Background: an optimization exercise with open tools, aiming at small area. Do not read the settings as production practice.
The RTL was checked by simulation tests, not by an equivalence proof against the original design.
Not every run is shown, and edits may drop behaviour that the tests do not exercise.
The flow treats the clock pin as an ideal source, which a real chip does not have.

[flow/config.mk]
export PLATFORM = sky130hd
export DESIGN_NAME = FemtoRV32
export DESIGN_NICKNAME = FemtoRV32
export VERILOG_FILES = /design/flow/design.v
export SDC_FILE = /design/flow/constraint.sdc
export NUM_CORES = 4
export LEC_CHECK = 0
export CAP_MARGIN = 20
export CORE_MARGIN = 2
export CORE_UTILIZATION = 40
export SLEW_MARGIN = 20
[flow/constraint.sdc]
create_clock -name core_clock -period 20.0 [get_ports {clk}]
set_input_delay 4.0000 -clock core_clock [delete_from_list [all_inputs] [get_ports {clk}]]
set_output_delay 4.0000 -clock core_clock [all_outputs]
set_load 0.01 [all_outputs]
[flow/design.v]
module FemtoRV32(
   input 	 clk,
   output [31:0] mem_addr,   
   output [31:0] mem_wdata,  
   output [3:0]  mem_wmask,  
   input [31:0]  mem_rdata,  
   output 	 mem_rstrb,  
   input 	 mem_rbusy,  
   input 	 mem_wbusy,  
   input 	 reset       
);
   parameter RESET_ADDR       = 32'h00000000;
   parameter ADDR_WIDTH       = 24;
   reg tee;
 wire [4:0] rdId = instr[11:7];
 (* onehot *)
 wire [7:0] funct3Is = 8'b00000001 << instr[14:12];
 wire [31:0] Uimm = {    instr[31],   instr[30:12], {12{1'b0}}};
 wire [31:0] Iimm = {{21{instr[31]}}, instr[30:20]};
 /*verilator lint_off UNUSED*/  
 wire [31:0] Simm = {{21{instr[31]}}, instr[30:25],instr[11:7]};
 wire [31:0] Bimm = {{20{instr[31]}}, instr[7],instr[30:25],instr[11:8],1'b0};
 wire [31:0] Jimm = {{12{instr[31]}}, instr[19:12],instr[20],instr[30:21],1'b0};
 /*verilator lint_on UNUSED*/
   wire isLoad    =  (instr[6:2] == 5'b00000);  
   wire isALUimm  =  (instr[6:2] == 5'b00100);  
   wire isStore   =  (instr[6:2] == 5'b01000);  
   wire isALUreg  =  (instr[6:2] == 5'b01100);  
   wire isSYSTEM  =  (instr[6:2] == 5'b11100);  
   wire isJAL     =  (instr[6:2] == 5'b11011);  
   wire isJALR    =  (instr[6:2] == 5'b11001);  
   wire isLUI     =  (instr[6:2] == 5'b01101);  
   wire isAUIPC   =  (instr[6:2] == 5'b00101);  
   wire isBranch  =  (instr[6:2] == 5'b11000);  
   wire isTEE     =  (instr[6:2] == 5'b00111);
   wire isALU = isALUimm | isALUreg;
   reg [31:0] rs1;
   reg [31:0] rs2;
   (* no_rw_check *)
   reg [31:0] registerFile [31:0];
   always @(posedge clk) begin
     if (writeBack)
       if (rdId != 0)
         registerFile[rdId] <= writeBackData;
   end
   wire [31:0] aluIn1 = rs1;
   wire [31:0] aluIn2 = isALUreg | isBranch | isTEE ? rs2 : Iimm;
   reg  [31:0] aluReg;        
   reg  [4:0]  aluShamt;      
   wire aluBusy = |aluShamt;  
   wire aluWr;                
   wire [31:0] aluPlus = aluIn1 + aluIn2;
   wire [32:0] aluMinus = {1'b1, ~aluIn2} + {1'b0,aluIn1} + 33'b1;
   wire        LT  = (aluIn1[31] ^ aluIn2[31]) ? aluIn1[31] : aluMinus[32];
   wire        LTU = aluMinus[32];
   wire        EQ  = (aluMinus[31:0] == 0);
   wire [31:0] aluOut =
     (funct3Is[0]  ? instr[30] & instr[5] ? aluMinus[31:0] : aluPlus : 32'b0) |
     (funct3Is[2]  ? {31'b0, LT}                                     : 32'b0) |
     (funct3Is[3]  ? {31'b0, LTU}                                    : 32'b0) |
     (funct3Is[4]  ? aluIn1 ^ aluIn2                                 : 32'b0) |
     (funct3Is[6]  ? aluIn1 | aluIn2                                 : 32'b0) |
     (funct3Is[7]  ? aluIn1 & aluIn2                                 : 32'b0) |
     (funct3IsShift ? aluReg                                         : 32'b0) ;
   wire funct3IsShift = funct3Is[1] | funct3Is[5];
   always @(posedge clk) begin
      if(aluWr) begin
         if (funct3IsShift) begin   
	    aluReg <= aluIn1;
	    aluShamt <= aluIn2[4:0];
	 end
      end
      if (|aluShamt) begin
         aluShamt <= aluShamt - 1;
	 aluReg <= funct3Is[1] ? aluReg << 1 :               
		   {instr[30] & aluReg[31], aluReg[31:1]};   
      end
      if(!reset) aluShamt <= 0;
   end
   wire predicate =
        funct3Is[0] &  EQ  |  
        funct3Is[1] & !EQ  |  
        funct3Is[4] &  LT  |  
        funct3Is[5] & !LT  |  
        funct3Is[6] &  LTU |  
        funct3Is[7] & !LTU ;  
   reg  [ADDR_WIDTH-1:0] PC;  
   reg  [31:2] instr;         
   wire [ADDR_WIDTH-1:0] PCplus4 = PC + 4;
   wire [ADDR_WIDTH-1:0] PCplusImm = PC + ( instr[3] ? Jimm[ADDR_WIDTH-1:0] :
					    instr[4] ? Uimm[ADDR_WIDTH-1:0] :
					               Bimm[ADDR_WIDTH-1:0] );
   wire [ADDR_WIDTH-1:0] loadstore_addr = rs1[ADDR_WIDTH-1:0] +
		   (instr[5] ? Simm[ADDR_WIDTH-1:0] : Iimm[ADDR_WIDTH-1:0]);
   /*verilator lint_off WIDTH*/
   wire mem_address_is_tee;
   assign mem_address_is_tee = loadstore_addr[21] && loadstore_addr[20];  
   assign mem_addr = (state[WAIT_INSTR_bit] | state[FETCH_INSTR_bit]) ?
                  PC :
                  ((mem_address_is_tee && !tee) ? 32'h400004 : loadstore_addr);
   wire [31:0] writeBackData  =
      (isSYSTEM            ? cycles     : 32'b0) |   
      (isLUI               ? Uimm       : 32'b0) |   
      (isALU               ? aluOut     : 32'b0) |   
      (isAUIPC             ? PCplusImm  : 32'b0) |   
      (isJALR   | isJAL    ? PCplus4    : 32'b0) |   
      (isLoad              ? LOAD_data  : 32'b0) ;   
   /*verilator lint_on WIDTH*/
   wire mem_byteAccess     = instr[13:12] == 2'b00;  
   wire mem_halfwordAccess = instr[13:12] == 2'b01;  
   wire LOAD_sign =
	!instr[14] & (mem_byteAccess ? LOAD_byte[7] : LOAD_halfword[15]);
   wire [31:0] LOAD_data =
         mem_byteAccess ? {{24{LOAD_sign}},     LOAD_byte} :
     mem_halfwordAccess ? {{16{LOAD_sign}}, LOAD_halfword} :
                          mem_rdata ;
   wire [15:0] LOAD_halfword =
	       loadstore_addr[1] ? mem_rdata[31:16] : mem_rdata[15:0];
   wire  [7:0] LOAD_byte =
	       loadstore_addr[0] ? LOAD_halfword[15:8] : LOAD_halfword[7:0];
   assign mem_wdata[ 7: 0] = (mem_address_is_tee && !tee)? 8'b0111  : rs2[7:0];
   assign mem_wdata[15: 8] = loadstore_addr[0] ? rs2[7:0]  : rs2[15: 8];
   assign mem_wdata[23:16] = loadstore_addr[1] ? rs2[7:0]  : rs2[23:16];
   assign mem_wdata[31:24] = loadstore_addr[0] ? rs2[7:0]  :
			     loadstore_addr[1] ? rs2[15:8] : rs2[31:24];
   wire [3:0] STORE_wmask =
	      mem_byteAccess      ?
	            (loadstore_addr[1] ?
		          (loadstore_addr[0] ? 4'b1000 : 4'b0100) :
		          (loadstore_addr[0] ? 4'b0010 : 4'b0001)
                    ) :
	      mem_halfwordAccess ?
	            (loadstore_addr[1] ? 4'b1100 : 4'b0011) :
              4'b1111;
   localparam FETCH_INSTR_bit     = 0;
   localparam WAIT_INSTR_bit      = 1;
   localparam EXECUTE_bit         = 2;
   localparam WAIT_ALU_OR_MEM_bit = 3;
   localparam NB_STATES           = 4;
   localparam FETCH_INSTR     = 1 << FETCH_INSTR_bit;
   localparam WAIT_INSTR      = 1 << WAIT_INSTR_bit;
   localparam EXECUTE         = 1 << EXECUTE_bit;
   localparam WAIT_ALU_OR_MEM = 1 << WAIT_ALU_OR_MEM_bit;
   (* onehot *)
   reg [NB_STATES-1:0] state;
   wire writeBack = ~(isBranch | isStore ) &
	            (state[EXECUTE_bit] | state[WAIT_ALU_OR_MEM_bit]);
   assign mem_rstrb = state[EXECUTE_bit] & isLoad | state[FETCH_INSTR_bit];
   assign mem_wmask = {4{state[EXECUTE_bit] & isStore}} & STORE_wmask;
   assign aluWr = state[EXECUTE_bit] & isALU;
   wire jumpToPCplusImm = isJAL | (isBranch & predicate);
   wire needToWait = isLoad | isStore | isALU & funct3IsShift;
   always @(posedge clk) begin
      if(!reset) begin
         state      <= WAIT_ALU_OR_MEM;  
         PC         <= RESET_ADDR[ADDR_WIDTH-1:0];
         tee        <= 0;
      end else
      case(1'b1)
        state[WAIT_INSTR_bit]: begin
           if(!mem_rbusy) begin  
              rs1 <= (mem_rdata[19:15] == 5'd0) ? 32'b0 : registerFile[mem_rdata[19:15]];
              rs2 <= (mem_rdata[24:20] == 5'd0) ? 32'b0 : registerFile[mem_rdata[24:20]];
              instr <= mem_rdata[31:2];  
              state <= EXECUTE;          
              tee <= (mem_rdata == 32'h0000007b) ? 1 : ((mem_rdata == 32'h0000007f) ? 0 : tee);
           end
        end
        state[EXECUTE_bit]: begin
           PC <= isJALR          ? {aluPlus[ADDR_WIDTH-1:1],1'b0} :
                 jumpToPCplusImm ? PCplusImm :
                 PCplus4;
	   state <= isTEE ? FETCH_INSTR : (needToWait ? WAIT_ALU_OR_MEM : FETCH_INSTR);
        end
        state[WAIT_ALU_OR_MEM_bit]: begin
           if(!aluBusy & !mem_rbusy & !mem_wbusy) state <= FETCH_INSTR;
        end
        default: begin  
          state <= WAIT_INSTR;
        end
      endcase
   end
   reg [31:0]  cycles;
   always @(posedge clk) cycles <= !reset ? 0 : cycles + 1;
endmodule
[flow/run.sh]
#!/bin/bash
# synth_recipe.tcl (not shown) runs the flow's synth.tcl, then flattens the netlist and writes it again
# the make line also repeats each setting of config.mk as NAME=value (left out here)
make -C /OpenROAD-flow-scripts/flow DESIGN_CONFIG=/design/flow/config.mk WORK_HOME=/design/flow/orfs CLKGATE_MAP_FILE= SYNTH_SCRIPT=/design/flow/synth_recipe.tcl finish
Fig. 1: run 1, power grid
Pins as bars on the die edge.
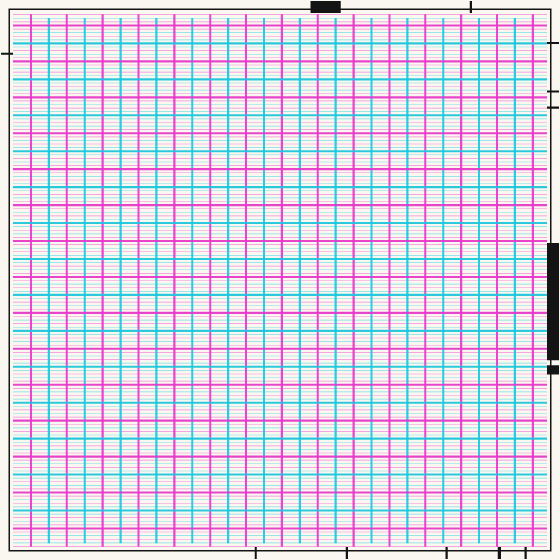
| net | colour |
|---|---|
| VSS | magenta |
| VDD | cyan |
met5 straps: 29
met4 straps: 29
Die W: 408.8 um
Die Y-Extent: 408.8 um
area of the core region: 162800 um^2

Fig. 2: run 1, placement by cell class
Fill, decap, tap and diode cells in grey.
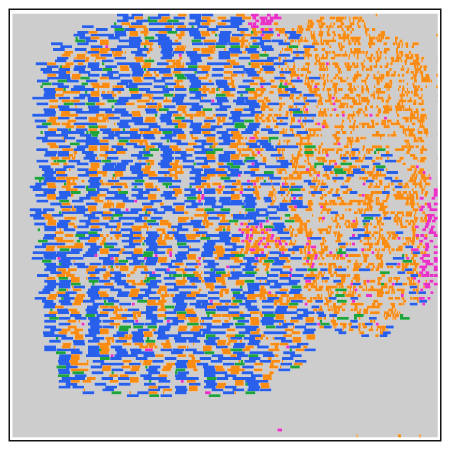
| class | colour | cells | share of their area |
|---|---|---|---|
| remaining buffers and delay cells | magenta | 235 | 2.9% |
| sequential cells | blue | 1215 | 50% |
| clock drivers and dummy loads | green | 247 | 6.1% |
| combinational and other logic | orange | 3031 | 41% |
utilization after layout: 45.41%
sequential share of cell area: 48.48%
number of placement rows: 148
area of all placed cells without fillers: 73920 um^2

Fig. 3: run 1, clock wires, drivers and flops
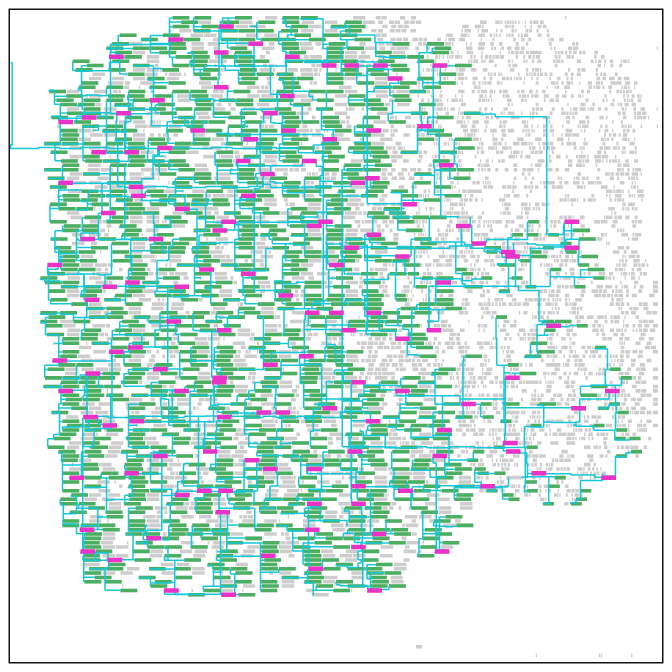
[clock wires] cyan | length: 15500 um
[flip-flops] green | count: 1215
[clock drivers] magenta | count: 135
routed clock nets: 136
setup skew after layout: 48.44 ps
clock insertion delay at the later pin of the skew report: 780 ps

Fig. 4: run 1, metal layers overlaid
The bar under the picture is 100 um long. Two of the layers only.
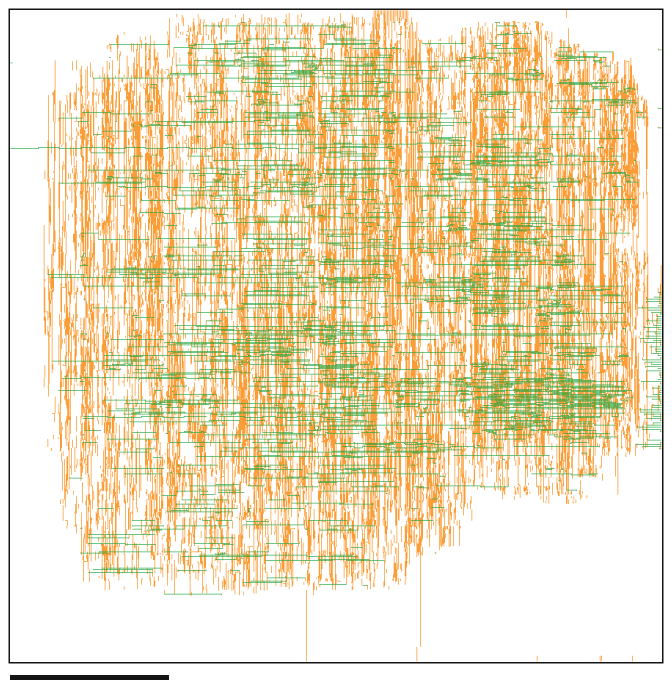
| layer | colour | wire length |
|---|---|---|
| metal 3 | green | 26.0 mm |
| metal 2 | orange | 108 mm |

==> reports/metrics.json, run 1 <==
{
  "status": {"value": "complete, no violations"},
  "finalHoldViolCount": {"value": 0},
  "tritoncts": {"value": "built"},
  "synth-seq-cells": {"value": 1215},
  "hpwl": {"value": 149600, "unit": "um"},
  "asyncSetResetFlopFracSynth": {"value": 0, "unit": "%"},
  "yosys-top-cells-count": {"value": "1150 x edfxtp_1, 521 x mux4_2, 271 x nor2_1"},
  "synth.most_common_cell": {"value": "edfxtp_1"},
  "n_fill_cell": {"value": 14190},
  "timing.max_cap.violations": {"value": 0},
  "worst_slew_pin_slew": {"value": 1081, "unit": "ps"},
  "drc": {"value": 0},
  "totalWireLength": {"value": 240800, "unit": "um"},
  "first_global_vias": {"value": 44370},
  "syn_to_final_growth": {"value": 12.76, "unit": "%"},
  "grt_usage": {"value": 28.37, "unit": "%"},
  "ant_nets": {"value": 0},
  "initial_utilization": {"value": 40.27, "unit": "%"},
  "critical_path_data_arrival_time": {"value": 6390, "unit": "ps"},
  "nets_final": {"value": 4802},
  "cts_root_buf": {"value": "clkbuf_16"},
  "slew_headroom": {"value": 27.47, "unit": "%"},
  "dominantRegCellSynth": {"value": "edfxtp_1"},
  "detail_route.vias_per_cell": {"value": 6.622},
  "drt_iter0_drc": {"value": 6932},
  "synthDominantCellAreaShare": {"value": 52.68, "unit": "%"},
  "max_freq": {"value": 96.28, "unit": "MHz"},
  "detailroute.wirelength.met3": {"value": 26010, "unit": "um"},
  "final_max_slew_viol_count": {"value": 0},
  "setup_violations": {"value": 0},
  "synthesis.area_per_instance": {"value": 14.42, "unit": "um^2"},
  "number_of_distinct_standard_cells_referenced_by_the_synthesized_netlist": {"value": 88},
  "grt_start_max_net_pins": {"value": 102},
  "fin_tns_setup": {"value": 0, "unit": "ps"},
  "period_needed": {"value": 10390, "unit": "ps"},
  "syn_area": {"value": 65560, "unit": "um^2"},
  "post_place_cells": {"value": 6656},
  "top_layer_used": {"value": "met5"},
  "worst_setup_path_start_kind": {"value": "flop"},
  "wl_met1": {"value": 93440, "unit": "um"},
  "routability_cong": {"value": 0.9891},
  "io_pins": {"value": 105},
  "post-cts-setup-buffer-count": {"value": 0},
  "required": {"value": 16000, "unit": "ps"},
  "synth-edff-count": {"value": 1150},
  "globalRouteOverflowTotal": {"value": 0},
  "drive_above_1_share": {"value": 22.29, "unit": "%"},
  "clock_sink_count": {"value": 1215},
  "max-clock-path-buffers": {"value": 3},
  "worstHoldPathType": {"value": "flop to flop"},
  "design.die.area": {"value": 167100, "unit": "um^2"},
  "first_pass_iters": {"value": 8},
  "synth_largest_area_cell": {"value": "edfxtp_1"},
  "holdBufCountCts": {"value": 0},
  "detailroute.via_count": {"value": 45750},
  "place.port_buffers": {"value": 96},
  "wl_met2": {"value": 108000, "unit": "um"},
  "clock_tree.htree_level_count": {"value": 4},
  "numCtsBuffers": {"value": 135},
  "synth.area.top_cells": {"value": "edfxtp_1 53%, mux4_2 18%, ha_1 2.7%, mux2i_1 2.2%, dfxtp_1 2.0%"},
  "synthesis_warning_total": {"value": 1},
  "number_of_antenna_violations_at_the_first_check_in_global_routing": {"value": 12},
  "sequential_fraction_of_the_synthesis_area": {"value": 54.66, "unit": "%"},
  "crit_fanout": {"value": 31},
  "final_cells": {"value": 6908},
  "wire_per_inst": {"value": 34.85, "unit": "um"},
  "clkTransAtPathRegs": {"value": 60, "unit": "ps"},
  "final_min_period_over_clock_period": {"value": 51.93, "unit": "%"},
  "grt_setup_unrepaired": {"value": "false"},
  "cts_resized": {"value": 0},
  "criticalPathCategory": {"value": "flop to primary output"},
  "synth_cells": {"value": 4547},
  "endpoint_kind": {"value": "primary output"},
  "detailed_place.area": {"value": 69570, "unit": "um^2"},
  "grt_first_pass_wirelength": {"value": 337400, "unit": "um"}
}
## run 1: logic make-up after synthesis
group	after synthesis	synth area share, %
flip-flops	1215	54.66
adder cells (fa/ha/maj)	148	2.871
AO/OA/AOI/OAI	941	9.950
buffers and inverters	479	2.821
multiplexers	754	21.63
XOR/XNOR	138	1.844
other	1	0.005720
AND/OR/NAND/NOR	871	6.220
## run 1: layout by cell type, fill, tap and decap left out, types with 47 or more instances in the layout
| master | count |
|---|---|
| xor2_1 | 50 |
| mux2i_1 | 143 |
| mux2_2 | 89 |
| o22ai_1 | 62 |
| nand3_1 | 47 |
| nand2_1 | 264 |
| buf_4 | 141 |
| xnor2_1 | 88 |
| a21o_1 | 58 |
| nor2_1 | 238 |
| a21oi_1 | 179 |
| dfxtp_1 | 65 |
| inv_1 | 137 |
| edfxtp_1 | 1150 |
| clkbuf_16 | 136 |
| o21ai_0 | 154 |
| mux4_2 | 521 |
| a31oi_1 | 53 |
| ha_1 | 144 |
| clkdlybuf4s50_1 | 86 |
## run 1: path summary, 6_finish.rpt
path / startpoint / to / slack, ps / depth (start not counted)
worst max-delay path: instr[5] / mem_addr[2] / 9610 / 15
worst min-delay path: cycles[0] / cycles[0] / 470 / 1
worst min register to register: cycles[0] / cycles[0] / 470 / 1
worst max register to register: instr[3] / PC[7] / 11890 / 19
## run 1: per-stage QoR
step	worst slack, ps	hold WS [ps]
6_report	9614	474.9
2_1_floorplan	11210	425.8
5_1_grt	9204	507.1
3_3_place_gp	10630	458.0
4_1_cts	9670	479.6
3_5_place_dp	10510	465.9
## run 1: per-layer routing
layer  vias up  GRT usage (%)
met5         -              0
met1     23700          38.73
met4         2          13.81
met2      3005          43.19
met3       544          5.934
li1      18490              -
## run 1: sequential cells by signal, indices dropped and copies added, names as in the netlist
signal,count
aluShamt,5
rs2,32
registerFile,1024
instr,30
aluReg,32
state,4
rs1,32
PC,23
tee,1
cycles,32
## run 1: cell type report
cell class                 count  area (um^2)  area share (%)
antenna                        5        12.51         0.01693
clock inverter                70        767.0           1.038
tap                         2175         2721           3.682
timing repair buffer         235         2031           2.747
inverter                     139        521.8          0.7058
sequential                  1215        35830           48.48
clock buffer                 177         3567           4.826
multi-input combinational   2892        28460           38.51
## run 1: worst max-delay path, stage by stage (launching register included)
cell and delay, ps:
edfxtp_1 780, mux2_2 440, ha_1 280, a21o_1 170, a21o_1 200, a21oi_1 230
o21ai_0 150, a31oi_1 430, o21ai_0 370, a211o_1 350, a21oi_1 220, xnor2_1 170
and3b_1 830, nor2_1 100, o21ai_0 270, clkdlybuf4s50_1 590
Fig. 5: run 1, cell placement
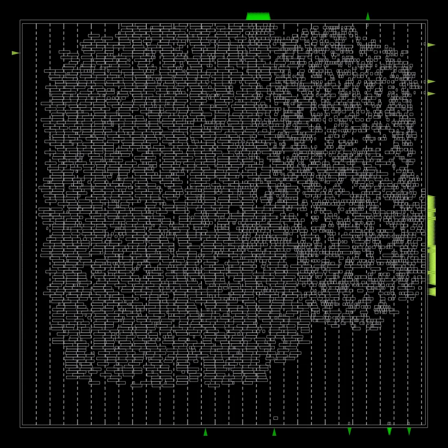

==> run 2: a larger rewrite; changed files in full <==
==> flow/design.v <==
module FemtoRV32(
   input 	 clk,
   output [31:0] mem_addr,   
   output [31:0] mem_wdata,  
   output [3:0]  mem_wmask,  
   input [31:0]  mem_rdata,  
   output 	 mem_rstrb,  
   input 	 mem_rbusy,  
   input 	 mem_wbusy,  
   input 	 reset       
);
   parameter RESET_ADDR       = 32'h00000000;
   parameter ADDR_WIDTH       = 24;
   reg tee;
   reg  [ADDR_WIDTH-1:1] PC;   
   reg  [31:2] instr;
   localparam FETCH_INSTR_bit     = 0;
   localparam WAIT_INSTR_bit      = 1;
   localparam EXECUTE_bit         = 2;
   localparam WAIT_ALU_OR_MEM_bit = 3;
   localparam FETCH_INSTR     = 4'b0001;
   localparam WAIT_INSTR      = 4'b0010;
   localparam EXECUTE         = 4'b0100;
   localparam WAIT_ALU_OR_MEM = 4'b1000;
   reg [3:0] state;
   wire [4:0] rdId = instr[11:7];
   wire [7:0] funct3Is = 8'b00000001 << instr[14:12];
   wire [31:0] Uimm = {    instr[31],   instr[30:12], {12{1'b0}}};
   wire [31:0] Iimm = {{21{instr[31]}}, instr[30:20]};
   wire [31:0] Simm = {{21{instr[31]}}, instr[30:25],instr[11:7]};
   wire [31:0] Bimm = {{20{instr[31]}}, instr[7],instr[30:25],instr[11:8],1'b0};
   wire [31:0] Jimm = {{12{instr[31]}}, instr[19:12],instr[20],instr[30:21],1'b0};
   wire isLoad    =  (instr[6:2] == 5'b00000);
   wire isALUimm  =  (instr[6:2] == 5'b00100);
   wire isStore   =  (instr[6:2] == 5'b01000);
   wire isALUreg  =  (instr[6:2] == 5'b01100);
   wire isSYSTEM  =  (instr[6:2] == 5'b11100);
   wire isJAL     =  (instr[6:2] == 5'b11011);
   wire isJALR    =  (instr[6:2] == 5'b11001);
   wire isLUI     =  (instr[6:2] == 5'b01101);
   wire isAUIPC   =  (instr[6:2] == 5'b00101);
   wire isBranch  =  (instr[6:2] == 5'b11000);
   wire isALU = isALUimm | isALUreg;
   reg [31:0] registerFile [31:1];
   wire [4:0]  rdAddr = state[WAIT_INSTR_bit] ? mem_rdata[19:15] : instr[24:20];
   wire [31:0] rdPort = (rdAddr == 5'd0) ? 32'b0 : registerFile[rdAddr];
   wire [31:0] writeBackData;
   wire        writeBack;
   always @(posedge clk) begin
     if (writeBack && rdId != 0)
       registerFile[rdId] <= writeBackData;
   end
   reg  [31:0] aluReg;    
   reg  [4:0]  aluShamt;
   wire [31:0] aluIn1 = aluReg;
   wire [31:0] aluIn2 = isALUreg | isBranch ? rdPort : Iimm;
   wire aluBusy = |aluShamt;
   wire [31:0] aluPlus = aluIn1 + aluIn2;
   wire [32:0] aluMinus = {1'b1, ~aluIn2} + {1'b0,aluIn1} + 33'b1;
   wire        LT  = (aluIn1[31] ^ aluIn2[31]) ? aluIn1[31] : aluMinus[32];
   wire        LTU = aluMinus[32];
   wire        EQ  = (aluMinus[31:0] == 0);
   wire funct3IsShift = funct3Is[1] | funct3Is[5];
   wire [31:0] aluOut =
     (funct3Is[0]  ? instr[30] & instr[5] ? aluMinus[31:0] : aluPlus : 32'b0) |
     (funct3Is[2]  ? {31'b0, LT}                                     : 32'b0) |
     (funct3Is[3]  ? {31'b0, LTU}                                    : 32'b0) |
     (funct3Is[4]  ? aluIn1 ^ aluIn2                                 : 32'b0) |
     (funct3Is[6]  ? aluIn1 | aluIn2                                 : 32'b0) |
     (funct3Is[7]  ? aluIn1 & aluIn2                                 : 32'b0) |
     (funct3IsShift ? aluReg                                         : 32'b0) ;
   wire aluWr = state[EXECUTE_bit] & isALU;
   always @(posedge clk) begin
      if (state[WAIT_INSTR_bit] & reset & !mem_rbusy)
         aluReg <= rdPort;
      else if (|aluShamt)
         aluReg <= funct3Is[1] ? aluReg << 1 :
                   {instr[30] & aluReg[31], aluReg[31:1]};
      if (!reset)
         aluShamt <= 0;
      else if (aluWr & funct3IsShift)
         aluShamt <= aluIn2[4:0];
      else if (|aluShamt)
         aluShamt <= aluShamt - 1;
   end
   wire predicate =
        funct3Is[0] &  EQ  |
        funct3Is[1] & !EQ  |
        funct3Is[4] &  LT  |
        funct3Is[5] & !LT  |
        funct3Is[6] &  LTU |
        funct3Is[7] & !LTU ;
   wire [ADDR_WIDTH-1:0] PCfull = {PC, 1'b0};
   wire [ADDR_WIDTH-1:0] PCplus4 = PCfull + 4;
   wire [ADDR_WIDTH-1:0] PCplusImm = PCfull + ( instr[3] ? Jimm[ADDR_WIDTH-1:0] :
                                                instr[4] ? Uimm[ADDR_WIDTH-1:0] :
                                                           Bimm[ADDR_WIDTH-1:0] );
   wire [ADDR_WIDTH-1:0] loadstore_addr = aluReg[ADDR_WIDTH-1:0] +
                   (instr[5] ? Simm[ADDR_WIDTH-1:0] : Iimm[ADDR_WIDTH-1:0]);
   wire redirect = loadstore_addr[21] & loadstore_addr[20] & !tee;
   assign mem_addr = state[EXECUTE_bit] ?
                     (redirect ? 32'h400004 : {8'b0, loadstore_addr}) :
                     {8'b0, PCfull};
   reg [31:0] cycles;
   wire mem_byteAccess     = instr[13:12] == 2'b00;
   wire mem_halfwordAccess = instr[13:12] == 2'b01;
   wire [15:0] LOAD_halfword = loadstore_addr[1] ? mem_rdata[31:16] : mem_rdata[15:0];
   wire  [7:0] LOAD_byte     = loadstore_addr[0] ? LOAD_halfword[15:8] : LOAD_halfword[7:0];
   wire LOAD_sign = !instr[14] & (mem_byteAccess ? LOAD_byte[7] : LOAD_halfword[15]);
   wire [31:0] LOAD_data =
         mem_byteAccess ? {{24{LOAD_sign}},     LOAD_byte} :
     mem_halfwordAccess ? {{16{LOAD_sign}}, LOAD_halfword} :
                          mem_rdata ;
   assign writeBackData  =
      (isSYSTEM            ? cycles              : 32'b0) |
      (isLUI               ? Uimm                : 32'b0) |
      (isALU               ? aluOut              : 32'b0) |
      (isAUIPC             ? {8'b0, PCplusImm}   : 32'b0) |
      (isJALR   | isJAL    ? {8'b0, PCplus4}     : 32'b0) |
      (isLoad              ? LOAD_data           : 32'b0) ;
   wire [31:0] rs2 = rdPort;
   assign mem_wdata[ 7: 0] = redirect ? 8'b0111 : rs2[7:0];
   assign mem_wdata[15: 8] = loadstore_addr[0] ? rs2[7:0]  : rs2[15: 8];
   assign mem_wdata[23:16] = loadstore_addr[1] ? rs2[7:0]  : rs2[23:16];
   assign mem_wdata[31:24] = loadstore_addr[0] ? rs2[7:0]  :
                             loadstore_addr[1] ? rs2[15:8] : rs2[31:24];
   wire [3:0] STORE_wmask =
              mem_byteAccess      ?
                    (loadstore_addr[1] ?
                          (loadstore_addr[0] ? 4'b1000 : 4'b0100) :
                          (loadstore_addr[0] ? 4'b0010 : 4'b0001)
                    ) :
              mem_halfwordAccess ?
                    (loadstore_addr[1] ? 4'b1100 : 4'b0011) :
              4'b1111;
   assign writeBack = ~(isBranch | isStore) &
                      (state[EXECUTE_bit] |
                       state[WAIT_ALU_OR_MEM_bit] & ~(isALU & ~funct3IsShift));
   assign mem_rstrb = state[EXECUTE_bit] & isLoad | state[FETCH_INSTR_bit];
   assign mem_wmask = {4{state[EXECUTE_bit] & isStore}} & STORE_wmask;
   wire jumpToPCplusImm = isJAL | (isBranch & predicate);
   wire needToWait = isLoad | isStore | isALU & funct3IsShift;
   always @(posedge clk) begin
      if(!reset) begin
         state      <= WAIT_ALU_OR_MEM;
         PC         <= RESET_ADDR[ADDR_WIDTH-1:1];
         tee        <= 0;
      end else
      case(1'b1)
        state[WAIT_INSTR_bit]: begin
           if(!mem_rbusy) begin
              instr <= mem_rdata[31:2];
              state <= EXECUTE;
              tee <= (mem_rdata == 32'h0000007b) ? 1'b1 :
                     ((mem_rdata == 32'h0000007f) ? 1'b0 : tee);
           end
        end
        state[EXECUTE_bit]: begin
           PC <= isJALR          ? aluPlus[ADDR_WIDTH-1:1] :
                 jumpToPCplusImm ? PCplusImm[ADDR_WIDTH-1:1] :
                 PCplus4[ADDR_WIDTH-1:1];
           state <= needToWait ? WAIT_ALU_OR_MEM : FETCH_INSTR;
        end
        state[WAIT_ALU_OR_MEM_bit]: begin
           if(!aluBusy & !mem_rbusy & !mem_wbusy) state <= FETCH_INSTR;
        end
        default: begin
          state <= WAIT_INSTR;
        end
      endcase
   end
   always @(posedge clk) cycles <= !reset ? 0 : cycles + 1;
endmodule
Fig. 6: run 2, cell placement
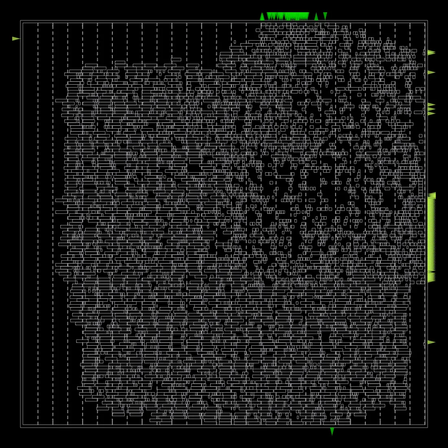
area of the core region: 139000 um^2
sequential share of cell area: 52.26%
filler-free cell count of the finished design: 7224

==> reports/metrics.json, run 2 <==
{
  "synthDominantCellAreaShare": {"value": 56.66, "unit": "%", "change": "was 52.68%"},
  "worst_setup_path_startpoint": {"value": "mem_rdata[16]", "change": "was instr[5]"},
  "nets_final": {"value": 5439, "change": "was 4802"},
  "detailroute.via_count": {"value": 43970, "change": "was 45750"},
  "grt_start_max_net_pins": {"value": 170, "change": "was 102"},
  "status": {"value": "complete, no violations", "change": "unchanged"},
  "synth-edff-count": {"value": 1054, "change": "was 1150"},
  "die_h": {"value": 377.7, "unit": "um", "change": "was 408.8 um"},
  "number_of_antenna_violations_at_the_first_check_in_global_routing": {"value": 15, "change": "was 12"},
  "biggestRegsByFlops": {"value": "registerFile x992, aluReg x32, cycles x32"},
  "syn_to_final_growth": {"value": 12.87, "unit": "%", "change": "was 12.76%"},
  "post-cts-setup-buffer-count": {"value": 0, "change": "unchanged"},
  "worst_slew_pin_slew": {"value": 1109, "unit": "ps", "change": "was 1081 ps"},
  "synth.area.top_cells": {"value": "edfxtp_1 57%, nand2_1 8.2%, nand3_1 4.5%, ha_1 3.2%, a311oi_1 3.0%", "change": "was edfxtp_1 53%, mux4_2 18%, ha_1 2.7%, mux2i_1 2.2%, dfxtp_1 2.0%"},
  "finalClockSkew": {"value": 46.58, "unit": "ps", "change": "was 48.44 ps"},
  "fin_tns_setup": {"value": 0, "unit": "ps", "change": "unchanged"},
  "cts_resized": {"value": 0, "change": "unchanged"},
  "asyncSetResetFlopFracSynth": {"value": 0, "unit": "%", "change": "unchanged"},
  "final_cell_mix": {"value": "1225 x nand2_1, 1054 x edfxtp_1, 499 x nand3_1, 252 x o21ai_0, 194 x a311oi_1", "change": "was 1150 x edfxtp_1, 521 x mux4_2, 264 x nand2_1, 238 x nor2_1, 179 x a21oi_1"},
  "clkLatencyLatePin": {"value": 770, "unit": "ps", "change": "was 780 ps"},
  "final_max_slew_viol_count": {"value": 0, "change": "unchanged"},
  "clkTransAtPathRegs": {"value": 60, "unit": "ps", "change": "about the same"},
  "cts_root_buf": {"value": "clkbuf_16", "change": "unchanged"},
  "max-clock-path-buffers": {"value": 3, "change": "unchanged"},
  "wire_per_inst": {"value": 28.84, "unit": "um", "change": "was 34.85 um"},
  "largest_register_ffs": {"value": 992, "change": "was 1024"},
  "drc": {"value": 0, "change": "unchanged"},
  "period_needed": {"value": 13650, "unit": "ps", "change": "was 10390 ps"},
  "crit-reg2reg-launch": {"value": "instr[21]", "change": "was instr[3]"},
  "design.die.area": {"value": 142700, "unit": "um^2", "change": "was 167100 um^2"},
  "routability_cong": {"value": 1.041, "change": "was 0.9891"},
  "io_pins": {"value": 105, "change": "unchanged"},
  "critical_path_data_arrival_time": {"value": 9650, "unit": "ps", "change": "was 6390 ps"},
  "totalWireLength": {"value": 208400, "unit": "um", "change": "was 240800 um"},
  "clock_tree.htree_level_count": {"value": 3, "change": "was 4"},
  "place.port_buffers": {"value": 96, "change": "unchanged"},
  "criticalPathCategory": {"value": "input pin to primary output", "change": "was flop to primary output"},
  "holdBufCountCts": {"value": 0, "change": "unchanged"},
  "worst_setup_path_start_kind": {"value": "input pin", "change": "was flop"},
  "ant_nets": {"value": 0, "change": "unchanged"},
  "slew_headroom": {"value": 25.27, "unit": "%", "change": "was 27.47%"},
  "globalRouteOverflowTotal": {"value": 0, "change": "unchanged"},
  "numCtsBuffers": {"value": 116, "change": "was 135"},
  "max_freq": {"value": 73.26, "unit": "MHz", "change": "was 96.28 MHz"},
  "grt_first_pass_wirelength": {"value": 296400, "unit": "um", "change": "was 337400 um"},
  "timing.max_cap.violations": {"value": 0, "change": "unchanged"},
  "first_global_vias": {"value": 40580, "change": "was 44370"},
  "synth.most_common_cell": {"value": "nand2_1", "change": "was edfxtp_1"}
}
Fig. 7: run 2, placement by cell class
Fill, decap, tap and diode cells in grey.
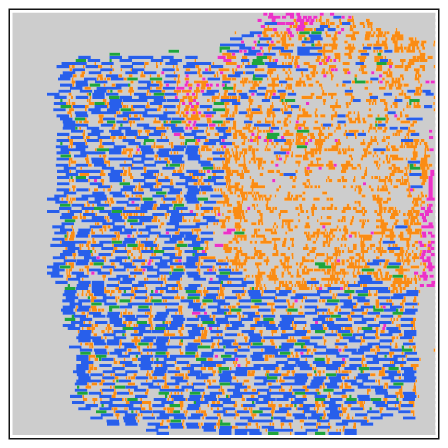
| class | colour | cells | share of their area |
|---|---|---|---|
| combinational and other logic | orange | 3780 | 36% |
| clock drivers and dummy loads | green | 208 | 6.1% |
| sequential cells | blue | 1119 | 54% |
| remaining buffers and delay cells | magenta | 237 | 3.5% |
area of all placed cells without fillers: 63050 um^2
number of placement rows: 137
utilization after layout: 45.36%

==> run 2: cell type report <==
cell class,instances,area [um^2]
fill,12850,75960
multi-input combinational,3657,21500
sequential,1119,32950
clock inverter,59,609.3
clock buffer,149,3069
timing repair buffer,237,2107
antenna,4,10.01
inverter,123,461.7
tap,1876,2347
==> run 2: kinds of logic (layout without fill, tap and decap cells) <==
family / after synthesis / in the layout / share of synthesized area (%)
buf+inv: 491 / 568 / 3.402
xor+xnor: 138 / 138 / 2.164
simple gates: 2278 / 2278 / 18.11
fa+ha+maj: 149 / 149 / 3.391
mux: 48 / 48 / 0.9161
flops: 1119 / 1119 / 58.99
other cells: 1 / 12 / 0.006713
compound gates: 1036 / 1036 / 13.02
==> run 2: worst max-delay path: cells and delay by family <==
kind / cells / cell delay, ps
AND/OR/NAND/NOR: 2 / 300
buffers and inverters: 4 / 2590
AO/OA/AOI/OAI: 4 / 1180
multiplexers: 2 / 1440
==> run 2: worst paths after layout <==
check                           slack [ps]             to  cells past startpoint
worst min-delay path                   470      cycles[0]                      1
worst max register to register       10350          PC[8]                     24
worst min register to register         470      cycles[0]                      1
worst max-delay path                  6350  mem_wdata[20]                     12
==> run 2: layer usage <==
metal	share of wire, %	vias up	global-route usage, %
li1	-	19400	-
met1	41	21980	38.52
met2	46	2199	45.38
met3	8.9	394	5.413
met4	4.2	6	11.78
met5	0.022	-	0
==> run 2: through the flow <==
stage | setup slack, ps | utilization, % | hold slack, ps | instance area [um^2]
after global placement | 6210 | 42.67 | 438.6 | 59320
after floorplan | 9267 | - | 425.8 | 55890
after detailed placement | 6537 | 42.69 | 450.9 | 59340
final | 6351 | 45.36 | 470.6 | 63050
after CTS | 6536 | 45.33 | 464.6 | 63020
after global routing | 6136 | 45.35 | 505.7 | 63050
Fig. 8: run 2, power grid
Pins as bars on the die edge.
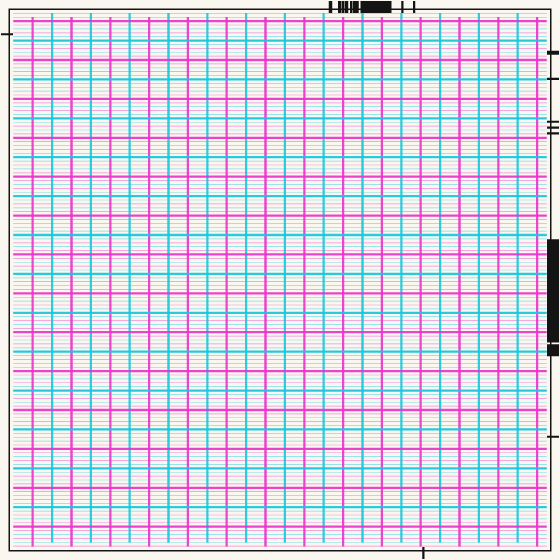

--- run 3 (changed files replaced; the others as in run 2) ---
==> flow/design.v <==
module FemtoRV32(
   input 	 clk,
   output [31:0] mem_addr,   
   output [31:0] mem_wdata,  
   output [3:0]  mem_wmask,  
   input [31:0]  mem_rdata,  
   output 	 mem_rstrb,  
   input 	 mem_rbusy,  
   input 	 mem_wbusy,  
   input 	 reset       
);
   reg tee;
   reg  [23:1] PC;        
   reg  [31:2] instr;
   reg         pcPending;  
   reg         taken;      
   localparam FETCH_INSTR_bit     = 0;
   localparam WAIT_INSTR_bit      = 1;
   localparam EXECUTE_bit         = 2;
   localparam WAIT_ALU_OR_MEM_bit = 3;
   localparam FETCH_INSTR     = 4'b0001;
   localparam WAIT_INSTR      = 4'b0010;
   localparam EXECUTE         = 4'b0100;
   localparam WAIT_ALU_OR_MEM = 4'b1000;
   reg [3:0] state;
   wire sFetch = state[FETCH_INSTR_bit];
   wire sWaitI = state[WAIT_INSTR_bit];
   wire sExec  = state[EXECUTE_bit];
   wire sWait  = state[WAIT_ALU_OR_MEM_bit];
   wire [4:0] rdId = instr[11:7];
   wire [7:0] funct3Is = 8'b00000001 << instr[14:12];
   wire [31:0] Uimm = {    instr[31],   instr[30:12], {12{1'b0}}};
   wire [31:0] Iimm = {{21{instr[31]}}, instr[30:20]};
   wire [31:0] Simm = {{21{instr[31]}}, instr[30:25],instr[11:7]};
   wire [31:0] Bimm = {{20{instr[31]}}, instr[7],instr[30:25],instr[11:8],1'b0};
   wire [31:0] Jimm = {{12{instr[31]}}, instr[19:12],instr[20],instr[30:21],1'b0};
   wire isLoad    =  (instr[6:2] == 5'b00000);
   wire isALUimm  =  (instr[6:2] == 5'b00100);
   wire isStore   =  (instr[6:2] == 5'b01000);
   wire isALUreg  =  (instr[6:2] == 5'b01100);
   wire isSYSTEM  =  (instr[6:2] == 5'b11100);
   wire isJAL     =  (instr[6:2] == 5'b11011);
   wire isJALR    =  (instr[6:2] == 5'b11001);
   wire isLUI     =  (instr[6:2] == 5'b01101);
   wire isAUIPC   =  (instr[6:2] == 5'b00101);
   wire isBranch  =  (instr[6:2] == 5'b11000);
   wire isALU = isALUimm | isALUreg;
   wire funct3IsShift = funct3Is[1] | funct3Is[5];
   reg [31:0] registerFile [31:1];
   wire [4:0]  rdAddr = sWaitI ? mem_rdata[19:15] : instr[24:20];
   reg [31:0] rdPort;
   integer k;
   always @* begin
      rdPort = 32'b0;
      for (k = 1; k < 32; k = k + 1)
         rdPort = rdPort | ({32{rdAddr == k}} & registerFile[k]);
   end
   wire [31:0] writeBackData;
   wire        writeBack;
   always @(posedge clk) begin
     if (writeBack && rdId != 0)
       registerFile[rdId] <= writeBackData;
   end
   reg  [31:0] aluReg;    
   reg  [4:0]  aluShamt;
   wire [31:0] rs2 = rdPort;
   wire usePC = sFetch ? ~(pcPending & isJALR) : (isJAL | isJALR | isAUIPC);
   wire [31:0] addA = usePC ? {8'b0, PC, 1'b0} : aluReg;
   reg  [31:0] addB;
   always @* begin
      if (sFetch)
         addB = !pcPending ? 32'd0 :
                isJALR     ? Iimm  :
                !taken     ? 32'd4 :
                instr[3]   ? Jimm  : Bimm;
      else if (isALUreg | isBranch)
         addB = rs2;
      else if (isStore)
         addB = Simm;
      else if (isJAL | isJALR)
         addB = 32'd4;
      else if (isAUIPC)
         addB = Uimm;
      else
         addB = Iimm;
   end
   wire doSub = ~sFetch & (isBranch | isALU & (funct3Is[0] ? instr[30] & instr[5] : 1'b1));
   wire [32:0] sum = {1'b0, addA} + {1'b0, addB ^ {32{doSub}}} + {32'b0, doSub};
   wire        LTU = ~sum[32];
   wire        LT  = (addA[31] ^ addB[31]) ? addA[31] : LTU;
   wire        EQ  = (sum[31:0] == 0);
   wire [31:0] aluIn1 = aluReg;
   wire [31:0] aluIn2 = addB;
   wire [31:0] aluOut =
     (funct3Is[0]  ? sum[31:0]                                       : 32'b0) |
     (funct3Is[2]  ? {31'b0, LT}                                     : 32'b0) |
     (funct3Is[3]  ? {31'b0, LTU}                                    : 32'b0) |
     (funct3Is[4]  ? aluIn1 ^ aluIn2                                 : 32'b0) |
     (funct3Is[6]  ? aluIn1 | aluIn2                                 : 32'b0) |
     (funct3Is[7]  ? aluIn1 & aluIn2                                 : 32'b0) |
     (funct3IsShift ? aluReg                                         : 32'b0) ;
   wire aluWr = sExec & isALU;
   wire aluBusy = |aluShamt;
   always @(posedge clk) begin
      if (sWaitI & reset & !mem_rbusy)
         aluReg <= rdPort;
      else if (aluBusy)
         aluReg <= funct3Is[1] ? aluReg << 1 :
                   {instr[30] & aluReg[31], aluReg[31:1]};
      if (!reset)
         aluShamt <= 0;
      else if (aluWr & funct3IsShift)
         aluShamt <= aluIn2[4:0];
      else if (aluBusy)
         aluShamt <= aluShamt - 1;
   end
   wire predicate =
        funct3Is[0] &  EQ  |
        funct3Is[1] & !EQ  |
        funct3Is[4] &  LT  |
        funct3Is[5] & !LT  |
        funct3Is[6] &  LTU |
        funct3Is[7] & !LTU ;
   wire [23:0] loadstore_addr = sum[23:0];
   wire redirect = loadstore_addr[21] & loadstore_addr[20] & !tee;
   assign mem_addr = (sExec & redirect) ? 32'h400004 :
                     {8'b0, sum[23:1], sum[0] & sExec};
   reg [31:0] cycles;
   wire mem_byteAccess     = instr[13:12] == 2'b00;
   wire mem_halfwordAccess = instr[13:12] == 2'b01;
   wire [15:0] LOAD_halfword = loadstore_addr[1] ? mem_rdata[31:16] : mem_rdata[15:0];
   wire  [7:0] LOAD_byte     = loadstore_addr[0] ? LOAD_halfword[15:8] : LOAD_halfword[7:0];
   wire LOAD_sign = !instr[14] & (mem_byteAccess ? LOAD_byte[7] : LOAD_halfword[15]);
   wire [31:0] LOAD_data =
         mem_byteAccess ? {{24{LOAD_sign}},     LOAD_byte} :
     mem_halfwordAccess ? {{16{LOAD_sign}}, LOAD_halfword} :
                          mem_rdata ;
   assign writeBackData  =
      (isSYSTEM                      ? cycles             : 32'b0) |
      (isLUI                         ? Uimm               : 32'b0) |
      (isALU                         ? aluOut             : 32'b0) |
      (isAUIPC | isJALR | isJAL      ? {8'b0, sum[23:0]}  : 32'b0) |
      (isLoad                        ? LOAD_data          : 32'b0) ;
   assign mem_wdata[ 7: 0] = redirect ? 8'b0111 : rs2[7:0];
   assign mem_wdata[15: 8] = loadstore_addr[0] ? rs2[7:0]  : rs2[15: 8];
   assign mem_wdata[23:16] = loadstore_addr[1] ? rs2[7:0]  : rs2[23:16];
   assign mem_wdata[31:24] = loadstore_addr[0] ? rs2[7:0]  :
                             loadstore_addr[1] ? rs2[15:8] : rs2[31:24];
   wire [3:0] STORE_wmask =
              mem_byteAccess      ?
                    (loadstore_addr[1] ?
                          (loadstore_addr[0] ? 4'b1000 : 4'b0100) :
                          (loadstore_addr[0] ? 4'b0010 : 4'b0001)
                    ) :
              mem_halfwordAccess ?
                    (loadstore_addr[1] ? 4'b1100 : 4'b0011) :
              4'b1111;
   assign writeBack = ~(isBranch | isStore) &
                      (sExec | sWait & ~(isALU & ~funct3IsShift));
   assign mem_rstrb = sExec & isLoad | sFetch;
   assign mem_wmask = {4{sExec & isStore}} & STORE_wmask;
   wire needToWait = isLoad | isStore | isALU & funct3IsShift;
   always @(posedge clk) begin
      if(!reset) begin
         state      <= WAIT_ALU_OR_MEM;
         PC         <= 23'b0;
         pcPending  <= 1'b0;
         tee        <= 0;
      end else
      case(1'b1)
        sWaitI: begin
           if(!mem_rbusy) begin
              instr <= mem_rdata[31:2];
              state <= EXECUTE;
              tee <= (mem_rdata == 32'h0000007b) ? 1'b1 :
                     ((mem_rdata == 32'h0000007f) ? 1'b0 : tee);
           end
        end
        sExec: begin
           pcPending <= 1'b1;
           taken <= isJAL | (isBranch & predicate);
           state <= needToWait ? WAIT_ALU_OR_MEM : FETCH_INSTR;
        end
        sWait: begin
           if(!aluBusy & !mem_rbusy & !mem_wbusy) state <= FETCH_INSTR;
        end
        default: begin
           PC <= sum[23:1];
           pcPending <= 1'b0;
           state <= WAIT_INSTR;
        end
      endcase
   end
   always @(posedge clk) cycles <= !reset ? 0 : cycles + 1;
endmodule
==> flow/config.mk <==
export PLATFORM = sky130hd
export DESIGN_NAME = FemtoRV32
export DESIGN_NICKNAME = FemtoRV32
export VERILOG_FILES = /design/flow/design.v
export SDC_FILE = /design/flow/constraint.sdc
export NUM_CORES = 4
export LEC_CHECK = 0
export CAP_MARGIN = 20
export CORE_MARGIN = 2
export CORE_UTILIZATION = 40
export CTS_BUF_LIST = sky130_fd_sc_hd__clkbuf_4
export SLEW_MARGIN = 20
Fig. 9: run 3, power grid
Pins as bars on the die edge.
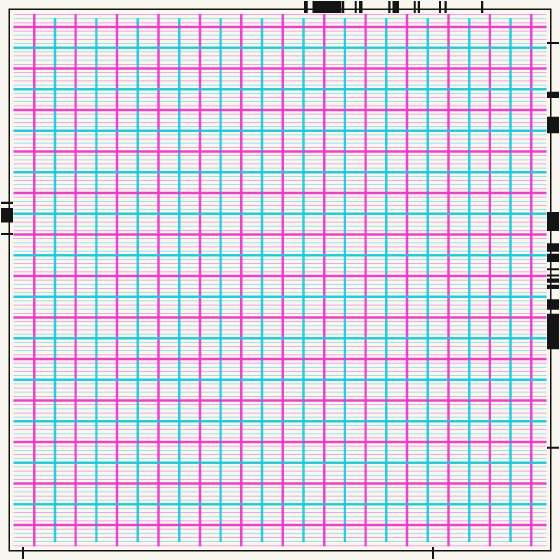
| net | colour |
|---|---|
| VSS | magenta |
| VDD | cyan |
rows: 128
met5 straps: 25
met1 rails: 129

Fig. 10: run 3, cell placement
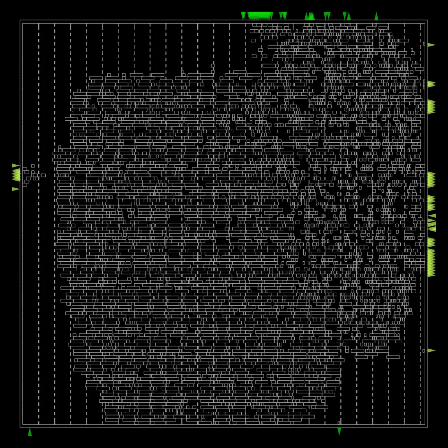
layout sequential cell count: 1121
layout filler cell count: 10870

==> reports/metrics.json, run 3 <==
{
  "crit_fanout": {"value": 21, "change": "was 113"},
  "drc": {"value": 0, "change": "unchanged"},
  "worst_slew_pin_slew": {"value": 1126, "unit": "ps", "change": "was 1109 ps"},
  "reg2reg_to": {"value": "taken", "change": "was PC[8]"},
  "dominantRegCellSynth": {"value": "edfxtp_1", "change": "unchanged"},
  "number_of_distinct_standard_cells_referenced_by_the_synthesized_netlist": {"value": 94, "change": "was 98"},
  "holdCritStartpoint": {"value": "PC[11]", "change": "was cycles[0]"},
  "totalWireLength": {"value": 190700, "unit": "um", "change": "was 208400 um"},
  "cts_resized": {"value": 0, "change": "unchanged"},
  "setup_violations": {"value": 0, "change": "unchanged"},
  "drive_above_1_share": {"value": 16.96, "unit": "%", "change": "was 7.934%"},
  "status": {"value": "complete, no violations", "change": "unchanged"},
  "clkTransAtPathRegs": {"value": 60, "unit": "ps", "change": "about the same"},
  "fin_tns_setup": {"value": 0, "unit": "ps", "change": "unchanged"},
  "tritoncts": {"value": "built", "change": "unchanged"},
  "wire_per_inst": {"value": 32.97, "unit": "um", "change": "was 28.84 um"},
  "required": {"value": 16000, "unit": "ps", "change": "about the same"},
  "cp_slowest_stage_delay": {"value": 930, "unit": "ps", "change": "was 750 ps"},
  "synth-edff-count": {"value": 1055, "change": "was 1054"},
  "yosys.area_share.simple": {"value": 8.773, "unit": "%", "change": "was 18.11%"},
  "final_max_slew_viol_count": {"value": 0, "change": "unchanged"},
  "holdBufCountCts": {"value": 0, "change": "unchanged"},
  "nets_final": {"value": 4101, "change": "was 5439"},
  "synth-seq-cells": {"value": 1121, "change": "was 1119"},
  "synth-compound-area-share": {"value": 15.49, "unit": "%", "change": "was 13.02%"},
  "yosys-top-cells-count": {"value": "1055 x edfxtp_1, 309 x nor2_1, 220 x a22oi_1", "change": "was 1225 x nand2_1, 1054 x edfxtp_1, 501 x nand3_1"},
  "hold-worst-slack": {"value": 461.2, "unit": "ps", "change": "was 470.6 ps"},
  "worst_setup_path_start_kind": {"value": "input pin", "change": "unchanged"},
  "critPathMostFrequentCell": {"value": "nor2_1", "change": "was a311oi_1"},
  "numCtsBuffers": {"value": 308, "change": "was 116"},
  "detailroute.via_count": {"value": 36680, "change": "was 43970"},
  "critical-path-slowest-cell": {"value": "nor3b_1", "change": "was mux2_8"},
  "period_needed": {"value": 17200, "unit": "ps", "change": "was 13650 ps"},
  "worst_hold_depth": {"value": 2, "change": "was 1"},
  "detailedPlace.worstSlack": {"value": 3173, "unit": "ps", "change": "was 6537 ps"},
  "synthesis_warning_total": {"value": 1, "change": "unchanged"},
  "synth-xor-area-share": {"value": 1.074, "unit": "%", "change": "was 2.164%"},
  "design.die.area": {"value": 125200, "unit": "um^2", "change": "was 142700 um^2"},
  "detail_route.vias_per_cell": {"value": 6.341, "change": "was 6.087"},
  "timing.final.ws_setup": {"value": 2800, "unit": "ps", "change": "was 6351 ps"},
  "place.port_buffers": {"value": 96, "change": "unchanged"},
  "final_min_period_over_clock_period": {"value": 86.00, "unit": "%", "change": "was 68.25%"},
  "synth.area.top_cells": {"value": "edfxtp_1 65%, a22oi_1 3.4%, dfxtp_1 2.7%, ha_1 2.6%, nor2_1 2.4%", "change": "was edfxtp_1 57%, nand2_1 8.2%, nand3_1 4.5%, ha_1 3.2%, a311oi_1 3.0%"},
  "finalClockSkew": {"value": 131.6, "unit": "ps", "change": "was 46.58 ps"},
  "rows": {"value": 128, "change": "was 137"},
  "endpoint_kind": {"value": "primary output", "change": "unchanged"},
  "crit-reg2reg-launch": {"value": "state[1]", "change": "was instr[21]"},
  "synth_top_family_by_area": {"value": "compound AO/OA/AOI/OAI gates", "change": "was simple AND/OR/NAND/NOR gates"},
  "synth.most_common_cell": {"value": "edfxtp_1", "change": "was nand2_1"},
  "critical_path_data_arrival_time": {"value": 13200, "unit": "ps", "change": "was 9650 ps"},
  "worst_setup_path_startpoint": {"value": "mem_rdata[18]", "change": "was mem_rdata[16]"},
  "clock_sink_count": {"value": 1121, "change": "was 1119"}
}
==> run 3: final cells by class <==
class                      instances  area, um^2
fill                           10870       65340
sequential                      1121       33000
multi-input combinational       2197       15200
clock buffer                     409        3070
timing repair buffer             240        2057
tap                             1625        2033
clock inverter                    88       479.2
inverter                          95       356.6
antenna                            9       22.52
==> run 3: layer usage <==
metal / track usage (%) / share of wire [%] / routed length [um]
met2: 46.90 / 46 / 87400
met5: 0 / 0.018 / 35
met4: 14.26 / 4.7 / 8895
met3: 7.485 / 12 / 22220
met1: 38.98 / 38 / 72160
==> run 3: logic make-up after synthesis <==
group	count (synthesis)
compound gates	1057
xor+xnor	60
fa+ha+maj	102
buf+inv	335
flops	1121
mux	80
other cells	1
simple gates	890
==> run 3: how the worst max path moves through the flow <==
stage,slack (ps),end,cells past startpoint
2_1_floorplan,7120,mem_addr[11],27
3_3_place_gp,3150,mem_addr[15],25
3_5_place_dp,3170,mem_addr[9],25
4_1_cts,3080,mem_addr[9],25
5_1_grt,2250,mem_addr[15],27
6_report,2800,mem_addr[9],25
==> run 3: critical path, delay by kind of cell <==
family / cells / cell delay (ps)
fa+ha+maj: 1 / 370
buf+inv: 4 / 1920
simple gates: 11 / 4380
compound gates: 9 / 2470
Fig. 11: run 3, placement by cell class
Fill, decap, tap and diode cells in grey.
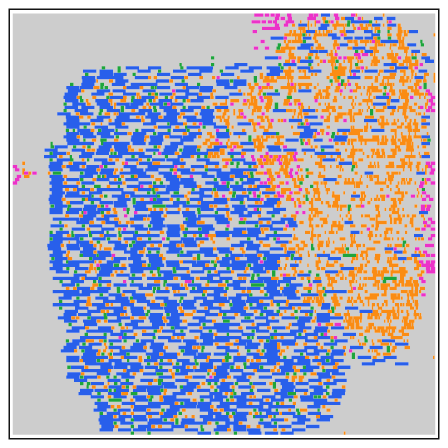

==> run 3 -> run 4 <==
--- a/flow/config.mk
+++ b/flow/config.mk
@@ -8,5 +8,4 @@
 export CAP_MARGIN = 20
 export CORE_MARGIN = 2
 export CORE_UTILIZATION = 40
-export CTS_BUF_LIST = sky130_fd_sc_hd__clkbuf_4
 export SLEW_MARGIN = 20
Fig. 12: run 4, placement by cell class
Fill, decap, tap and diode cells in grey.
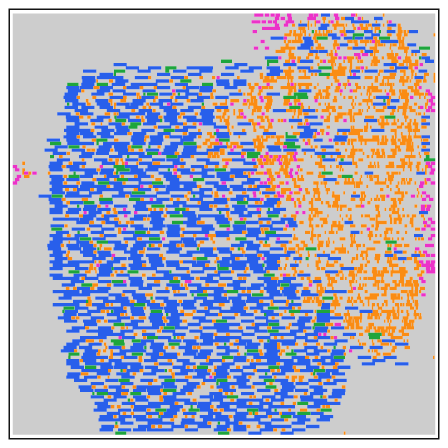
sequential share of cell area: 58.62%
area of the core region: 121600 um^2
utilization after layout: 46.31%

==> reports/metrics.json, run 4 <==
{
  "status": {"value": "complete, no violations", "change": "unchanged"},
  "timing.max_cap.violations": {"value": 0, "change": "unchanged"},
  "holdBufCountCts": {"value": 0, "change": "unchanged"},
  "criticalPathCategory": {"value": "input pin to primary output", "change": "unchanged"},
  "cts_root_buf": {"value": "clkbuf_16", "change": "was clkbuf_4"},
  "period_needed": {"value": 17140, "unit": "ps", "change": "was 17200 ps"},
  "number_of_antenna_violations_at_the_first_check_in_global_routing": {"value": 6, "change": "was 10"},
  "max_flop_register": {"value": "registerFile", "change": "unchanged"},
  "syn_to_final_growth": {"value": 15.02, "unit": "%", "change": "was 14.85%"},
  "hpwl": {"value": 115400, "unit": "um", "change": "unchanged"},
  "design.die.area": {"value": 125200, "unit": "um^2", "change": "unchanged"},
  "totalWireLength": {"value": 188700, "unit": "um", "change": "was 190700 um"},
  "clock_sink_count": {"value": 1121, "change": "unchanged"},
  "synth_largest_area_cell": {"value": "edfxtp_1", "change": "unchanged"},
  "worst_slew_pin_slew": {"value": 1123, "unit": "ps", "change": "was 1126 ps"},
  "critPathMostFrequentCell": {"value": "nor2_1", "change": "unchanged"},
  "synth.most_common_cell": {"value": "edfxtp_1", "change": "unchanged"},
  "cts_resized": {"value": 0, "change": "unchanged"},
  "drt_iter0_drc": {"value": 5544, "change": "was 5633"},
  "layout.cell_area.non_filler": {"value": 56300, "unit": "um^2", "change": "was 56220 um^2"},
  "final_min_period_over_clock_period": {"value": 85.70, "unit": "%", "change": "was 86.00%"},
  "syn_area": {"value": 48950, "unit": "um^2", "change": "unchanged"},
  "endpoint_kind": {"value": "primary output", "change": "unchanged"},
  "asyncSetResetFlopFracSynth": {"value": 0, "unit": "%", "change": "unchanged"},
  "detailed_place.area": {"value": 52620, "unit": "um^2", "change": "unchanged"},
  "post-cts-setup-buffer-count": {"value": 0, "change": "unchanged"},
  "place.port_buffers": {"value": 96, "change": "unchanged"},
  "clkTransAtPathRegs": {"value": 60, "unit": "ps", "change": "about the same"},
  "globalRouteOverflowTotal": {"value": 0, "change": "unchanged"},
  "worst_setup_path_start_kind": {"value": "input pin", "change": "unchanged"},
  "tritoncts": {"value": "built", "change": "unchanged"},
  "n_fill_cell": {"value": 10650, "change": "was 10870"},
  "drc": {"value": 0, "change": "unchanged"},
  "io_pins": {"value": 105, "change": "unchanged"},
  "synthesis_warning_total": {"value": 1, "change": "unchanged"},
  "routability_cong": {"value": 0.9790, "change": "unchanged"},
  "synth-edff-count": {"value": 1055, "change": "unchanged"},
  "drive_above_1_share": {"value": 11.15, "unit": "%", "change": "was 16.96%"},
  "ant_nets": {"value": 0, "change": "unchanged"},
  "slew_headroom": {"value": 24.99, "unit": "%", "change": "was 24.64%"},
  "grt_setup_unrepaired": {"value": "false", "change": "unchanged"},
  "first_pass_iters": {"value": 6, "change": "was 8"},
  "required": {"value": 16000, "unit": "ps", "change": "about the same"},
  "crit_fanout": {"value": 21, "change": "unchanged"},
  "detail_route.vias_per_cell": {"value": 6.474, "change": "was 6.341"},
  "max-clock-path-buffers": {"value": 3, "change": "was 4"},
  "clkLatencyLatePin": {"value": 740, "unit": "ps", "change": "was 1240 ps"},
  "die_h": {"value": 353.8, "unit": "um", "change": "unchanged"},
  "sequential_fraction_of_the_synthesis_area": {"value": 67.42, "unit": "%", "change": "unchanged"},
  "initial_utilization": {"value": 40.27, "unit": "%", "change": "unchanged"},
  "grt_first_pass_wirelength": {"value": 263000, "unit": "um", "change": "was 266300 um"},
  "dominantRegCellSynth": {"value": "edfxtp_1", "change": "unchanged"},
  "first_global_vias": {"value": 33410, "change": "was 35020"},
  "biggestRegsByFlops": {"value": "registerFile x992, aluReg x32, cycles x32", "change": "unchanged"},
  "yosys-top-cells-count": {"value": "1055 x edfxtp_1, 309 x nor2_1, 220 x a22oi_1", "change": "unchanged"},
  "number_of_distinct_standard_cells_referenced_by_the_synthesized_netlist": {"value": 94, "change": "unchanged"},
  "fin_tns_setup": {"value": 0, "unit": "ps", "change": "unchanged"},
  "post_place_cells": {"value": 5278, "change": "unchanged"},
  "synthesis.area_per_instance": {"value": 13.42, "unit": "um^2", "change": "unchanged"},
  "numCtsBuffers": {"value": 112, "change": "was 308"},
  "setup_violations": {"value": 0, "change": "unchanged"},
  "mostFrequentLayoutCell": {"value": "edfxtp_1", "change": "unchanged"},
  "clock_tree.htree_level_count": {"value": 3, "change": "was 5"},
  "synthDominantCellAreaShare": {"value": 64.72, "unit": "%", "change": "unchanged"},
  "final_cell_mix": {"value": "1055 x edfxtp_1, 257 x nor2_1, 214 x a22oi_1, 210 x nand2_1, 170 x a21oi_1", "change": "was 1055 x edfxtp_1, 409 x clkbuf_4, 257 x nor2_1, 214 x a22oi_1, 210 x nand2_1"},
  "grt_start_max_net_pins": {"value": 66, "change": "unchanged"},
  "synth-seq-cells": {"value": 1121, "change": "unchanged"},
  "max_freq": {"value": 58.34, "unit": "MHz", "change": "was 58.14 MHz"},
  "timing.critical_path.max_delay_family": {"value": "simple AND/OR/NAND/NOR gates", "change": "unchanged"},
  "critical-path-slowest-cell": {"value": "nor3b_1", "change": "unchanged"},
  "synth.area.top_cells": {"value": "edfxtp_1 65%, a22oi_1 3.4%, dfxtp_1 2.7%, ha_1 2.6%, nor2_1 2.4%", "change": "unchanged"},
  "cp_slowest_stage_delay": {"value": 880, "unit": "ps", "change": "was 930 ps"},
  "grt_usage": {"value": 29.54, "unit": "%", "change": "was 29.92%"},
  "final_cells": {"value": 5485, "change": "was 5784"}
}
Fig. 13: run 4, clock wires, drivers and flops
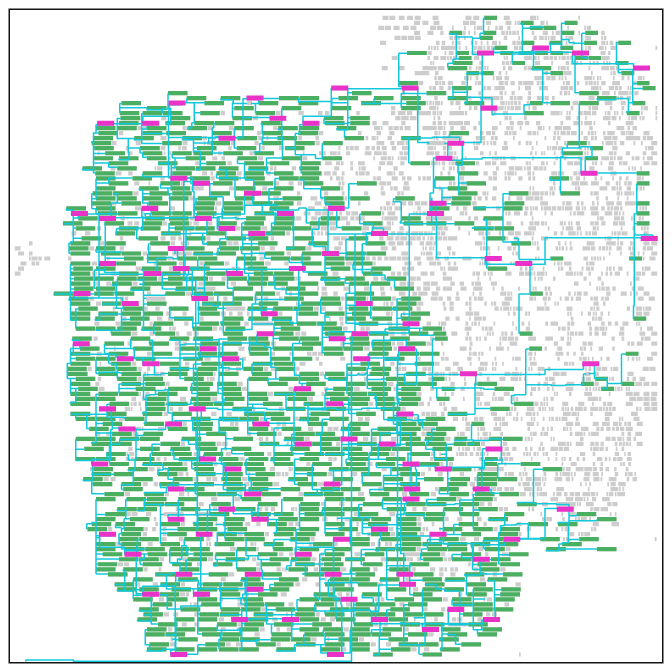
[clock wires] cyan | length: 12900 um
[flip-flops] green | count: 1121
[clock drivers] magenta | count: 112
routed clock nets: 113

run 4: cell types whose count changed in the layout (fill, tap and decap cells not counted), moves of 3 or more:
cell | before | now
bufinv_16 | 5 | 11
clkbuf_1 | 0 | 22
clkbuf_16 | 0 | 113
clkbuf_4 | 409 | 0
clkinv_1 | 67 | 27
clkinv_16 | 0 | 3
clkinv_2 | 10 | 20
diode_2 | 9 | 2
inv_16 | 0 | 3
inv_2 | 7 | 1
inv_6 | 0 | 3
run 4: area by class of cell:
| class | count | area, um^2 | share of cell area [%] |
|---|---|---|---|
| sequential | 1121 | 33000 | 58.62 |
| multi-input combinational | 2197 | 15200 | 26.99 |
| clock buffer | 135 | 2910 | 5.170 |
| timing repair buffer | 240 | 2057 | 3.654 |
| tap | 1625 | 2033 | 3.612 |
| clock inverter | 70 | 737.0 | 1.309 |
| inverter | 95 | 356.6 | 0.6334 |
| antenna | 2 | 5.005 | 0.008890 |
run 4: worst paths after layout:
| check | start | endpoint | slack [ps] | cells past startpoint |
|---|---|---|---|---|
| worst min register to register | PC[11] | PC[11] | 460 | 2 |
| worst min-delay path | PC[11] | PC[11] | 460 | 2 |
| worst max register to register | state[1] | taken | 10120 | 25 |
| worst max-delay path | mem_rdata[18] | mem_addr[15] | 2860 | 27 |
run 4: through the flow:
stage,setup slack [ps],hold slack [ps],util (%)
final,2859,461.2,46.31
after global routing,2318,484.2,46.31
after CTS,3121,460.1,46.29
after detailed placement,3173,449.5,43.29
after global placement,3153,444.1,43.25
after floorplan,7119,421.5,-
run 4: worst reg2reg max path, cell delays in order (launching register included):
cell,delay (ps)
dfxtp_1,310
buf_4,390
nor3b_1,850
o21ai_1,530
nor2_4,790
buf_4,430
a222oi_1,180
nand4_1,170
nor3_1,50
nand2_1,670
a211oi_1,290
a21oi_1,190
a21oi_1,80
ha_1,370
a21o_1,200
a221oi_1,700
o21bai_1,410
o21ai_0,390
xor2_1,690
nand2_1,190
nor3_1,200
nand4_1,130
nor4b_2,560
nand4_1,130
and4bb_1,580
mux2i_1,140
run 4: routing by layer:
metal	vias up	wire (um)	global-route usage [%]
li1	14660	-	-
met4	4	8808	12.83
met3	418	20230	5.887
met2	2398	86600	46.67
met1	18040	73090	39.65
met5	-	22	0
run 4: cells by family (layout without fill, tap and decap cells):
logic type                 Yosys count  count (layout)  synth area share, %
and+or+nand+nor                    890             890                8.773
buffers and inverters              335             540                2.756
other                                1              10             0.007661
DFF                               1121            1121                67.42
xor gates and xnor gates            60              60                1.074
muxes                               80              80                1.858
AOI/OAI and AO/OA                 1057            1057                15.49
adders and majority gates          102             102                2.623
Fig. 14: run 4, metal layers overlaid
The bar under the picture is 100 um long. Two of the layers only.
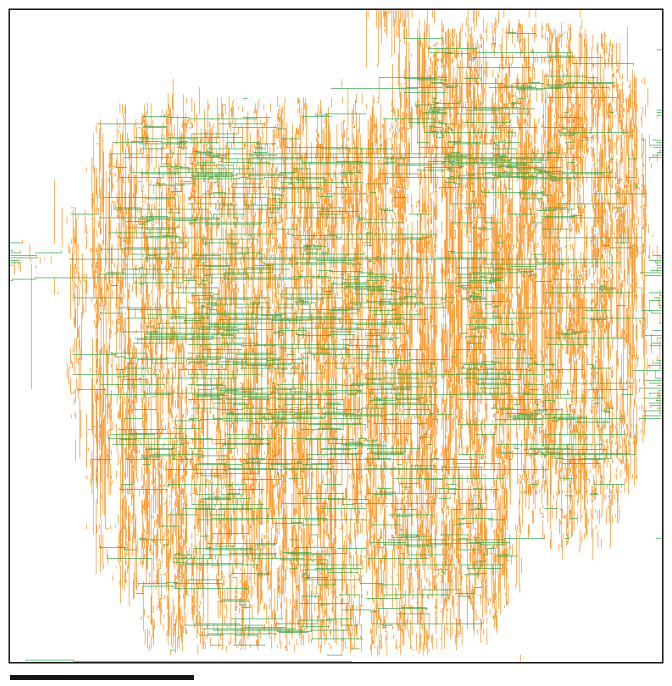

==> run 4 -> run 5 <==
==> flow/flow/run.sh (new file) <==
#!/bin/bash
# Own layout flow:
#  1. the standard synthesis, unchanged (standard.sh synth);
#  2. the combinational logic of its netlist re-mapped with an area-oriented
#     ABC script (flow/remap.sh); registers keep their instances, names and
#     cell types;
#  3. the rest of the standard ORFS flow (standard.sh), with CTS told not to
#     add dummy loads and the ports buffered with the smallest buffer.
# Each tool's output goes to a log file of its own in this folder.
set -euo pipefail
cd "$(dirname "$0")/.."
export CTS_ARGS="-sink_clustering_enable -repair_clock_nets -dont_use_dummy_load"
export BUFFER_PORTS_ARGS="-buffer_cell sky130_fd_sc_hd__buf_1"
R=orfs/results/sky130hd/FemtoRV32/base
bash standard.sh synth > synth.log 2>&1
cp $R/1_2_yosys.v $R/1_2_yosys_standard.v
bash flow/remap.sh $R/1_2_yosys_standard.v $R/1_2_yosys.v remap.log
rm -f $R/1_synth.odb $R/1_synth.sdc
bash standard.sh > standard.log 2>&1
==> flow/flow/remap.sh (new file) <==
#!/bin/bash
# Re-map the combinational logic of the standard synthesis netlist with an
# area-oriented ABC script. Registers (and tie cells) are kept as they are:
# same instances, names and cell types.
# usage: remap.sh IN.v OUT.v LOG
set -euo pipefail
IN=$1; OUT=$2; LOG=$3
HERE=$(cd "$(dirname "$0")" && pwd)
LIB=${FLOW_HOME:-/OpenROAD-flow-scripts/flow}/platforms/sky130hd/lib/sky130_fd_sc_hd__tt_025C_1v80.lib
YOSYS=${YOSYS_EXE:-yosys}
command -v $YOSYS >/dev/null 2>&1 || YOSYS=/OpenROAD-flow-scripts/tools/install/yosys/bin/yosys
# cells kept as black boxes: every sequential cell and tie cell in the netlist
KEEP=$(grep -oE "^\s*sky130_fd_sc_hd__[a-z0-9_]+" "$IN" | sort -u | grep -E "__(df|edf|sdf|dl|conb)" | tr '\n' ' ')
# dont-use cells of the platform
DU=""
for c in $(grep -E "^\s*export DONT_USE_CELLS|^\s+sky130" ${FLOW_HOME:-/OpenROAD-flow-scripts/flow}/platforms/sky130hd/config.mk | grep -oE "sky130_fd_sc_hd__[a-z0-9_]+"); do DU="$DU -dont_use $c"; done
TMP=$(mktemp -d)
cat > $TMP/area.abc <<EOT
&get -n
&st
&dch
&nf -R 1000
&st
&syn2
&dch
&nf -R 1000
&st
&dch
&nf -R 1000
&put
EOT
cat > $TMP/remap.ys <<EOT
read_liberty -ignore_miss_func $LIB
blackbox $KEEP
read_verilog $IN
hierarchy -top FemtoRV32
flatten
opt_clean -purge
abc -script $TMP/area.abc -liberty $LIB $DU
opt_clean -purge
setundef -zero
hilomap -singleton -hicell sky130_fd_sc_hd__conb_1 HI -locell sky130_fd_sc_hd__conb_1 LO
insbuf -buf sky130_fd_sc_hd__buf_4 A X
opt_clean -purge
stat -liberty $LIB
select FemtoRV32
write_verilog -noattr -nohex -nodec -selected $OUT
EOT
$YOSYS -s $TMP/remap.ys > "$LOG" 2>&1
rm -rf $TMP
==> flow/standard.sh (new file) <==
#!/bin/bash
# synth_recipe.tcl (not shown) runs the flow's synth.tcl, then flattens the netlist and writes it again
# the make line also repeats each setting of config.mk as NAME=value (left out here)
make -C /OpenROAD-flow-scripts/flow DESIGN_CONFIG=/design/flow/config.mk WORK_HOME=/design/flow/orfs CLKGATE_MAP_FILE= SYNTH_SCRIPT=/design/flow/synth_recipe.tcl "${@:-finish}"
removed: flow/run.sh
Fig. 15: run 5, metal layers overlaid
The bar under the picture is 100 um long. Two of the layers only.
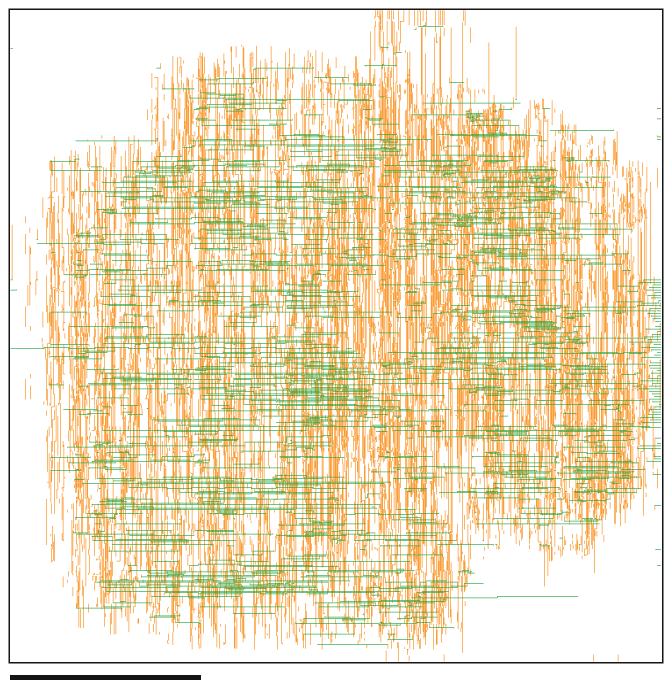
number of vias in the routed layout: 34010
wire length reported by the detailed router: 180400 um
All-Layer GR Usage: 30.29%

==> reports/metrics.json, run 5 <==
{
  "cts_resized": {"value": 0, "change": "unchanged"},
  "status": {"value": "complete, no violations", "change": "unchanged"},
  "detail_route.vias_per_cell": {"value": 6.692, "change": "was 6.474"},
  "initial_utilization": {"value": 40.41, "unit": "%", "change": "was 40.27%"},
  "die_h": {"value": 341.6, "unit": "um", "change": "was 353.8 um"},
  "mostFrequentLayoutCell": {"value": "edfxtp_1", "change": "unchanged"},
  "place.port_buffers": {"value": 96, "change": "unchanged"},
  "die_w": {"value": 341.6, "unit": "um", "change": "was 353.8 um"},
  "critical-path-slowest-cell": {"value": "a31oi_1", "change": "was nor3b_1"},
  "drt_iter0_drc": {"value": 6267, "change": "was 5544"},
  "final_cell_mix": {"value": "1055 x edfxtp_1, 322 x nand2_1, 242 x nor2_1, 202 x o21ai_0, 188 x a222oi_1", "change": "was 1055 x edfxtp_1, 257 x nor2_1, 214 x a22oi_1, 210 x nand2_1, 170 x a21oi_1"},
  "critical_path_data_arrival_time": {"value": 13280, "unit": "ps", "change": "was 13140 ps"},
  "rows": {"value": 123, "change": "was 128"},
  "syn_to_final_growth": {"value": 14.82, "unit": "%", "change": "was 15.02%"},
  "post-cts-setup-buffer-count": {"value": 0, "change": "unchanged"},
  "worst_setup_path_startpoint": {"value": "mem_rdata[19]", "change": "was mem_rdata[18]"},
  "required": {"value": 16000, "unit": "ps", "change": "about the same"},
  "hpwl": {"value": 109800, "unit": "um", "change": "was 115400 um"},
  "grt_start_max_net_pins": {"value": 53, "change": "was 66"},
  "endpoint_kind": {"value": "primary output", "change": "unchanged"},
  "syn_area": {"value": 45590, "unit": "um^2", "change": "was 48950 um^2"},
  "globalRouteOverflowTotal": {"value": 0, "change": "unchanged"},
  "max_flop_register": {"value": "registerFile", "change": "unchanged"},
  "clkTransAtPathRegs": {"value": 50, "unit": "ps", "change": "was 60 ps"},
  "grt_setup_unrepaired": {"value": "false", "change": "unchanged"},
  "io_pins": {"value": 105, "change": "unchanged"},
  "biggestRegsByFlops": {"value": "registerFile x992, aluReg x32, cycles x32", "change": "unchanged"},
  "layout.cell_area.non_filler": {"value": 52340, "unit": "um^2", "change": "was 56300 um^2"},
  "routability_cong": {"value": 0.9738, "change": "was 0.9790"},
  "tritoncts": {"value": "built", "change": "unchanged"},
  "worst_slew_pin_slew": {"value": 1277, "unit": "ps", "change": "was 1123 ps"},
  "clock_tree.htree_level_count": {"value": 3, "change": "unchanged"},
  "design.die.area": {"value": 116700, "unit": "um^2", "change": "was 125200 um^2"},
  "fin_tns_setup": {"value": 0, "unit": "ps", "change": "unchanged"},
  "worstHoldPathType": {"value": "flop to flop", "change": "unchanged"},
  "post_place_cells": {"value": 4966, "change": "was 5278"},
  "largest_register_ffs": {"value": 992, "change": "unchanged"},
  "ant_nets": {"value": 0, "change": "unchanged"},
  "worst_setup_path_start_kind": {"value": "input pin", "change": "unchanged"},
  "clkLatencyLatePin": {"value": 730, "unit": "ps", "change": "was 740 ps"},
  "final_max_slew_viol_count": {"value": 0, "change": "unchanged"},
  "first_global_vias": {"value": 31660, "change": "was 33410"},
  "holdBufCountCts": {"value": 0, "change": "unchanged"},
  "slew_headroom": {"value": 12.67, "unit": "%", "change": "was 24.99%"}
}
Fig. 16: run 5, power grid
Pins as bars on the die edge.
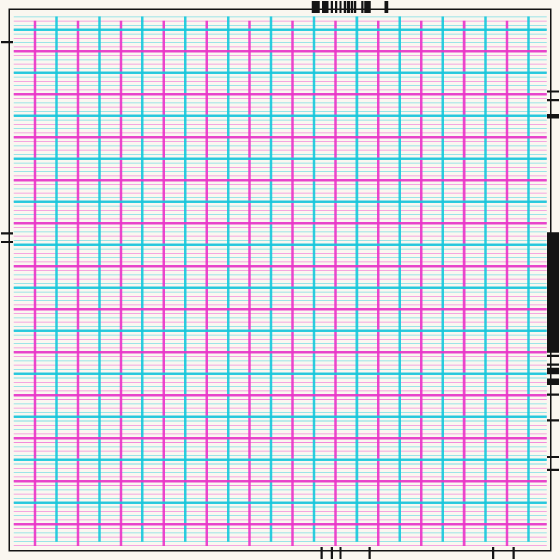
area of the core region: 112800 um^2

[run 5: cell count changes in the layout (fill, tap and decap cells not counted), moves of 26 or more]
cell / before / now
inv_1: 93 / 0
and2_0: 1 / 28
a221oi_1: 127 / 36
a22o_1: 113 / 23
or3_1: 35 / 9
buf_1: 0 / 95
a22oi_1: 214 / 161
ha_1: 101 / 0
o21ai_0: 169 / 202
a222oi_1: 57 / 188
clkdlybuf4s50_1: 96 / 0
nand2_1: 210 / 322
[run 5: metal layers]
layer / GRT usage, % / share of wire, % / vias to the layer above
li1: - / - / 13860
met2: 46.40 / 44 / 2693
met3: 7.072 / 13 / 472
met1: 40.84 / 37 / 16980
met4: 14.39 / 5.6 / 2
met5: 0 / 0.0072 / -
[run 5: worst max-delay path, delay by kind of cell]
kind                       cells  cell delay (ps)
and+or+nand+nor               13             3260
adders and majority gates      2              800
buffers and inverters          4             1030
xor gates and xnor gates       1              290
AOI/OAI and AO/OA             13             3870
[run 5: stage by stage]
| stage | setup WS, ps | util, % | hold slack, ps |
|---|---|---|---|
| floorplan | 4593 | - | 424.8 |
| detailed placement | 2600 | 43.89 | 442.1 |
| CTS | 2586 | 46.35 | 452.7 |
| global route | 2065 | 46.39 | 480.0 |
| global placement | 2844 | 43.88 | 433.4 |
| finish | 2719 | 46.40 | 452.0 |
[run 5: area by class of cell]
class                           instances  area [um^2]  share of cell area [%]
Sequential cell                      1121        33000                   63.05
Tap cell                             1500         1877                   3.586
Inverter                               33        123.9                  0.2367
Multi-Input combinational cell       2069        13050                   24.94
Antenna cell                            3        7.507                 0.01434
Timing Repair Buffer                  245         1501                   2.868
Clock buffer                          111         2778                   5.307
[run 5: path summary, 6_finish.rpt]
kind | to | slack, ps | depth (start not counted)
worst max-delay path | mem_addr[2] | 2720 | 33
worst min-delay path | PC[15] | 450 | 2
worst max register to register | taken | 9160 | 36
worst min register to register | PC[15] | 450 | 2
Fig. 17: run 5, placement by cell class
Fill, decap, tap and diode cells in grey.
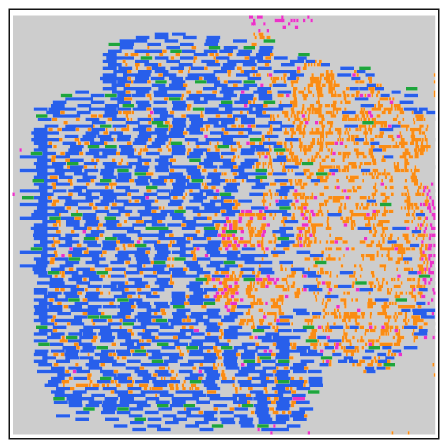

==> run 5 -> run 6 <==
--- a/flow/design.v
+++ b/flow/design.v
@@ -84,20 +84,29 @@
       else
          addB = Iimm;
    end
-   wire doSub = ~sFetch & (isBranch | isALU & (funct3Is[0] ? instr[30] & instr[5] : 1'b1));
-   wire [32:0] sum = {1'b0, addA} + {1'b0, addB ^ {32{doSub}}} + {32'b0, doSub};
+   wire doSub = ~sFetch & (isBranch | isALU & (funct3Is[0] ? instr[30] & instr[5] :
+                                                 (funct3Is[2] | funct3Is[3])));
+   wire [31:0] addBx = addB ^ {32{doSub}};
+   wire [31:0] aluP  = addA ^ addBx;
+   wire [31:0] aluG  = addA & addBx;
+   wire [32:0] carry;
+   assign carry[0] = doSub;
+   genvar gi;
+   generate for (gi = 0; gi < 32; gi = gi + 1) begin : addc
+      assign carry[gi+1] = aluG[gi] | (aluP[gi] & carry[gi]);
+   end endgenerate
+   wire [32:0] sum = {carry[32], aluP ^ carry[31:0]};
    wire        LTU = ~sum[32];
    wire        LT  = (addA[31] ^ addB[31]) ? addA[31] : LTU;
    wire        EQ  = (sum[31:0] == 0);
-   wire [31:0] aluIn1 = aluReg;
-   wire [31:0] aluIn2 = addB;
+   wire [31:0] aluIn2 = addB;    
    wire [31:0] aluOut =
      (funct3Is[0]  ? sum[31:0]                                       : 32'b0) |
      (funct3Is[2]  ? {31'b0, LT}                                     : 32'b0) |
      (funct3Is[3]  ? {31'b0, LTU}                                    : 32'b0) |
-     (funct3Is[4]  ? aluIn1 ^ aluIn2                                 : 32'b0) |
-     (funct3Is[6]  ? aluIn1 | aluIn2                                 : 32'b0) |
-     (funct3Is[7]  ? aluIn1 & aluIn2                                 : 32'b0) |
+     (funct3Is[4]  ? aluP                                            : 32'b0) |
+     (funct3Is[6]  ? aluP | aluG                                     : 32'b0) |
+     (funct3Is[7]  ? aluG                                            : 32'b0) |
      (funct3IsShift ? aluReg                                         : 32'b0) ;
    wire aluWr = sExec & isALU;
    wire aluBusy = |aluShamt;
==> flow/flow/run.sh (replaced) <==
#!/bin/bash
# Own layout flow:
#  1. the standard synthesis, unchanged (standard.sh synth);
#  2. the combinational logic of its netlist re-mapped with an area-oriented
#     ABC script (flow/remap.sh); registers keep their instances, names and
#     cell types;
#  3. the rest of the standard ORFS flow (standard.sh), with CTS using larger
#     sink clusters and no dummy loads, and the ports buffered with the
#     smallest buffer.
# Each tool's output goes to a log file of its own in this folder.
set -euo pipefail
cd "$(dirname "$0")/.."
export CTS_ARGS="-sink_clustering_enable -repair_clock_nets -dont_use_dummy_load -buf_list sky130_fd_sc_hd__clkbuf_16 -sink_clustering_size 30 -sink_clustering_max_diameter 80"
export BUFFER_PORTS_ARGS="-buffer_cell sky130_fd_sc_hd__buf_1"
export PRE_CTS_TCL=$PWD/flow/pre_cts.tcl
R=orfs/results/sky130hd/FemtoRV32/base
bash standard.sh synth > synth.log 2>&1
cp $R/1_2_yosys.v $R/1_2_yosys_standard.v
bash flow/remap.sh $R/1_2_yosys_standard.v $R/1_2_yosys.v remap.log
rm -f $R/1_synth.odb $R/1_synth.sdc
bash standard.sh > standard.log 2>&1
==> flow/flow/pre_cts.tcl (new file) <==
set_max_transition -clock_path 0.100 [all_clocks]
--- a/flow/config.mk
+++ b/flow/config.mk
@@ -7,5 +7,5 @@
 export LEC_CHECK = 0
 export CAP_MARGIN = 20
 export CORE_MARGIN = 2
-export CORE_UTILIZATION = 40
+export CORE_UTILIZATION = 55
 export SLEW_MARGIN = 20
Fig. 18: run 6, placement by cell class
Fill, decap, tap and diode cells in grey.
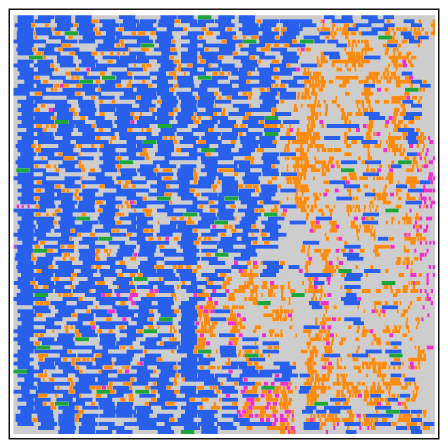
| class | colour | cells | share of their area |
|---|---|---|---|
| clock drivers | green | 52 | 2.7% |
| combinational and other logic | orange | 1937 | 26% |
| sequential cells | blue | 1121 | 69% |
| remaining buffers and delay cells | magenta | 242 | 3.0% |
number of placement rows: 104
area of all placed cells without fillers: 49500 um^2
sequential share of cell area: 66.67%
area of the core region: 80550 um^2
utilization after layout: 61.45%

Fig. 19: run 6, cell placement
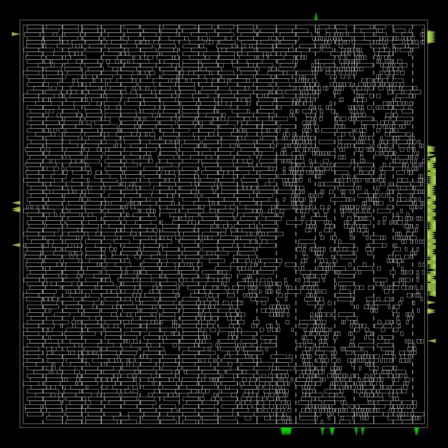
filler-free cell count of the finished design: 4414
number of tapcells: 1060
layout filler cell count: 6056

==> reports/metrics.json, run 6 <==
{
  "drive_above_1_share": {"value": 8.890, "unit": "%", "change": "was 9.863%"},
  "nets_final": {"value": 3390, "change": "was 3617"},
  "clkLatencyLatePin": {"value": 700, "unit": "ps", "change": "was 730 ps"},
  "clock_sink_count": {"value": 1121, "change": "unchanged"},
  "rrSetupSlack": {"value": 6340, "unit": "ps", "change": "was 9160 ps"},
  "first_pass_iters": {"value": 9, "change": "unchanged"},
  "grt_usage": {"value": 41.80, "unit": "%", "change": "was 30.29%"},
  "detail_route.vias_per_cell": {"value": 7.503, "change": "was 6.692"},
  "final_min_period_over_clock_period": {"value": 93.98, "unit": "%", "change": "was 86.41%"},
  "status": {"value": "complete, no violations", "change": "unchanged"},
  "finalHoldViolCount": {"value": 0, "change": "unchanged"},
  "max_flop_register": {"value": "registerFile", "change": "unchanged"},
  "reg2reg_to": {"value": "registerFile[24][0]", "change": "was taken"},
  "slew_headroom": {"value": 29.23, "unit": "%", "change": "was 12.67%"},
  "grt_setup_unrepaired": {"value": "false", "change": "unchanged"},
  "biggestRegsByFlops": {"value": "registerFile x992, aluReg x32, cycles x32", "change": "unchanged"},
  "endpoint": {"value": "mem_addr[23]", "change": "was mem_addr[2]"},
  "io_pins": {"value": 105, "change": "unchanged"},
  "critPathMostFrequentCell": {"value": "nor2_1", "change": "was a21oi_1"},
  "drt_iter0_drc": {"value": 6202, "change": "was 6267"},
  "drc": {"value": 0, "change": "unchanged"},
  "synthesis_warning_total": {"value": 1, "change": "unchanged"},
  "totalWireLength": {"value": 176000, "unit": "um", "change": "was 180400 um"},
  "clkTransAtPathRegs": {"value": 50, "unit": "ps", "change": "about the same"},
  "tritoncts": {"value": "built", "change": "unchanged"},
  "die_h": {"value": 289.2, "unit": "um", "change": "was 341.6 um"},
  "area_of_the_multi_input_gates": {"value": 12280, "unit": "um^2", "change": "was 13050 um^2"},
  "globalRouteOverflowTotal": {"value": 0, "change": "unchanged"},
  "worst_slew_pin_slew": {"value": 1050, "unit": "ps", "change": "was 1277 ps"},
  "syn_to_final_growth": {"value": 10.69, "unit": "%", "change": "was 14.82%"},
  "finalClockSkew": {"value": 128.8, "unit": "ps", "change": "was 109.9 ps"},
  "syn_area": {"value": 44720, "unit": "um^2", "change": "was 45590 um^2"},
  "worst_setup_path_startpoint": {"value": "mem_rdata[19]", "change": "unchanged"},
  "routability_cong": {"value": 1.002, "change": "was 0.9738"},
  "final_cell_mix": {"value": "1055 x edfxtp_1, 261 x nand2_1, 217 x nor2_1, 198 x a21oi_1, 191 x a222oi_1", "change": "was 1055 x edfxtp_1, 322 x nand2_1, 242 x nor2_1, 202 x o21ai_0, 188 x a222oi_1"},
  "initial_utilization": {"value": 55.52, "unit": "%", "change": "was 40.41%"},
  "timing.final.ws_setup": {"value": 1204, "unit": "ps", "change": "was 2719 ps"},
  "grt_first_pass_wirelength": {"value": 240100, "unit": "um", "change": "was 249000 um"},
  "design.die.area": {"value": 83610, "unit": "um^2", "change": "was 116700 um^2"},
  "timing.reg2reg.worst_path_depth": {"value": 56, "change": "was 36"},
  "crit_fanout": {"value": 32, "change": "unchanged"},
  "hpwl": {"value": 105700, "unit": "um", "change": "was 109800 um"},
  "crit-reg2reg-launch": {"value": "state[1]", "change": "unchanged"},
  "timing.max_cap.violations": {"value": 0, "change": "unchanged"},
  "synthesis.area_per_instance": {"value": 14.62, "unit": "um^2", "change": "was 14.14 um^2"},
  "worst_setup_path_start_kind": {"value": "input pin", "change": "unchanged"},
  "criticalPathCategory": {"value": "input pin to primary output", "change": "unchanged"},
  "ant_nets": {"value": 0, "change": "unchanged"},
  "period_needed": {"value": 18800, "unit": "ps", "change": "was 17280 ps"},
  "place.port_buffers": {"value": 96, "change": "unchanged"},
  "endpoint_kind": {"value": "primary output", "change": "unchanged"},
  "synth_cells": {"value": 3059, "change": "was 3224"},
  "cp_slowest_stage_delay": {"value": 890, "unit": "ps", "change": "was 760 ps"},
  "fin_tns_setup": {"value": 0, "unit": "ps", "change": "unchanged"},
  "max_freq": {"value": 53.20, "unit": "MHz", "change": "was 57.87 MHz"},
  "detailedPlace.worstSlack": {"value": 1507, "unit": "ps", "change": "was 2600 ps"},
  "die_w": {"value": 289.2, "unit": "um", "change": "was 341.6 um"},
  "holdBufCountCts": {"value": 0, "change": "unchanged"},
  "largest_register_ffs": {"value": 992, "change": "unchanged"},
  "wire_per_inst": {"value": 39.86, "unit": "um", "change": "was 35.49 um"},
  "cts_resized": {"value": 0, "change": "unchanged"},
  "critical-path-slowest-cell": {"value": "o21ai_0", "change": "was a31oi_1"},
  "detailed_place.area": {"value": 48140, "unit": "um^2", "change": "was 49510 um^2"},
  "required": {"value": 16000, "unit": "ps", "change": "about the same"},
  "grt_start_max_net_pins": {"value": 67, "change": "was 53"},
  "detailroute.via_count": {"value": 33120, "change": "was 34010"},
  "first_global_vias": {"value": 30800, "change": "was 31660"},
  "mostFrequentLayoutCell": {"value": "edfxtp_1", "change": "unchanged"},
  "setup_violations": {"value": 0, "change": "unchanged"},
  "final_max_slew_viol_count": {"value": 0, "change": "unchanged"},
  "critical_path_data_arrival_time": {"value": 14800, "unit": "ps", "change": "was 13280 ps"},
  "sequential_cell_area": {"value": 33000, "unit": "um^2", "change": "unchanged"},
  "worstHoldPathType": {"value": "flop to flop", "change": "unchanged"},
  "post-cts-setup-buffer-count": {"value": 0, "change": "unchanged"},
  "number_of_antenna_violations_at_the_first_check_in_global_routing": {"value": 3, "change": "was 7"},
  "numCtsBuffers": {"value": 52, "change": "was 111"}
}
run 6: stage by stage:
step | hold slack (ps) | cells
2_1_floorplan | 428.0 | 3066
3_3_place_gp | 474.4 | 4359
3_5_place_dp | 484.9 | 4359
4_1_cts | 502.7 | 4411
5_1_grt | 525.8 | 4412
6_report | 506.8 | 4414
run 6: how the worst min path moves through the flow:
stage / startpoint / end / slack (ps) / depth (start not counted)
floorplan: cycles[31] / cycles[31] / 430 / 2
global placement: cycles[12] / cycles[12] / 470 / 1
detailed placement: cycles[15] / cycles[15] / 480 / 1
CTS: cycles[6] / cycles[6] / 500 / 1
global route: cycles[15] / cycles[15] / 530 / 1
finish: cycles[9] / cycles[9] / 510 / 1
run 6: routing by layer:
layer,up-vias,GRT usage (%),routed length [um]
met5,-,0,12
met4,2,22.55,11860
met2,3031,65.64,80090
met3,571,9.559,24770
li1,13210,-,-
met1,16300,54.63,59220
run 6: critical path, delay by kind of cell:
family / cells / cell delay [ps]
buffers and inverters: 6 / 1640
xor gates and xnor gates: 1 / 250
AOI/OAI and AO/OA: 17 / 5280
adders and majority gates: 2 / 870
and+or+nand+nor: 19 / 2670
run 6: cell type report:
type / count / area share (%)
inverter: 33 / 0.2502
antenna: 2 / 0.01011
clock buffer: 52 / 2.629
timing repair buffer: 242 / 2.945
tap: 1060 / 2.679
multi-input combinational: 1904 / 24.82
sequential: 1121 / 66.67
Fig. 20: run 6, clock wires, drivers and flops
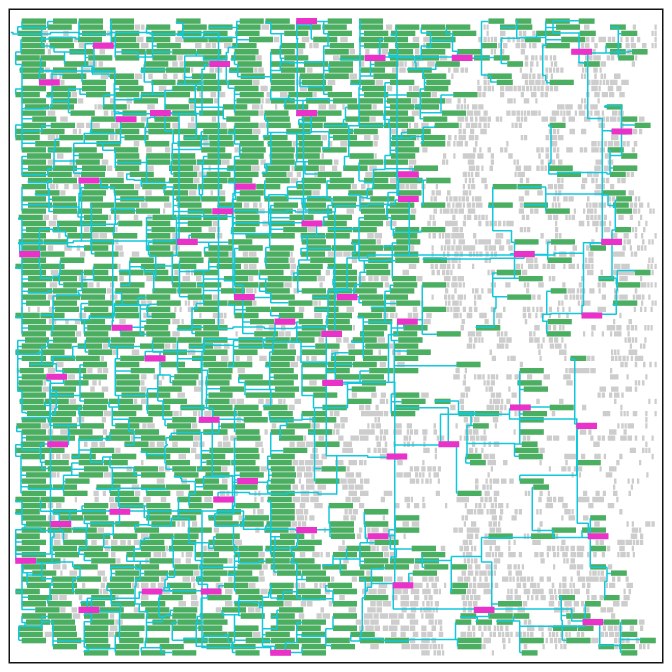

==> run 6 -> run 7 <==
==> flow/config.mk (replaced) <==
export PLATFORM = sky130hd
export DESIGN_NAME = FemtoRV32
export DESIGN_NICKNAME = FemtoRV32
export VERILOG_FILES = /design/flow/design.v
export SDC_FILE = /design/flow/constraint.sdc
export NUM_CORES = 4
export LEC_CHECK = 0
export CAP_MARGIN = 0
export CORE_MARGIN = 2
export CORE_UTILIZATION = 65
export SLEW_MARGIN = 0
Fig. 21: run 7, clock wires, drivers and flops
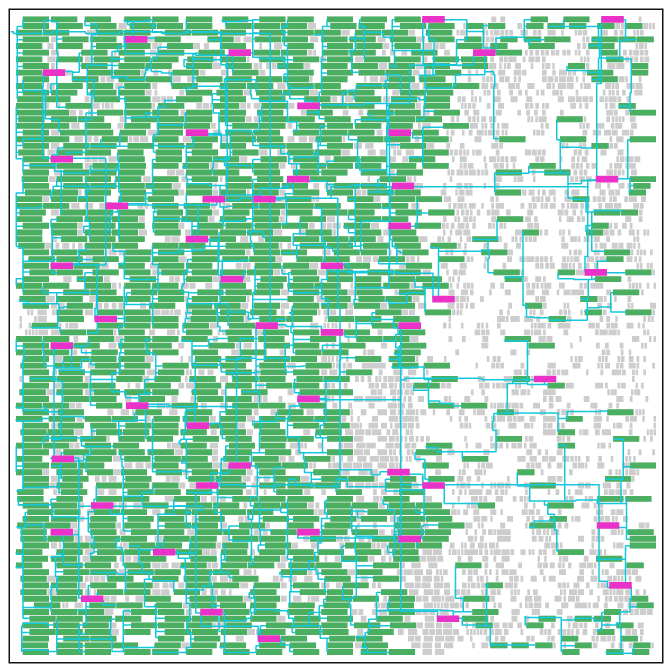
[clock wires] cyan | length: 10000 um
[flip-flops] green | count: 1121
[clock drivers] magenta | count: 48
flops lie: widely spread
routed clock nets: 49
setup skew after layout: 68.45 ps
clock insertion delay at the later pin of the skew report: 670 ps

Fig. 22: run 7, power grid
Pins as bars on the die edge.
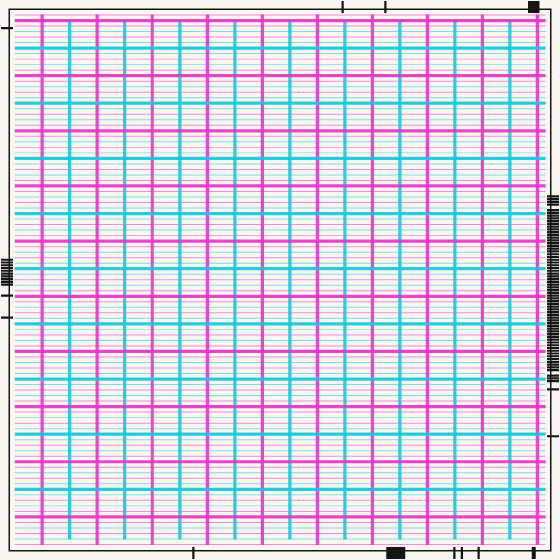
| net | colour |
|---|---|
| VSS | magenta |
| VDD | cyan |
met4 straps: 19
met1 rails: 97
met5 straps: 19
signal pins: 105

==> reports/metrics.json, run 7 <==
{
  "status": {"value": "complete, no violations", "change": "unchanged"},
  "drive_above_1_share": {"value": 8.588, "unit": "%", "change": "was 8.890%"},
  "synth_cells": {"value": 3059, "change": "unchanged"},
  "die_w": {"value": 266.3, "unit": "um", "change": "was 289.2 um"},
  "drt_iter0_drc": {"value": 7129, "change": "was 6202"},
  "grt_usage": {"value": 47.88, "unit": "%", "change": "was 41.80%"},
  "tritoncts": {"value": "built", "change": "unchanged"},
  "critical-path-slowest-cell": {"value": "nor2_2", "change": "was o21ai_0"},
  "routability_cong": {"value": 1.011, "change": "was 1.002"},
  "grt_setup_unrepaired": {"value": "false", "change": "unchanged"},
  "max_freq": {"value": 53.40, "unit": "MHz", "change": "was 53.20 MHz"},
  "max_flop_register": {"value": "registerFile", "change": "unchanged"},
  "rows": {"value": 96, "change": "was 104"},
  "ant_nets": {"value": 0, "change": "unchanged"},
  "criticalPathCategory": {"value": "input pin to primary output", "change": "unchanged"},
  "biggestRegsByFlops": {"value": "registerFile x992, aluReg x32, cycles x32", "change": "unchanged"},
  "timing.max_cap.violations": {"value": 0, "change": "unchanged"},
  "numCtsBuffers": {"value": 48, "change": "was 52"},
  "final_core_util": {"value": 71.77, "unit": "%", "change": "was 61.45%"},
  "endpoint_kind": {"value": "primary output", "change": "unchanged"},
  "initial_utilization": {"value": 65.43, "unit": "%", "change": "was 55.52%"},
  "totalWireLength": {"value": 170500, "unit": "um", "change": "was 176000 um"},
  "design.die.area": {"value": 70920, "unit": "um^2", "change": "was 83610 um^2"},
  "final_min_period_over_clock_period": {"value": 93.64, "unit": "%", "change": "was 93.98%"},
  "synthesis.area_per_instance": {"value": 14.62, "unit": "um^2", "change": "unchanged"},
  "post-cts-setup-buffer-count": {"value": 0, "change": "unchanged"},
  "syn_to_final_growth": {"value": 9.686, "unit": "%", "change": "was 10.69%"},
  "final_cell_mix": {"value": "1055 x edfxtp_1, 261 x nand2_1, 217 x nor2_1, 198 x a21oi_1, 191 x a222oi_1", "change": "unchanged"},
  "slew_headroom": {"value": 9.757, "unit": "%", "change": "was 29.23%"},
  "required": {"value": 16000, "unit": "ps", "change": "about the same"},
  "clock_sink_count": {"value": 1121, "change": "unchanged"},
  "timing.critical_path.max_delay_family": {"value": "simple AND/OR/NAND/NOR gates", "change": "was compound AO/OA/AOI/OAI gates"},
  "grt_first_pass_wirelength": {"value": 235200, "unit": "um", "change": "was 240100 um"},
  "layout.cell_area.non_filler": {"value": 49050, "unit": "um^2", "change": "was 49500 um^2"},
  "grt_start_max_net_pins": {"value": 67, "change": "unchanged"},
  "wire_per_inst": {"value": 40.35, "unit": "um", "change": "was 39.86 um"},
  "crit_fanout": {"value": 19, "change": "was 32"},
  "holdBufCountCts": {"value": 0, "change": "unchanged"},
  "largest_register_ffs": {"value": 992, "change": "unchanged"},
  "n_fill_cell": {"value": 4446, "change": "was 6056"},
  "clkTransAtPathRegs": {"value": 80, "unit": "ps", "change": "was 50 ps"},
  "critical_path_data_arrival_time": {"value": 14730, "unit": "ps", "change": "was 14800 ps"},
  "period_needed": {"value": 18730, "unit": "ps", "change": "was 18800 ps"},
  "worstHoldPathType": {"value": "flop to flop", "change": "unchanged"},
  "number_of_antenna_violations_at_the_first_check_in_global_routing": {"value": 5, "change": "was 3"},
  "detail_route.vias_per_cell": {"value": 8.007, "change": "was 7.503"},
  "rrSetupSlack": {"value": 6270, "unit": "ps", "change": "was 6340 ps"},
  "syn_area": {"value": 44720, "unit": "um^2", "change": "unchanged"},
  "setup_violations": {"value": 0, "change": "unchanged"}
}
[run 7: path summary, 6_finish.rpt]
kind,startpoint,endpoint,cells past startpoint
min reg2reg,cycles[3],cycles[3],1
max reg2reg,state[1],registerFile[29][0],58
max,mem_rdata[16],mem_addr[1],45
min,cycles[3],cycles[3],1
[run 7: cell type report]
| class | instances | share of cell area, % |
|---|---|---|
| flip-flops and latches | 1121 | 67.28 |
| multi-input cells | 1904 | 24.89 |
| repair buffers | 236 | 2.880 |
| clock buffers | 48 | 2.449 |
| well taps | 882 | 2.250 |
| inverters | 33 | 0.2525 |
| diodes | 1 | 0.005102 |
[run 7: routing by layer]
layer / up-vias / track usage [%] / share of wire, %
li1: 13180 / - / -
met1: 16010 / 61.51 / 31
met2: 3753 / 69.92 / 43
met3: 888 / 15.31 / 18
met4: 6 / 32.89 / 8.7
met5: - / 0.9009 / 0.067
[run 7: worst register-to-register path: cells and delay by family, from the launching register on]
family | cells | cell delay (ps)
compound gates | 26 | 7580
simple gates | 25 | 3220
buf+inv | 4 | 1370
fa+ha+maj | 3 | 870
flops | 1 | 320
[run 7: through the flow]
step | hold WS [ps] | worst slack (ps)
after floorplan | 428.0 | 3549
after detailed placement | 493.0 | 1642
after global routing | 528.0 | 772.2
final | 503.7 | 1273
after global placement | 472.5 | 1827
after CTS | 511.4 | 1581

==> layout pictures side by side <==
Clock wires, drivers and flops.
image #1
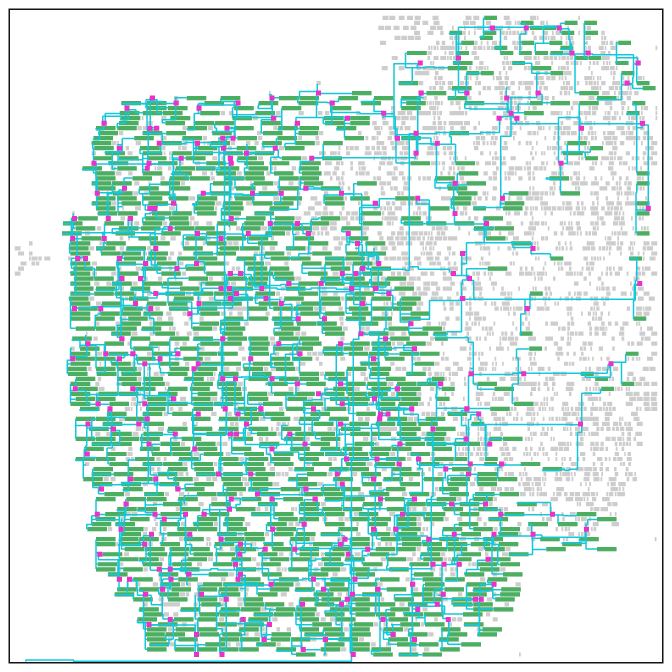
image #2
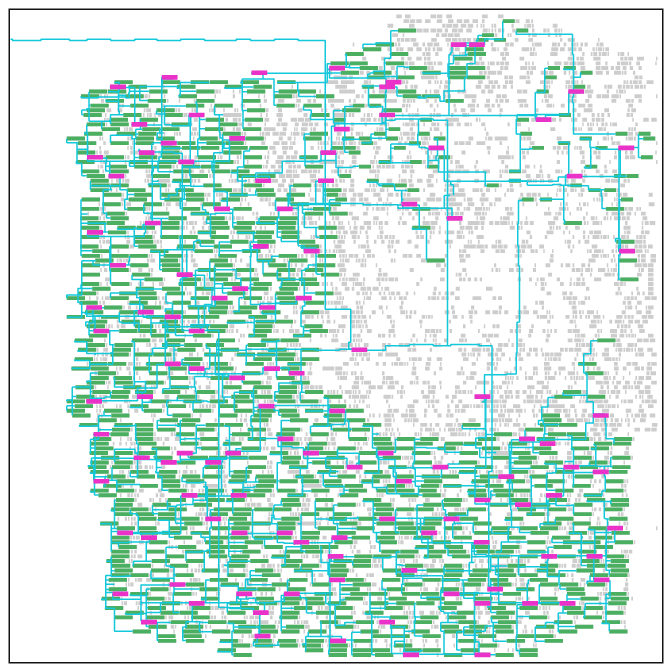
image #3
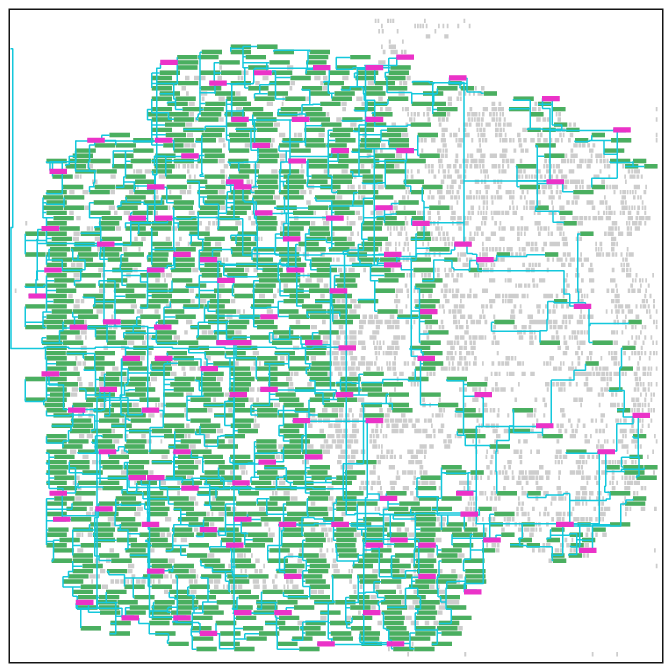
run 3: image #1
run 5: image #3
run 2: image #2


## Gallery

Metal layers overlaid.
The bar under the picture is 100 um long. Two of the layers only.
picture 1
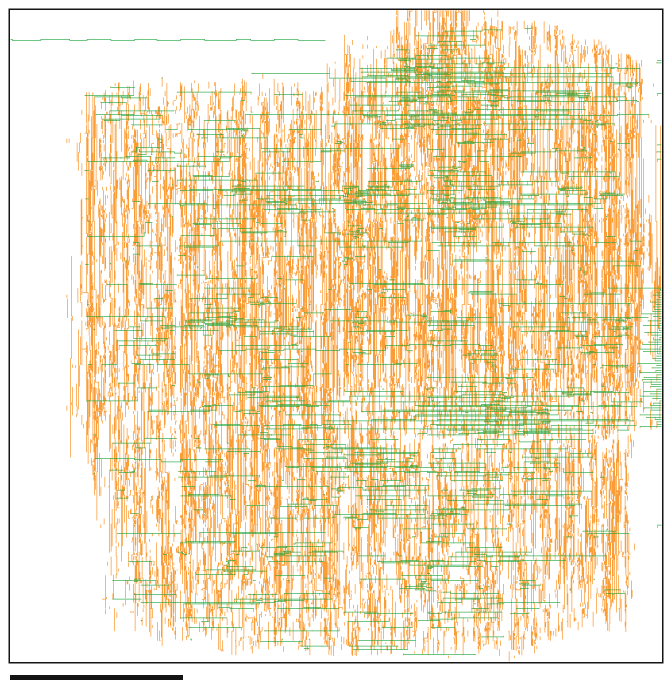
picture 2
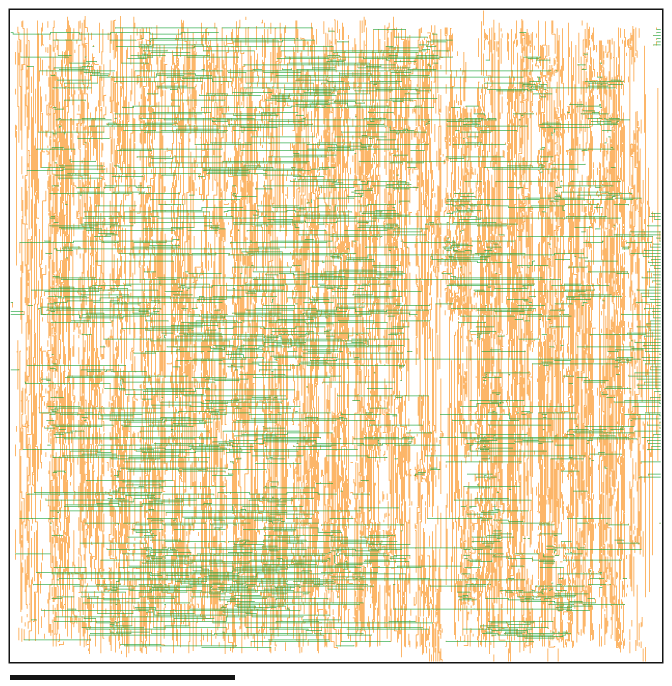
- picture 1 = run 2
- picture 2 = run 6
- largest die: picture 1

Key to picture 2:
| layer | colour | wire length |
|---|---|---|
| metal 2 | orange | 80.1 mm |
| metal 3 | green | 24.8 mm |

-- what the ideal ports hide --
The flow's constraints put no driver on any port. The routed layouts listed below were extracted and timed again, unchanged, in two steps. Step 1 assumes that a clkbuf_16 drives the clock port and a buf_2 every other input. Step 2 adds t to the input delays and takes it off the output delays; t is the mean of the earliest and latest rising clock arrival at the registers after step 1. Input paths then give back, and output paths get back, about the clock's delay inside the block. Three values: ideal, step 1, step 2; two values: the first two.
run | shift t [ns] | slack for setup (ns) | latest minus earliest clock arrival (ns) | slew at the worst register clock pin (ns) | worst slew at a driven data input, ns
run 1 | 0.838 | 9.614 / 9.533 / 10.370 | 0.052 / 0.053 | 0.07 / 0.07 | 0.12
run 2 | 0.832 | 6.351 / 6.324 / 6.324 | 0.047 / 0.047 | 0.08 / 0.08 | 0.11
run 3 | 1.248 | 2.800 / 2.780 / 2.780 | 0.132 / 0.132 | 0.09 / 0.09 | 0.21
run 4 | 0.789 | 2.859 / 2.839 / 2.839 | 0.049 / 0.049 | 0.07 / 0.07 | 0.23
run 5 | 0.743 | 2.719 / 2.688 / 2.688 | 0.110 / 0.110 | 0.07 / 0.07 | 0.06
run 6 | 0.710 | 1.204 / 1.161 / 1.161 | 0.129 / 0.128 | 0.11 / 0.11 | 0.08
run 7 | 0.697 | 1.273 / 1.247 / 1.247 | 0.069 / 0.069 | 0.11 / 0.11 | 0.07
After both steps every run listed still meets setup and hold. For run 6, which loses most, drivers alone change the setup slack by -0.043 ns; drivers and shift together by -0.043 ns.
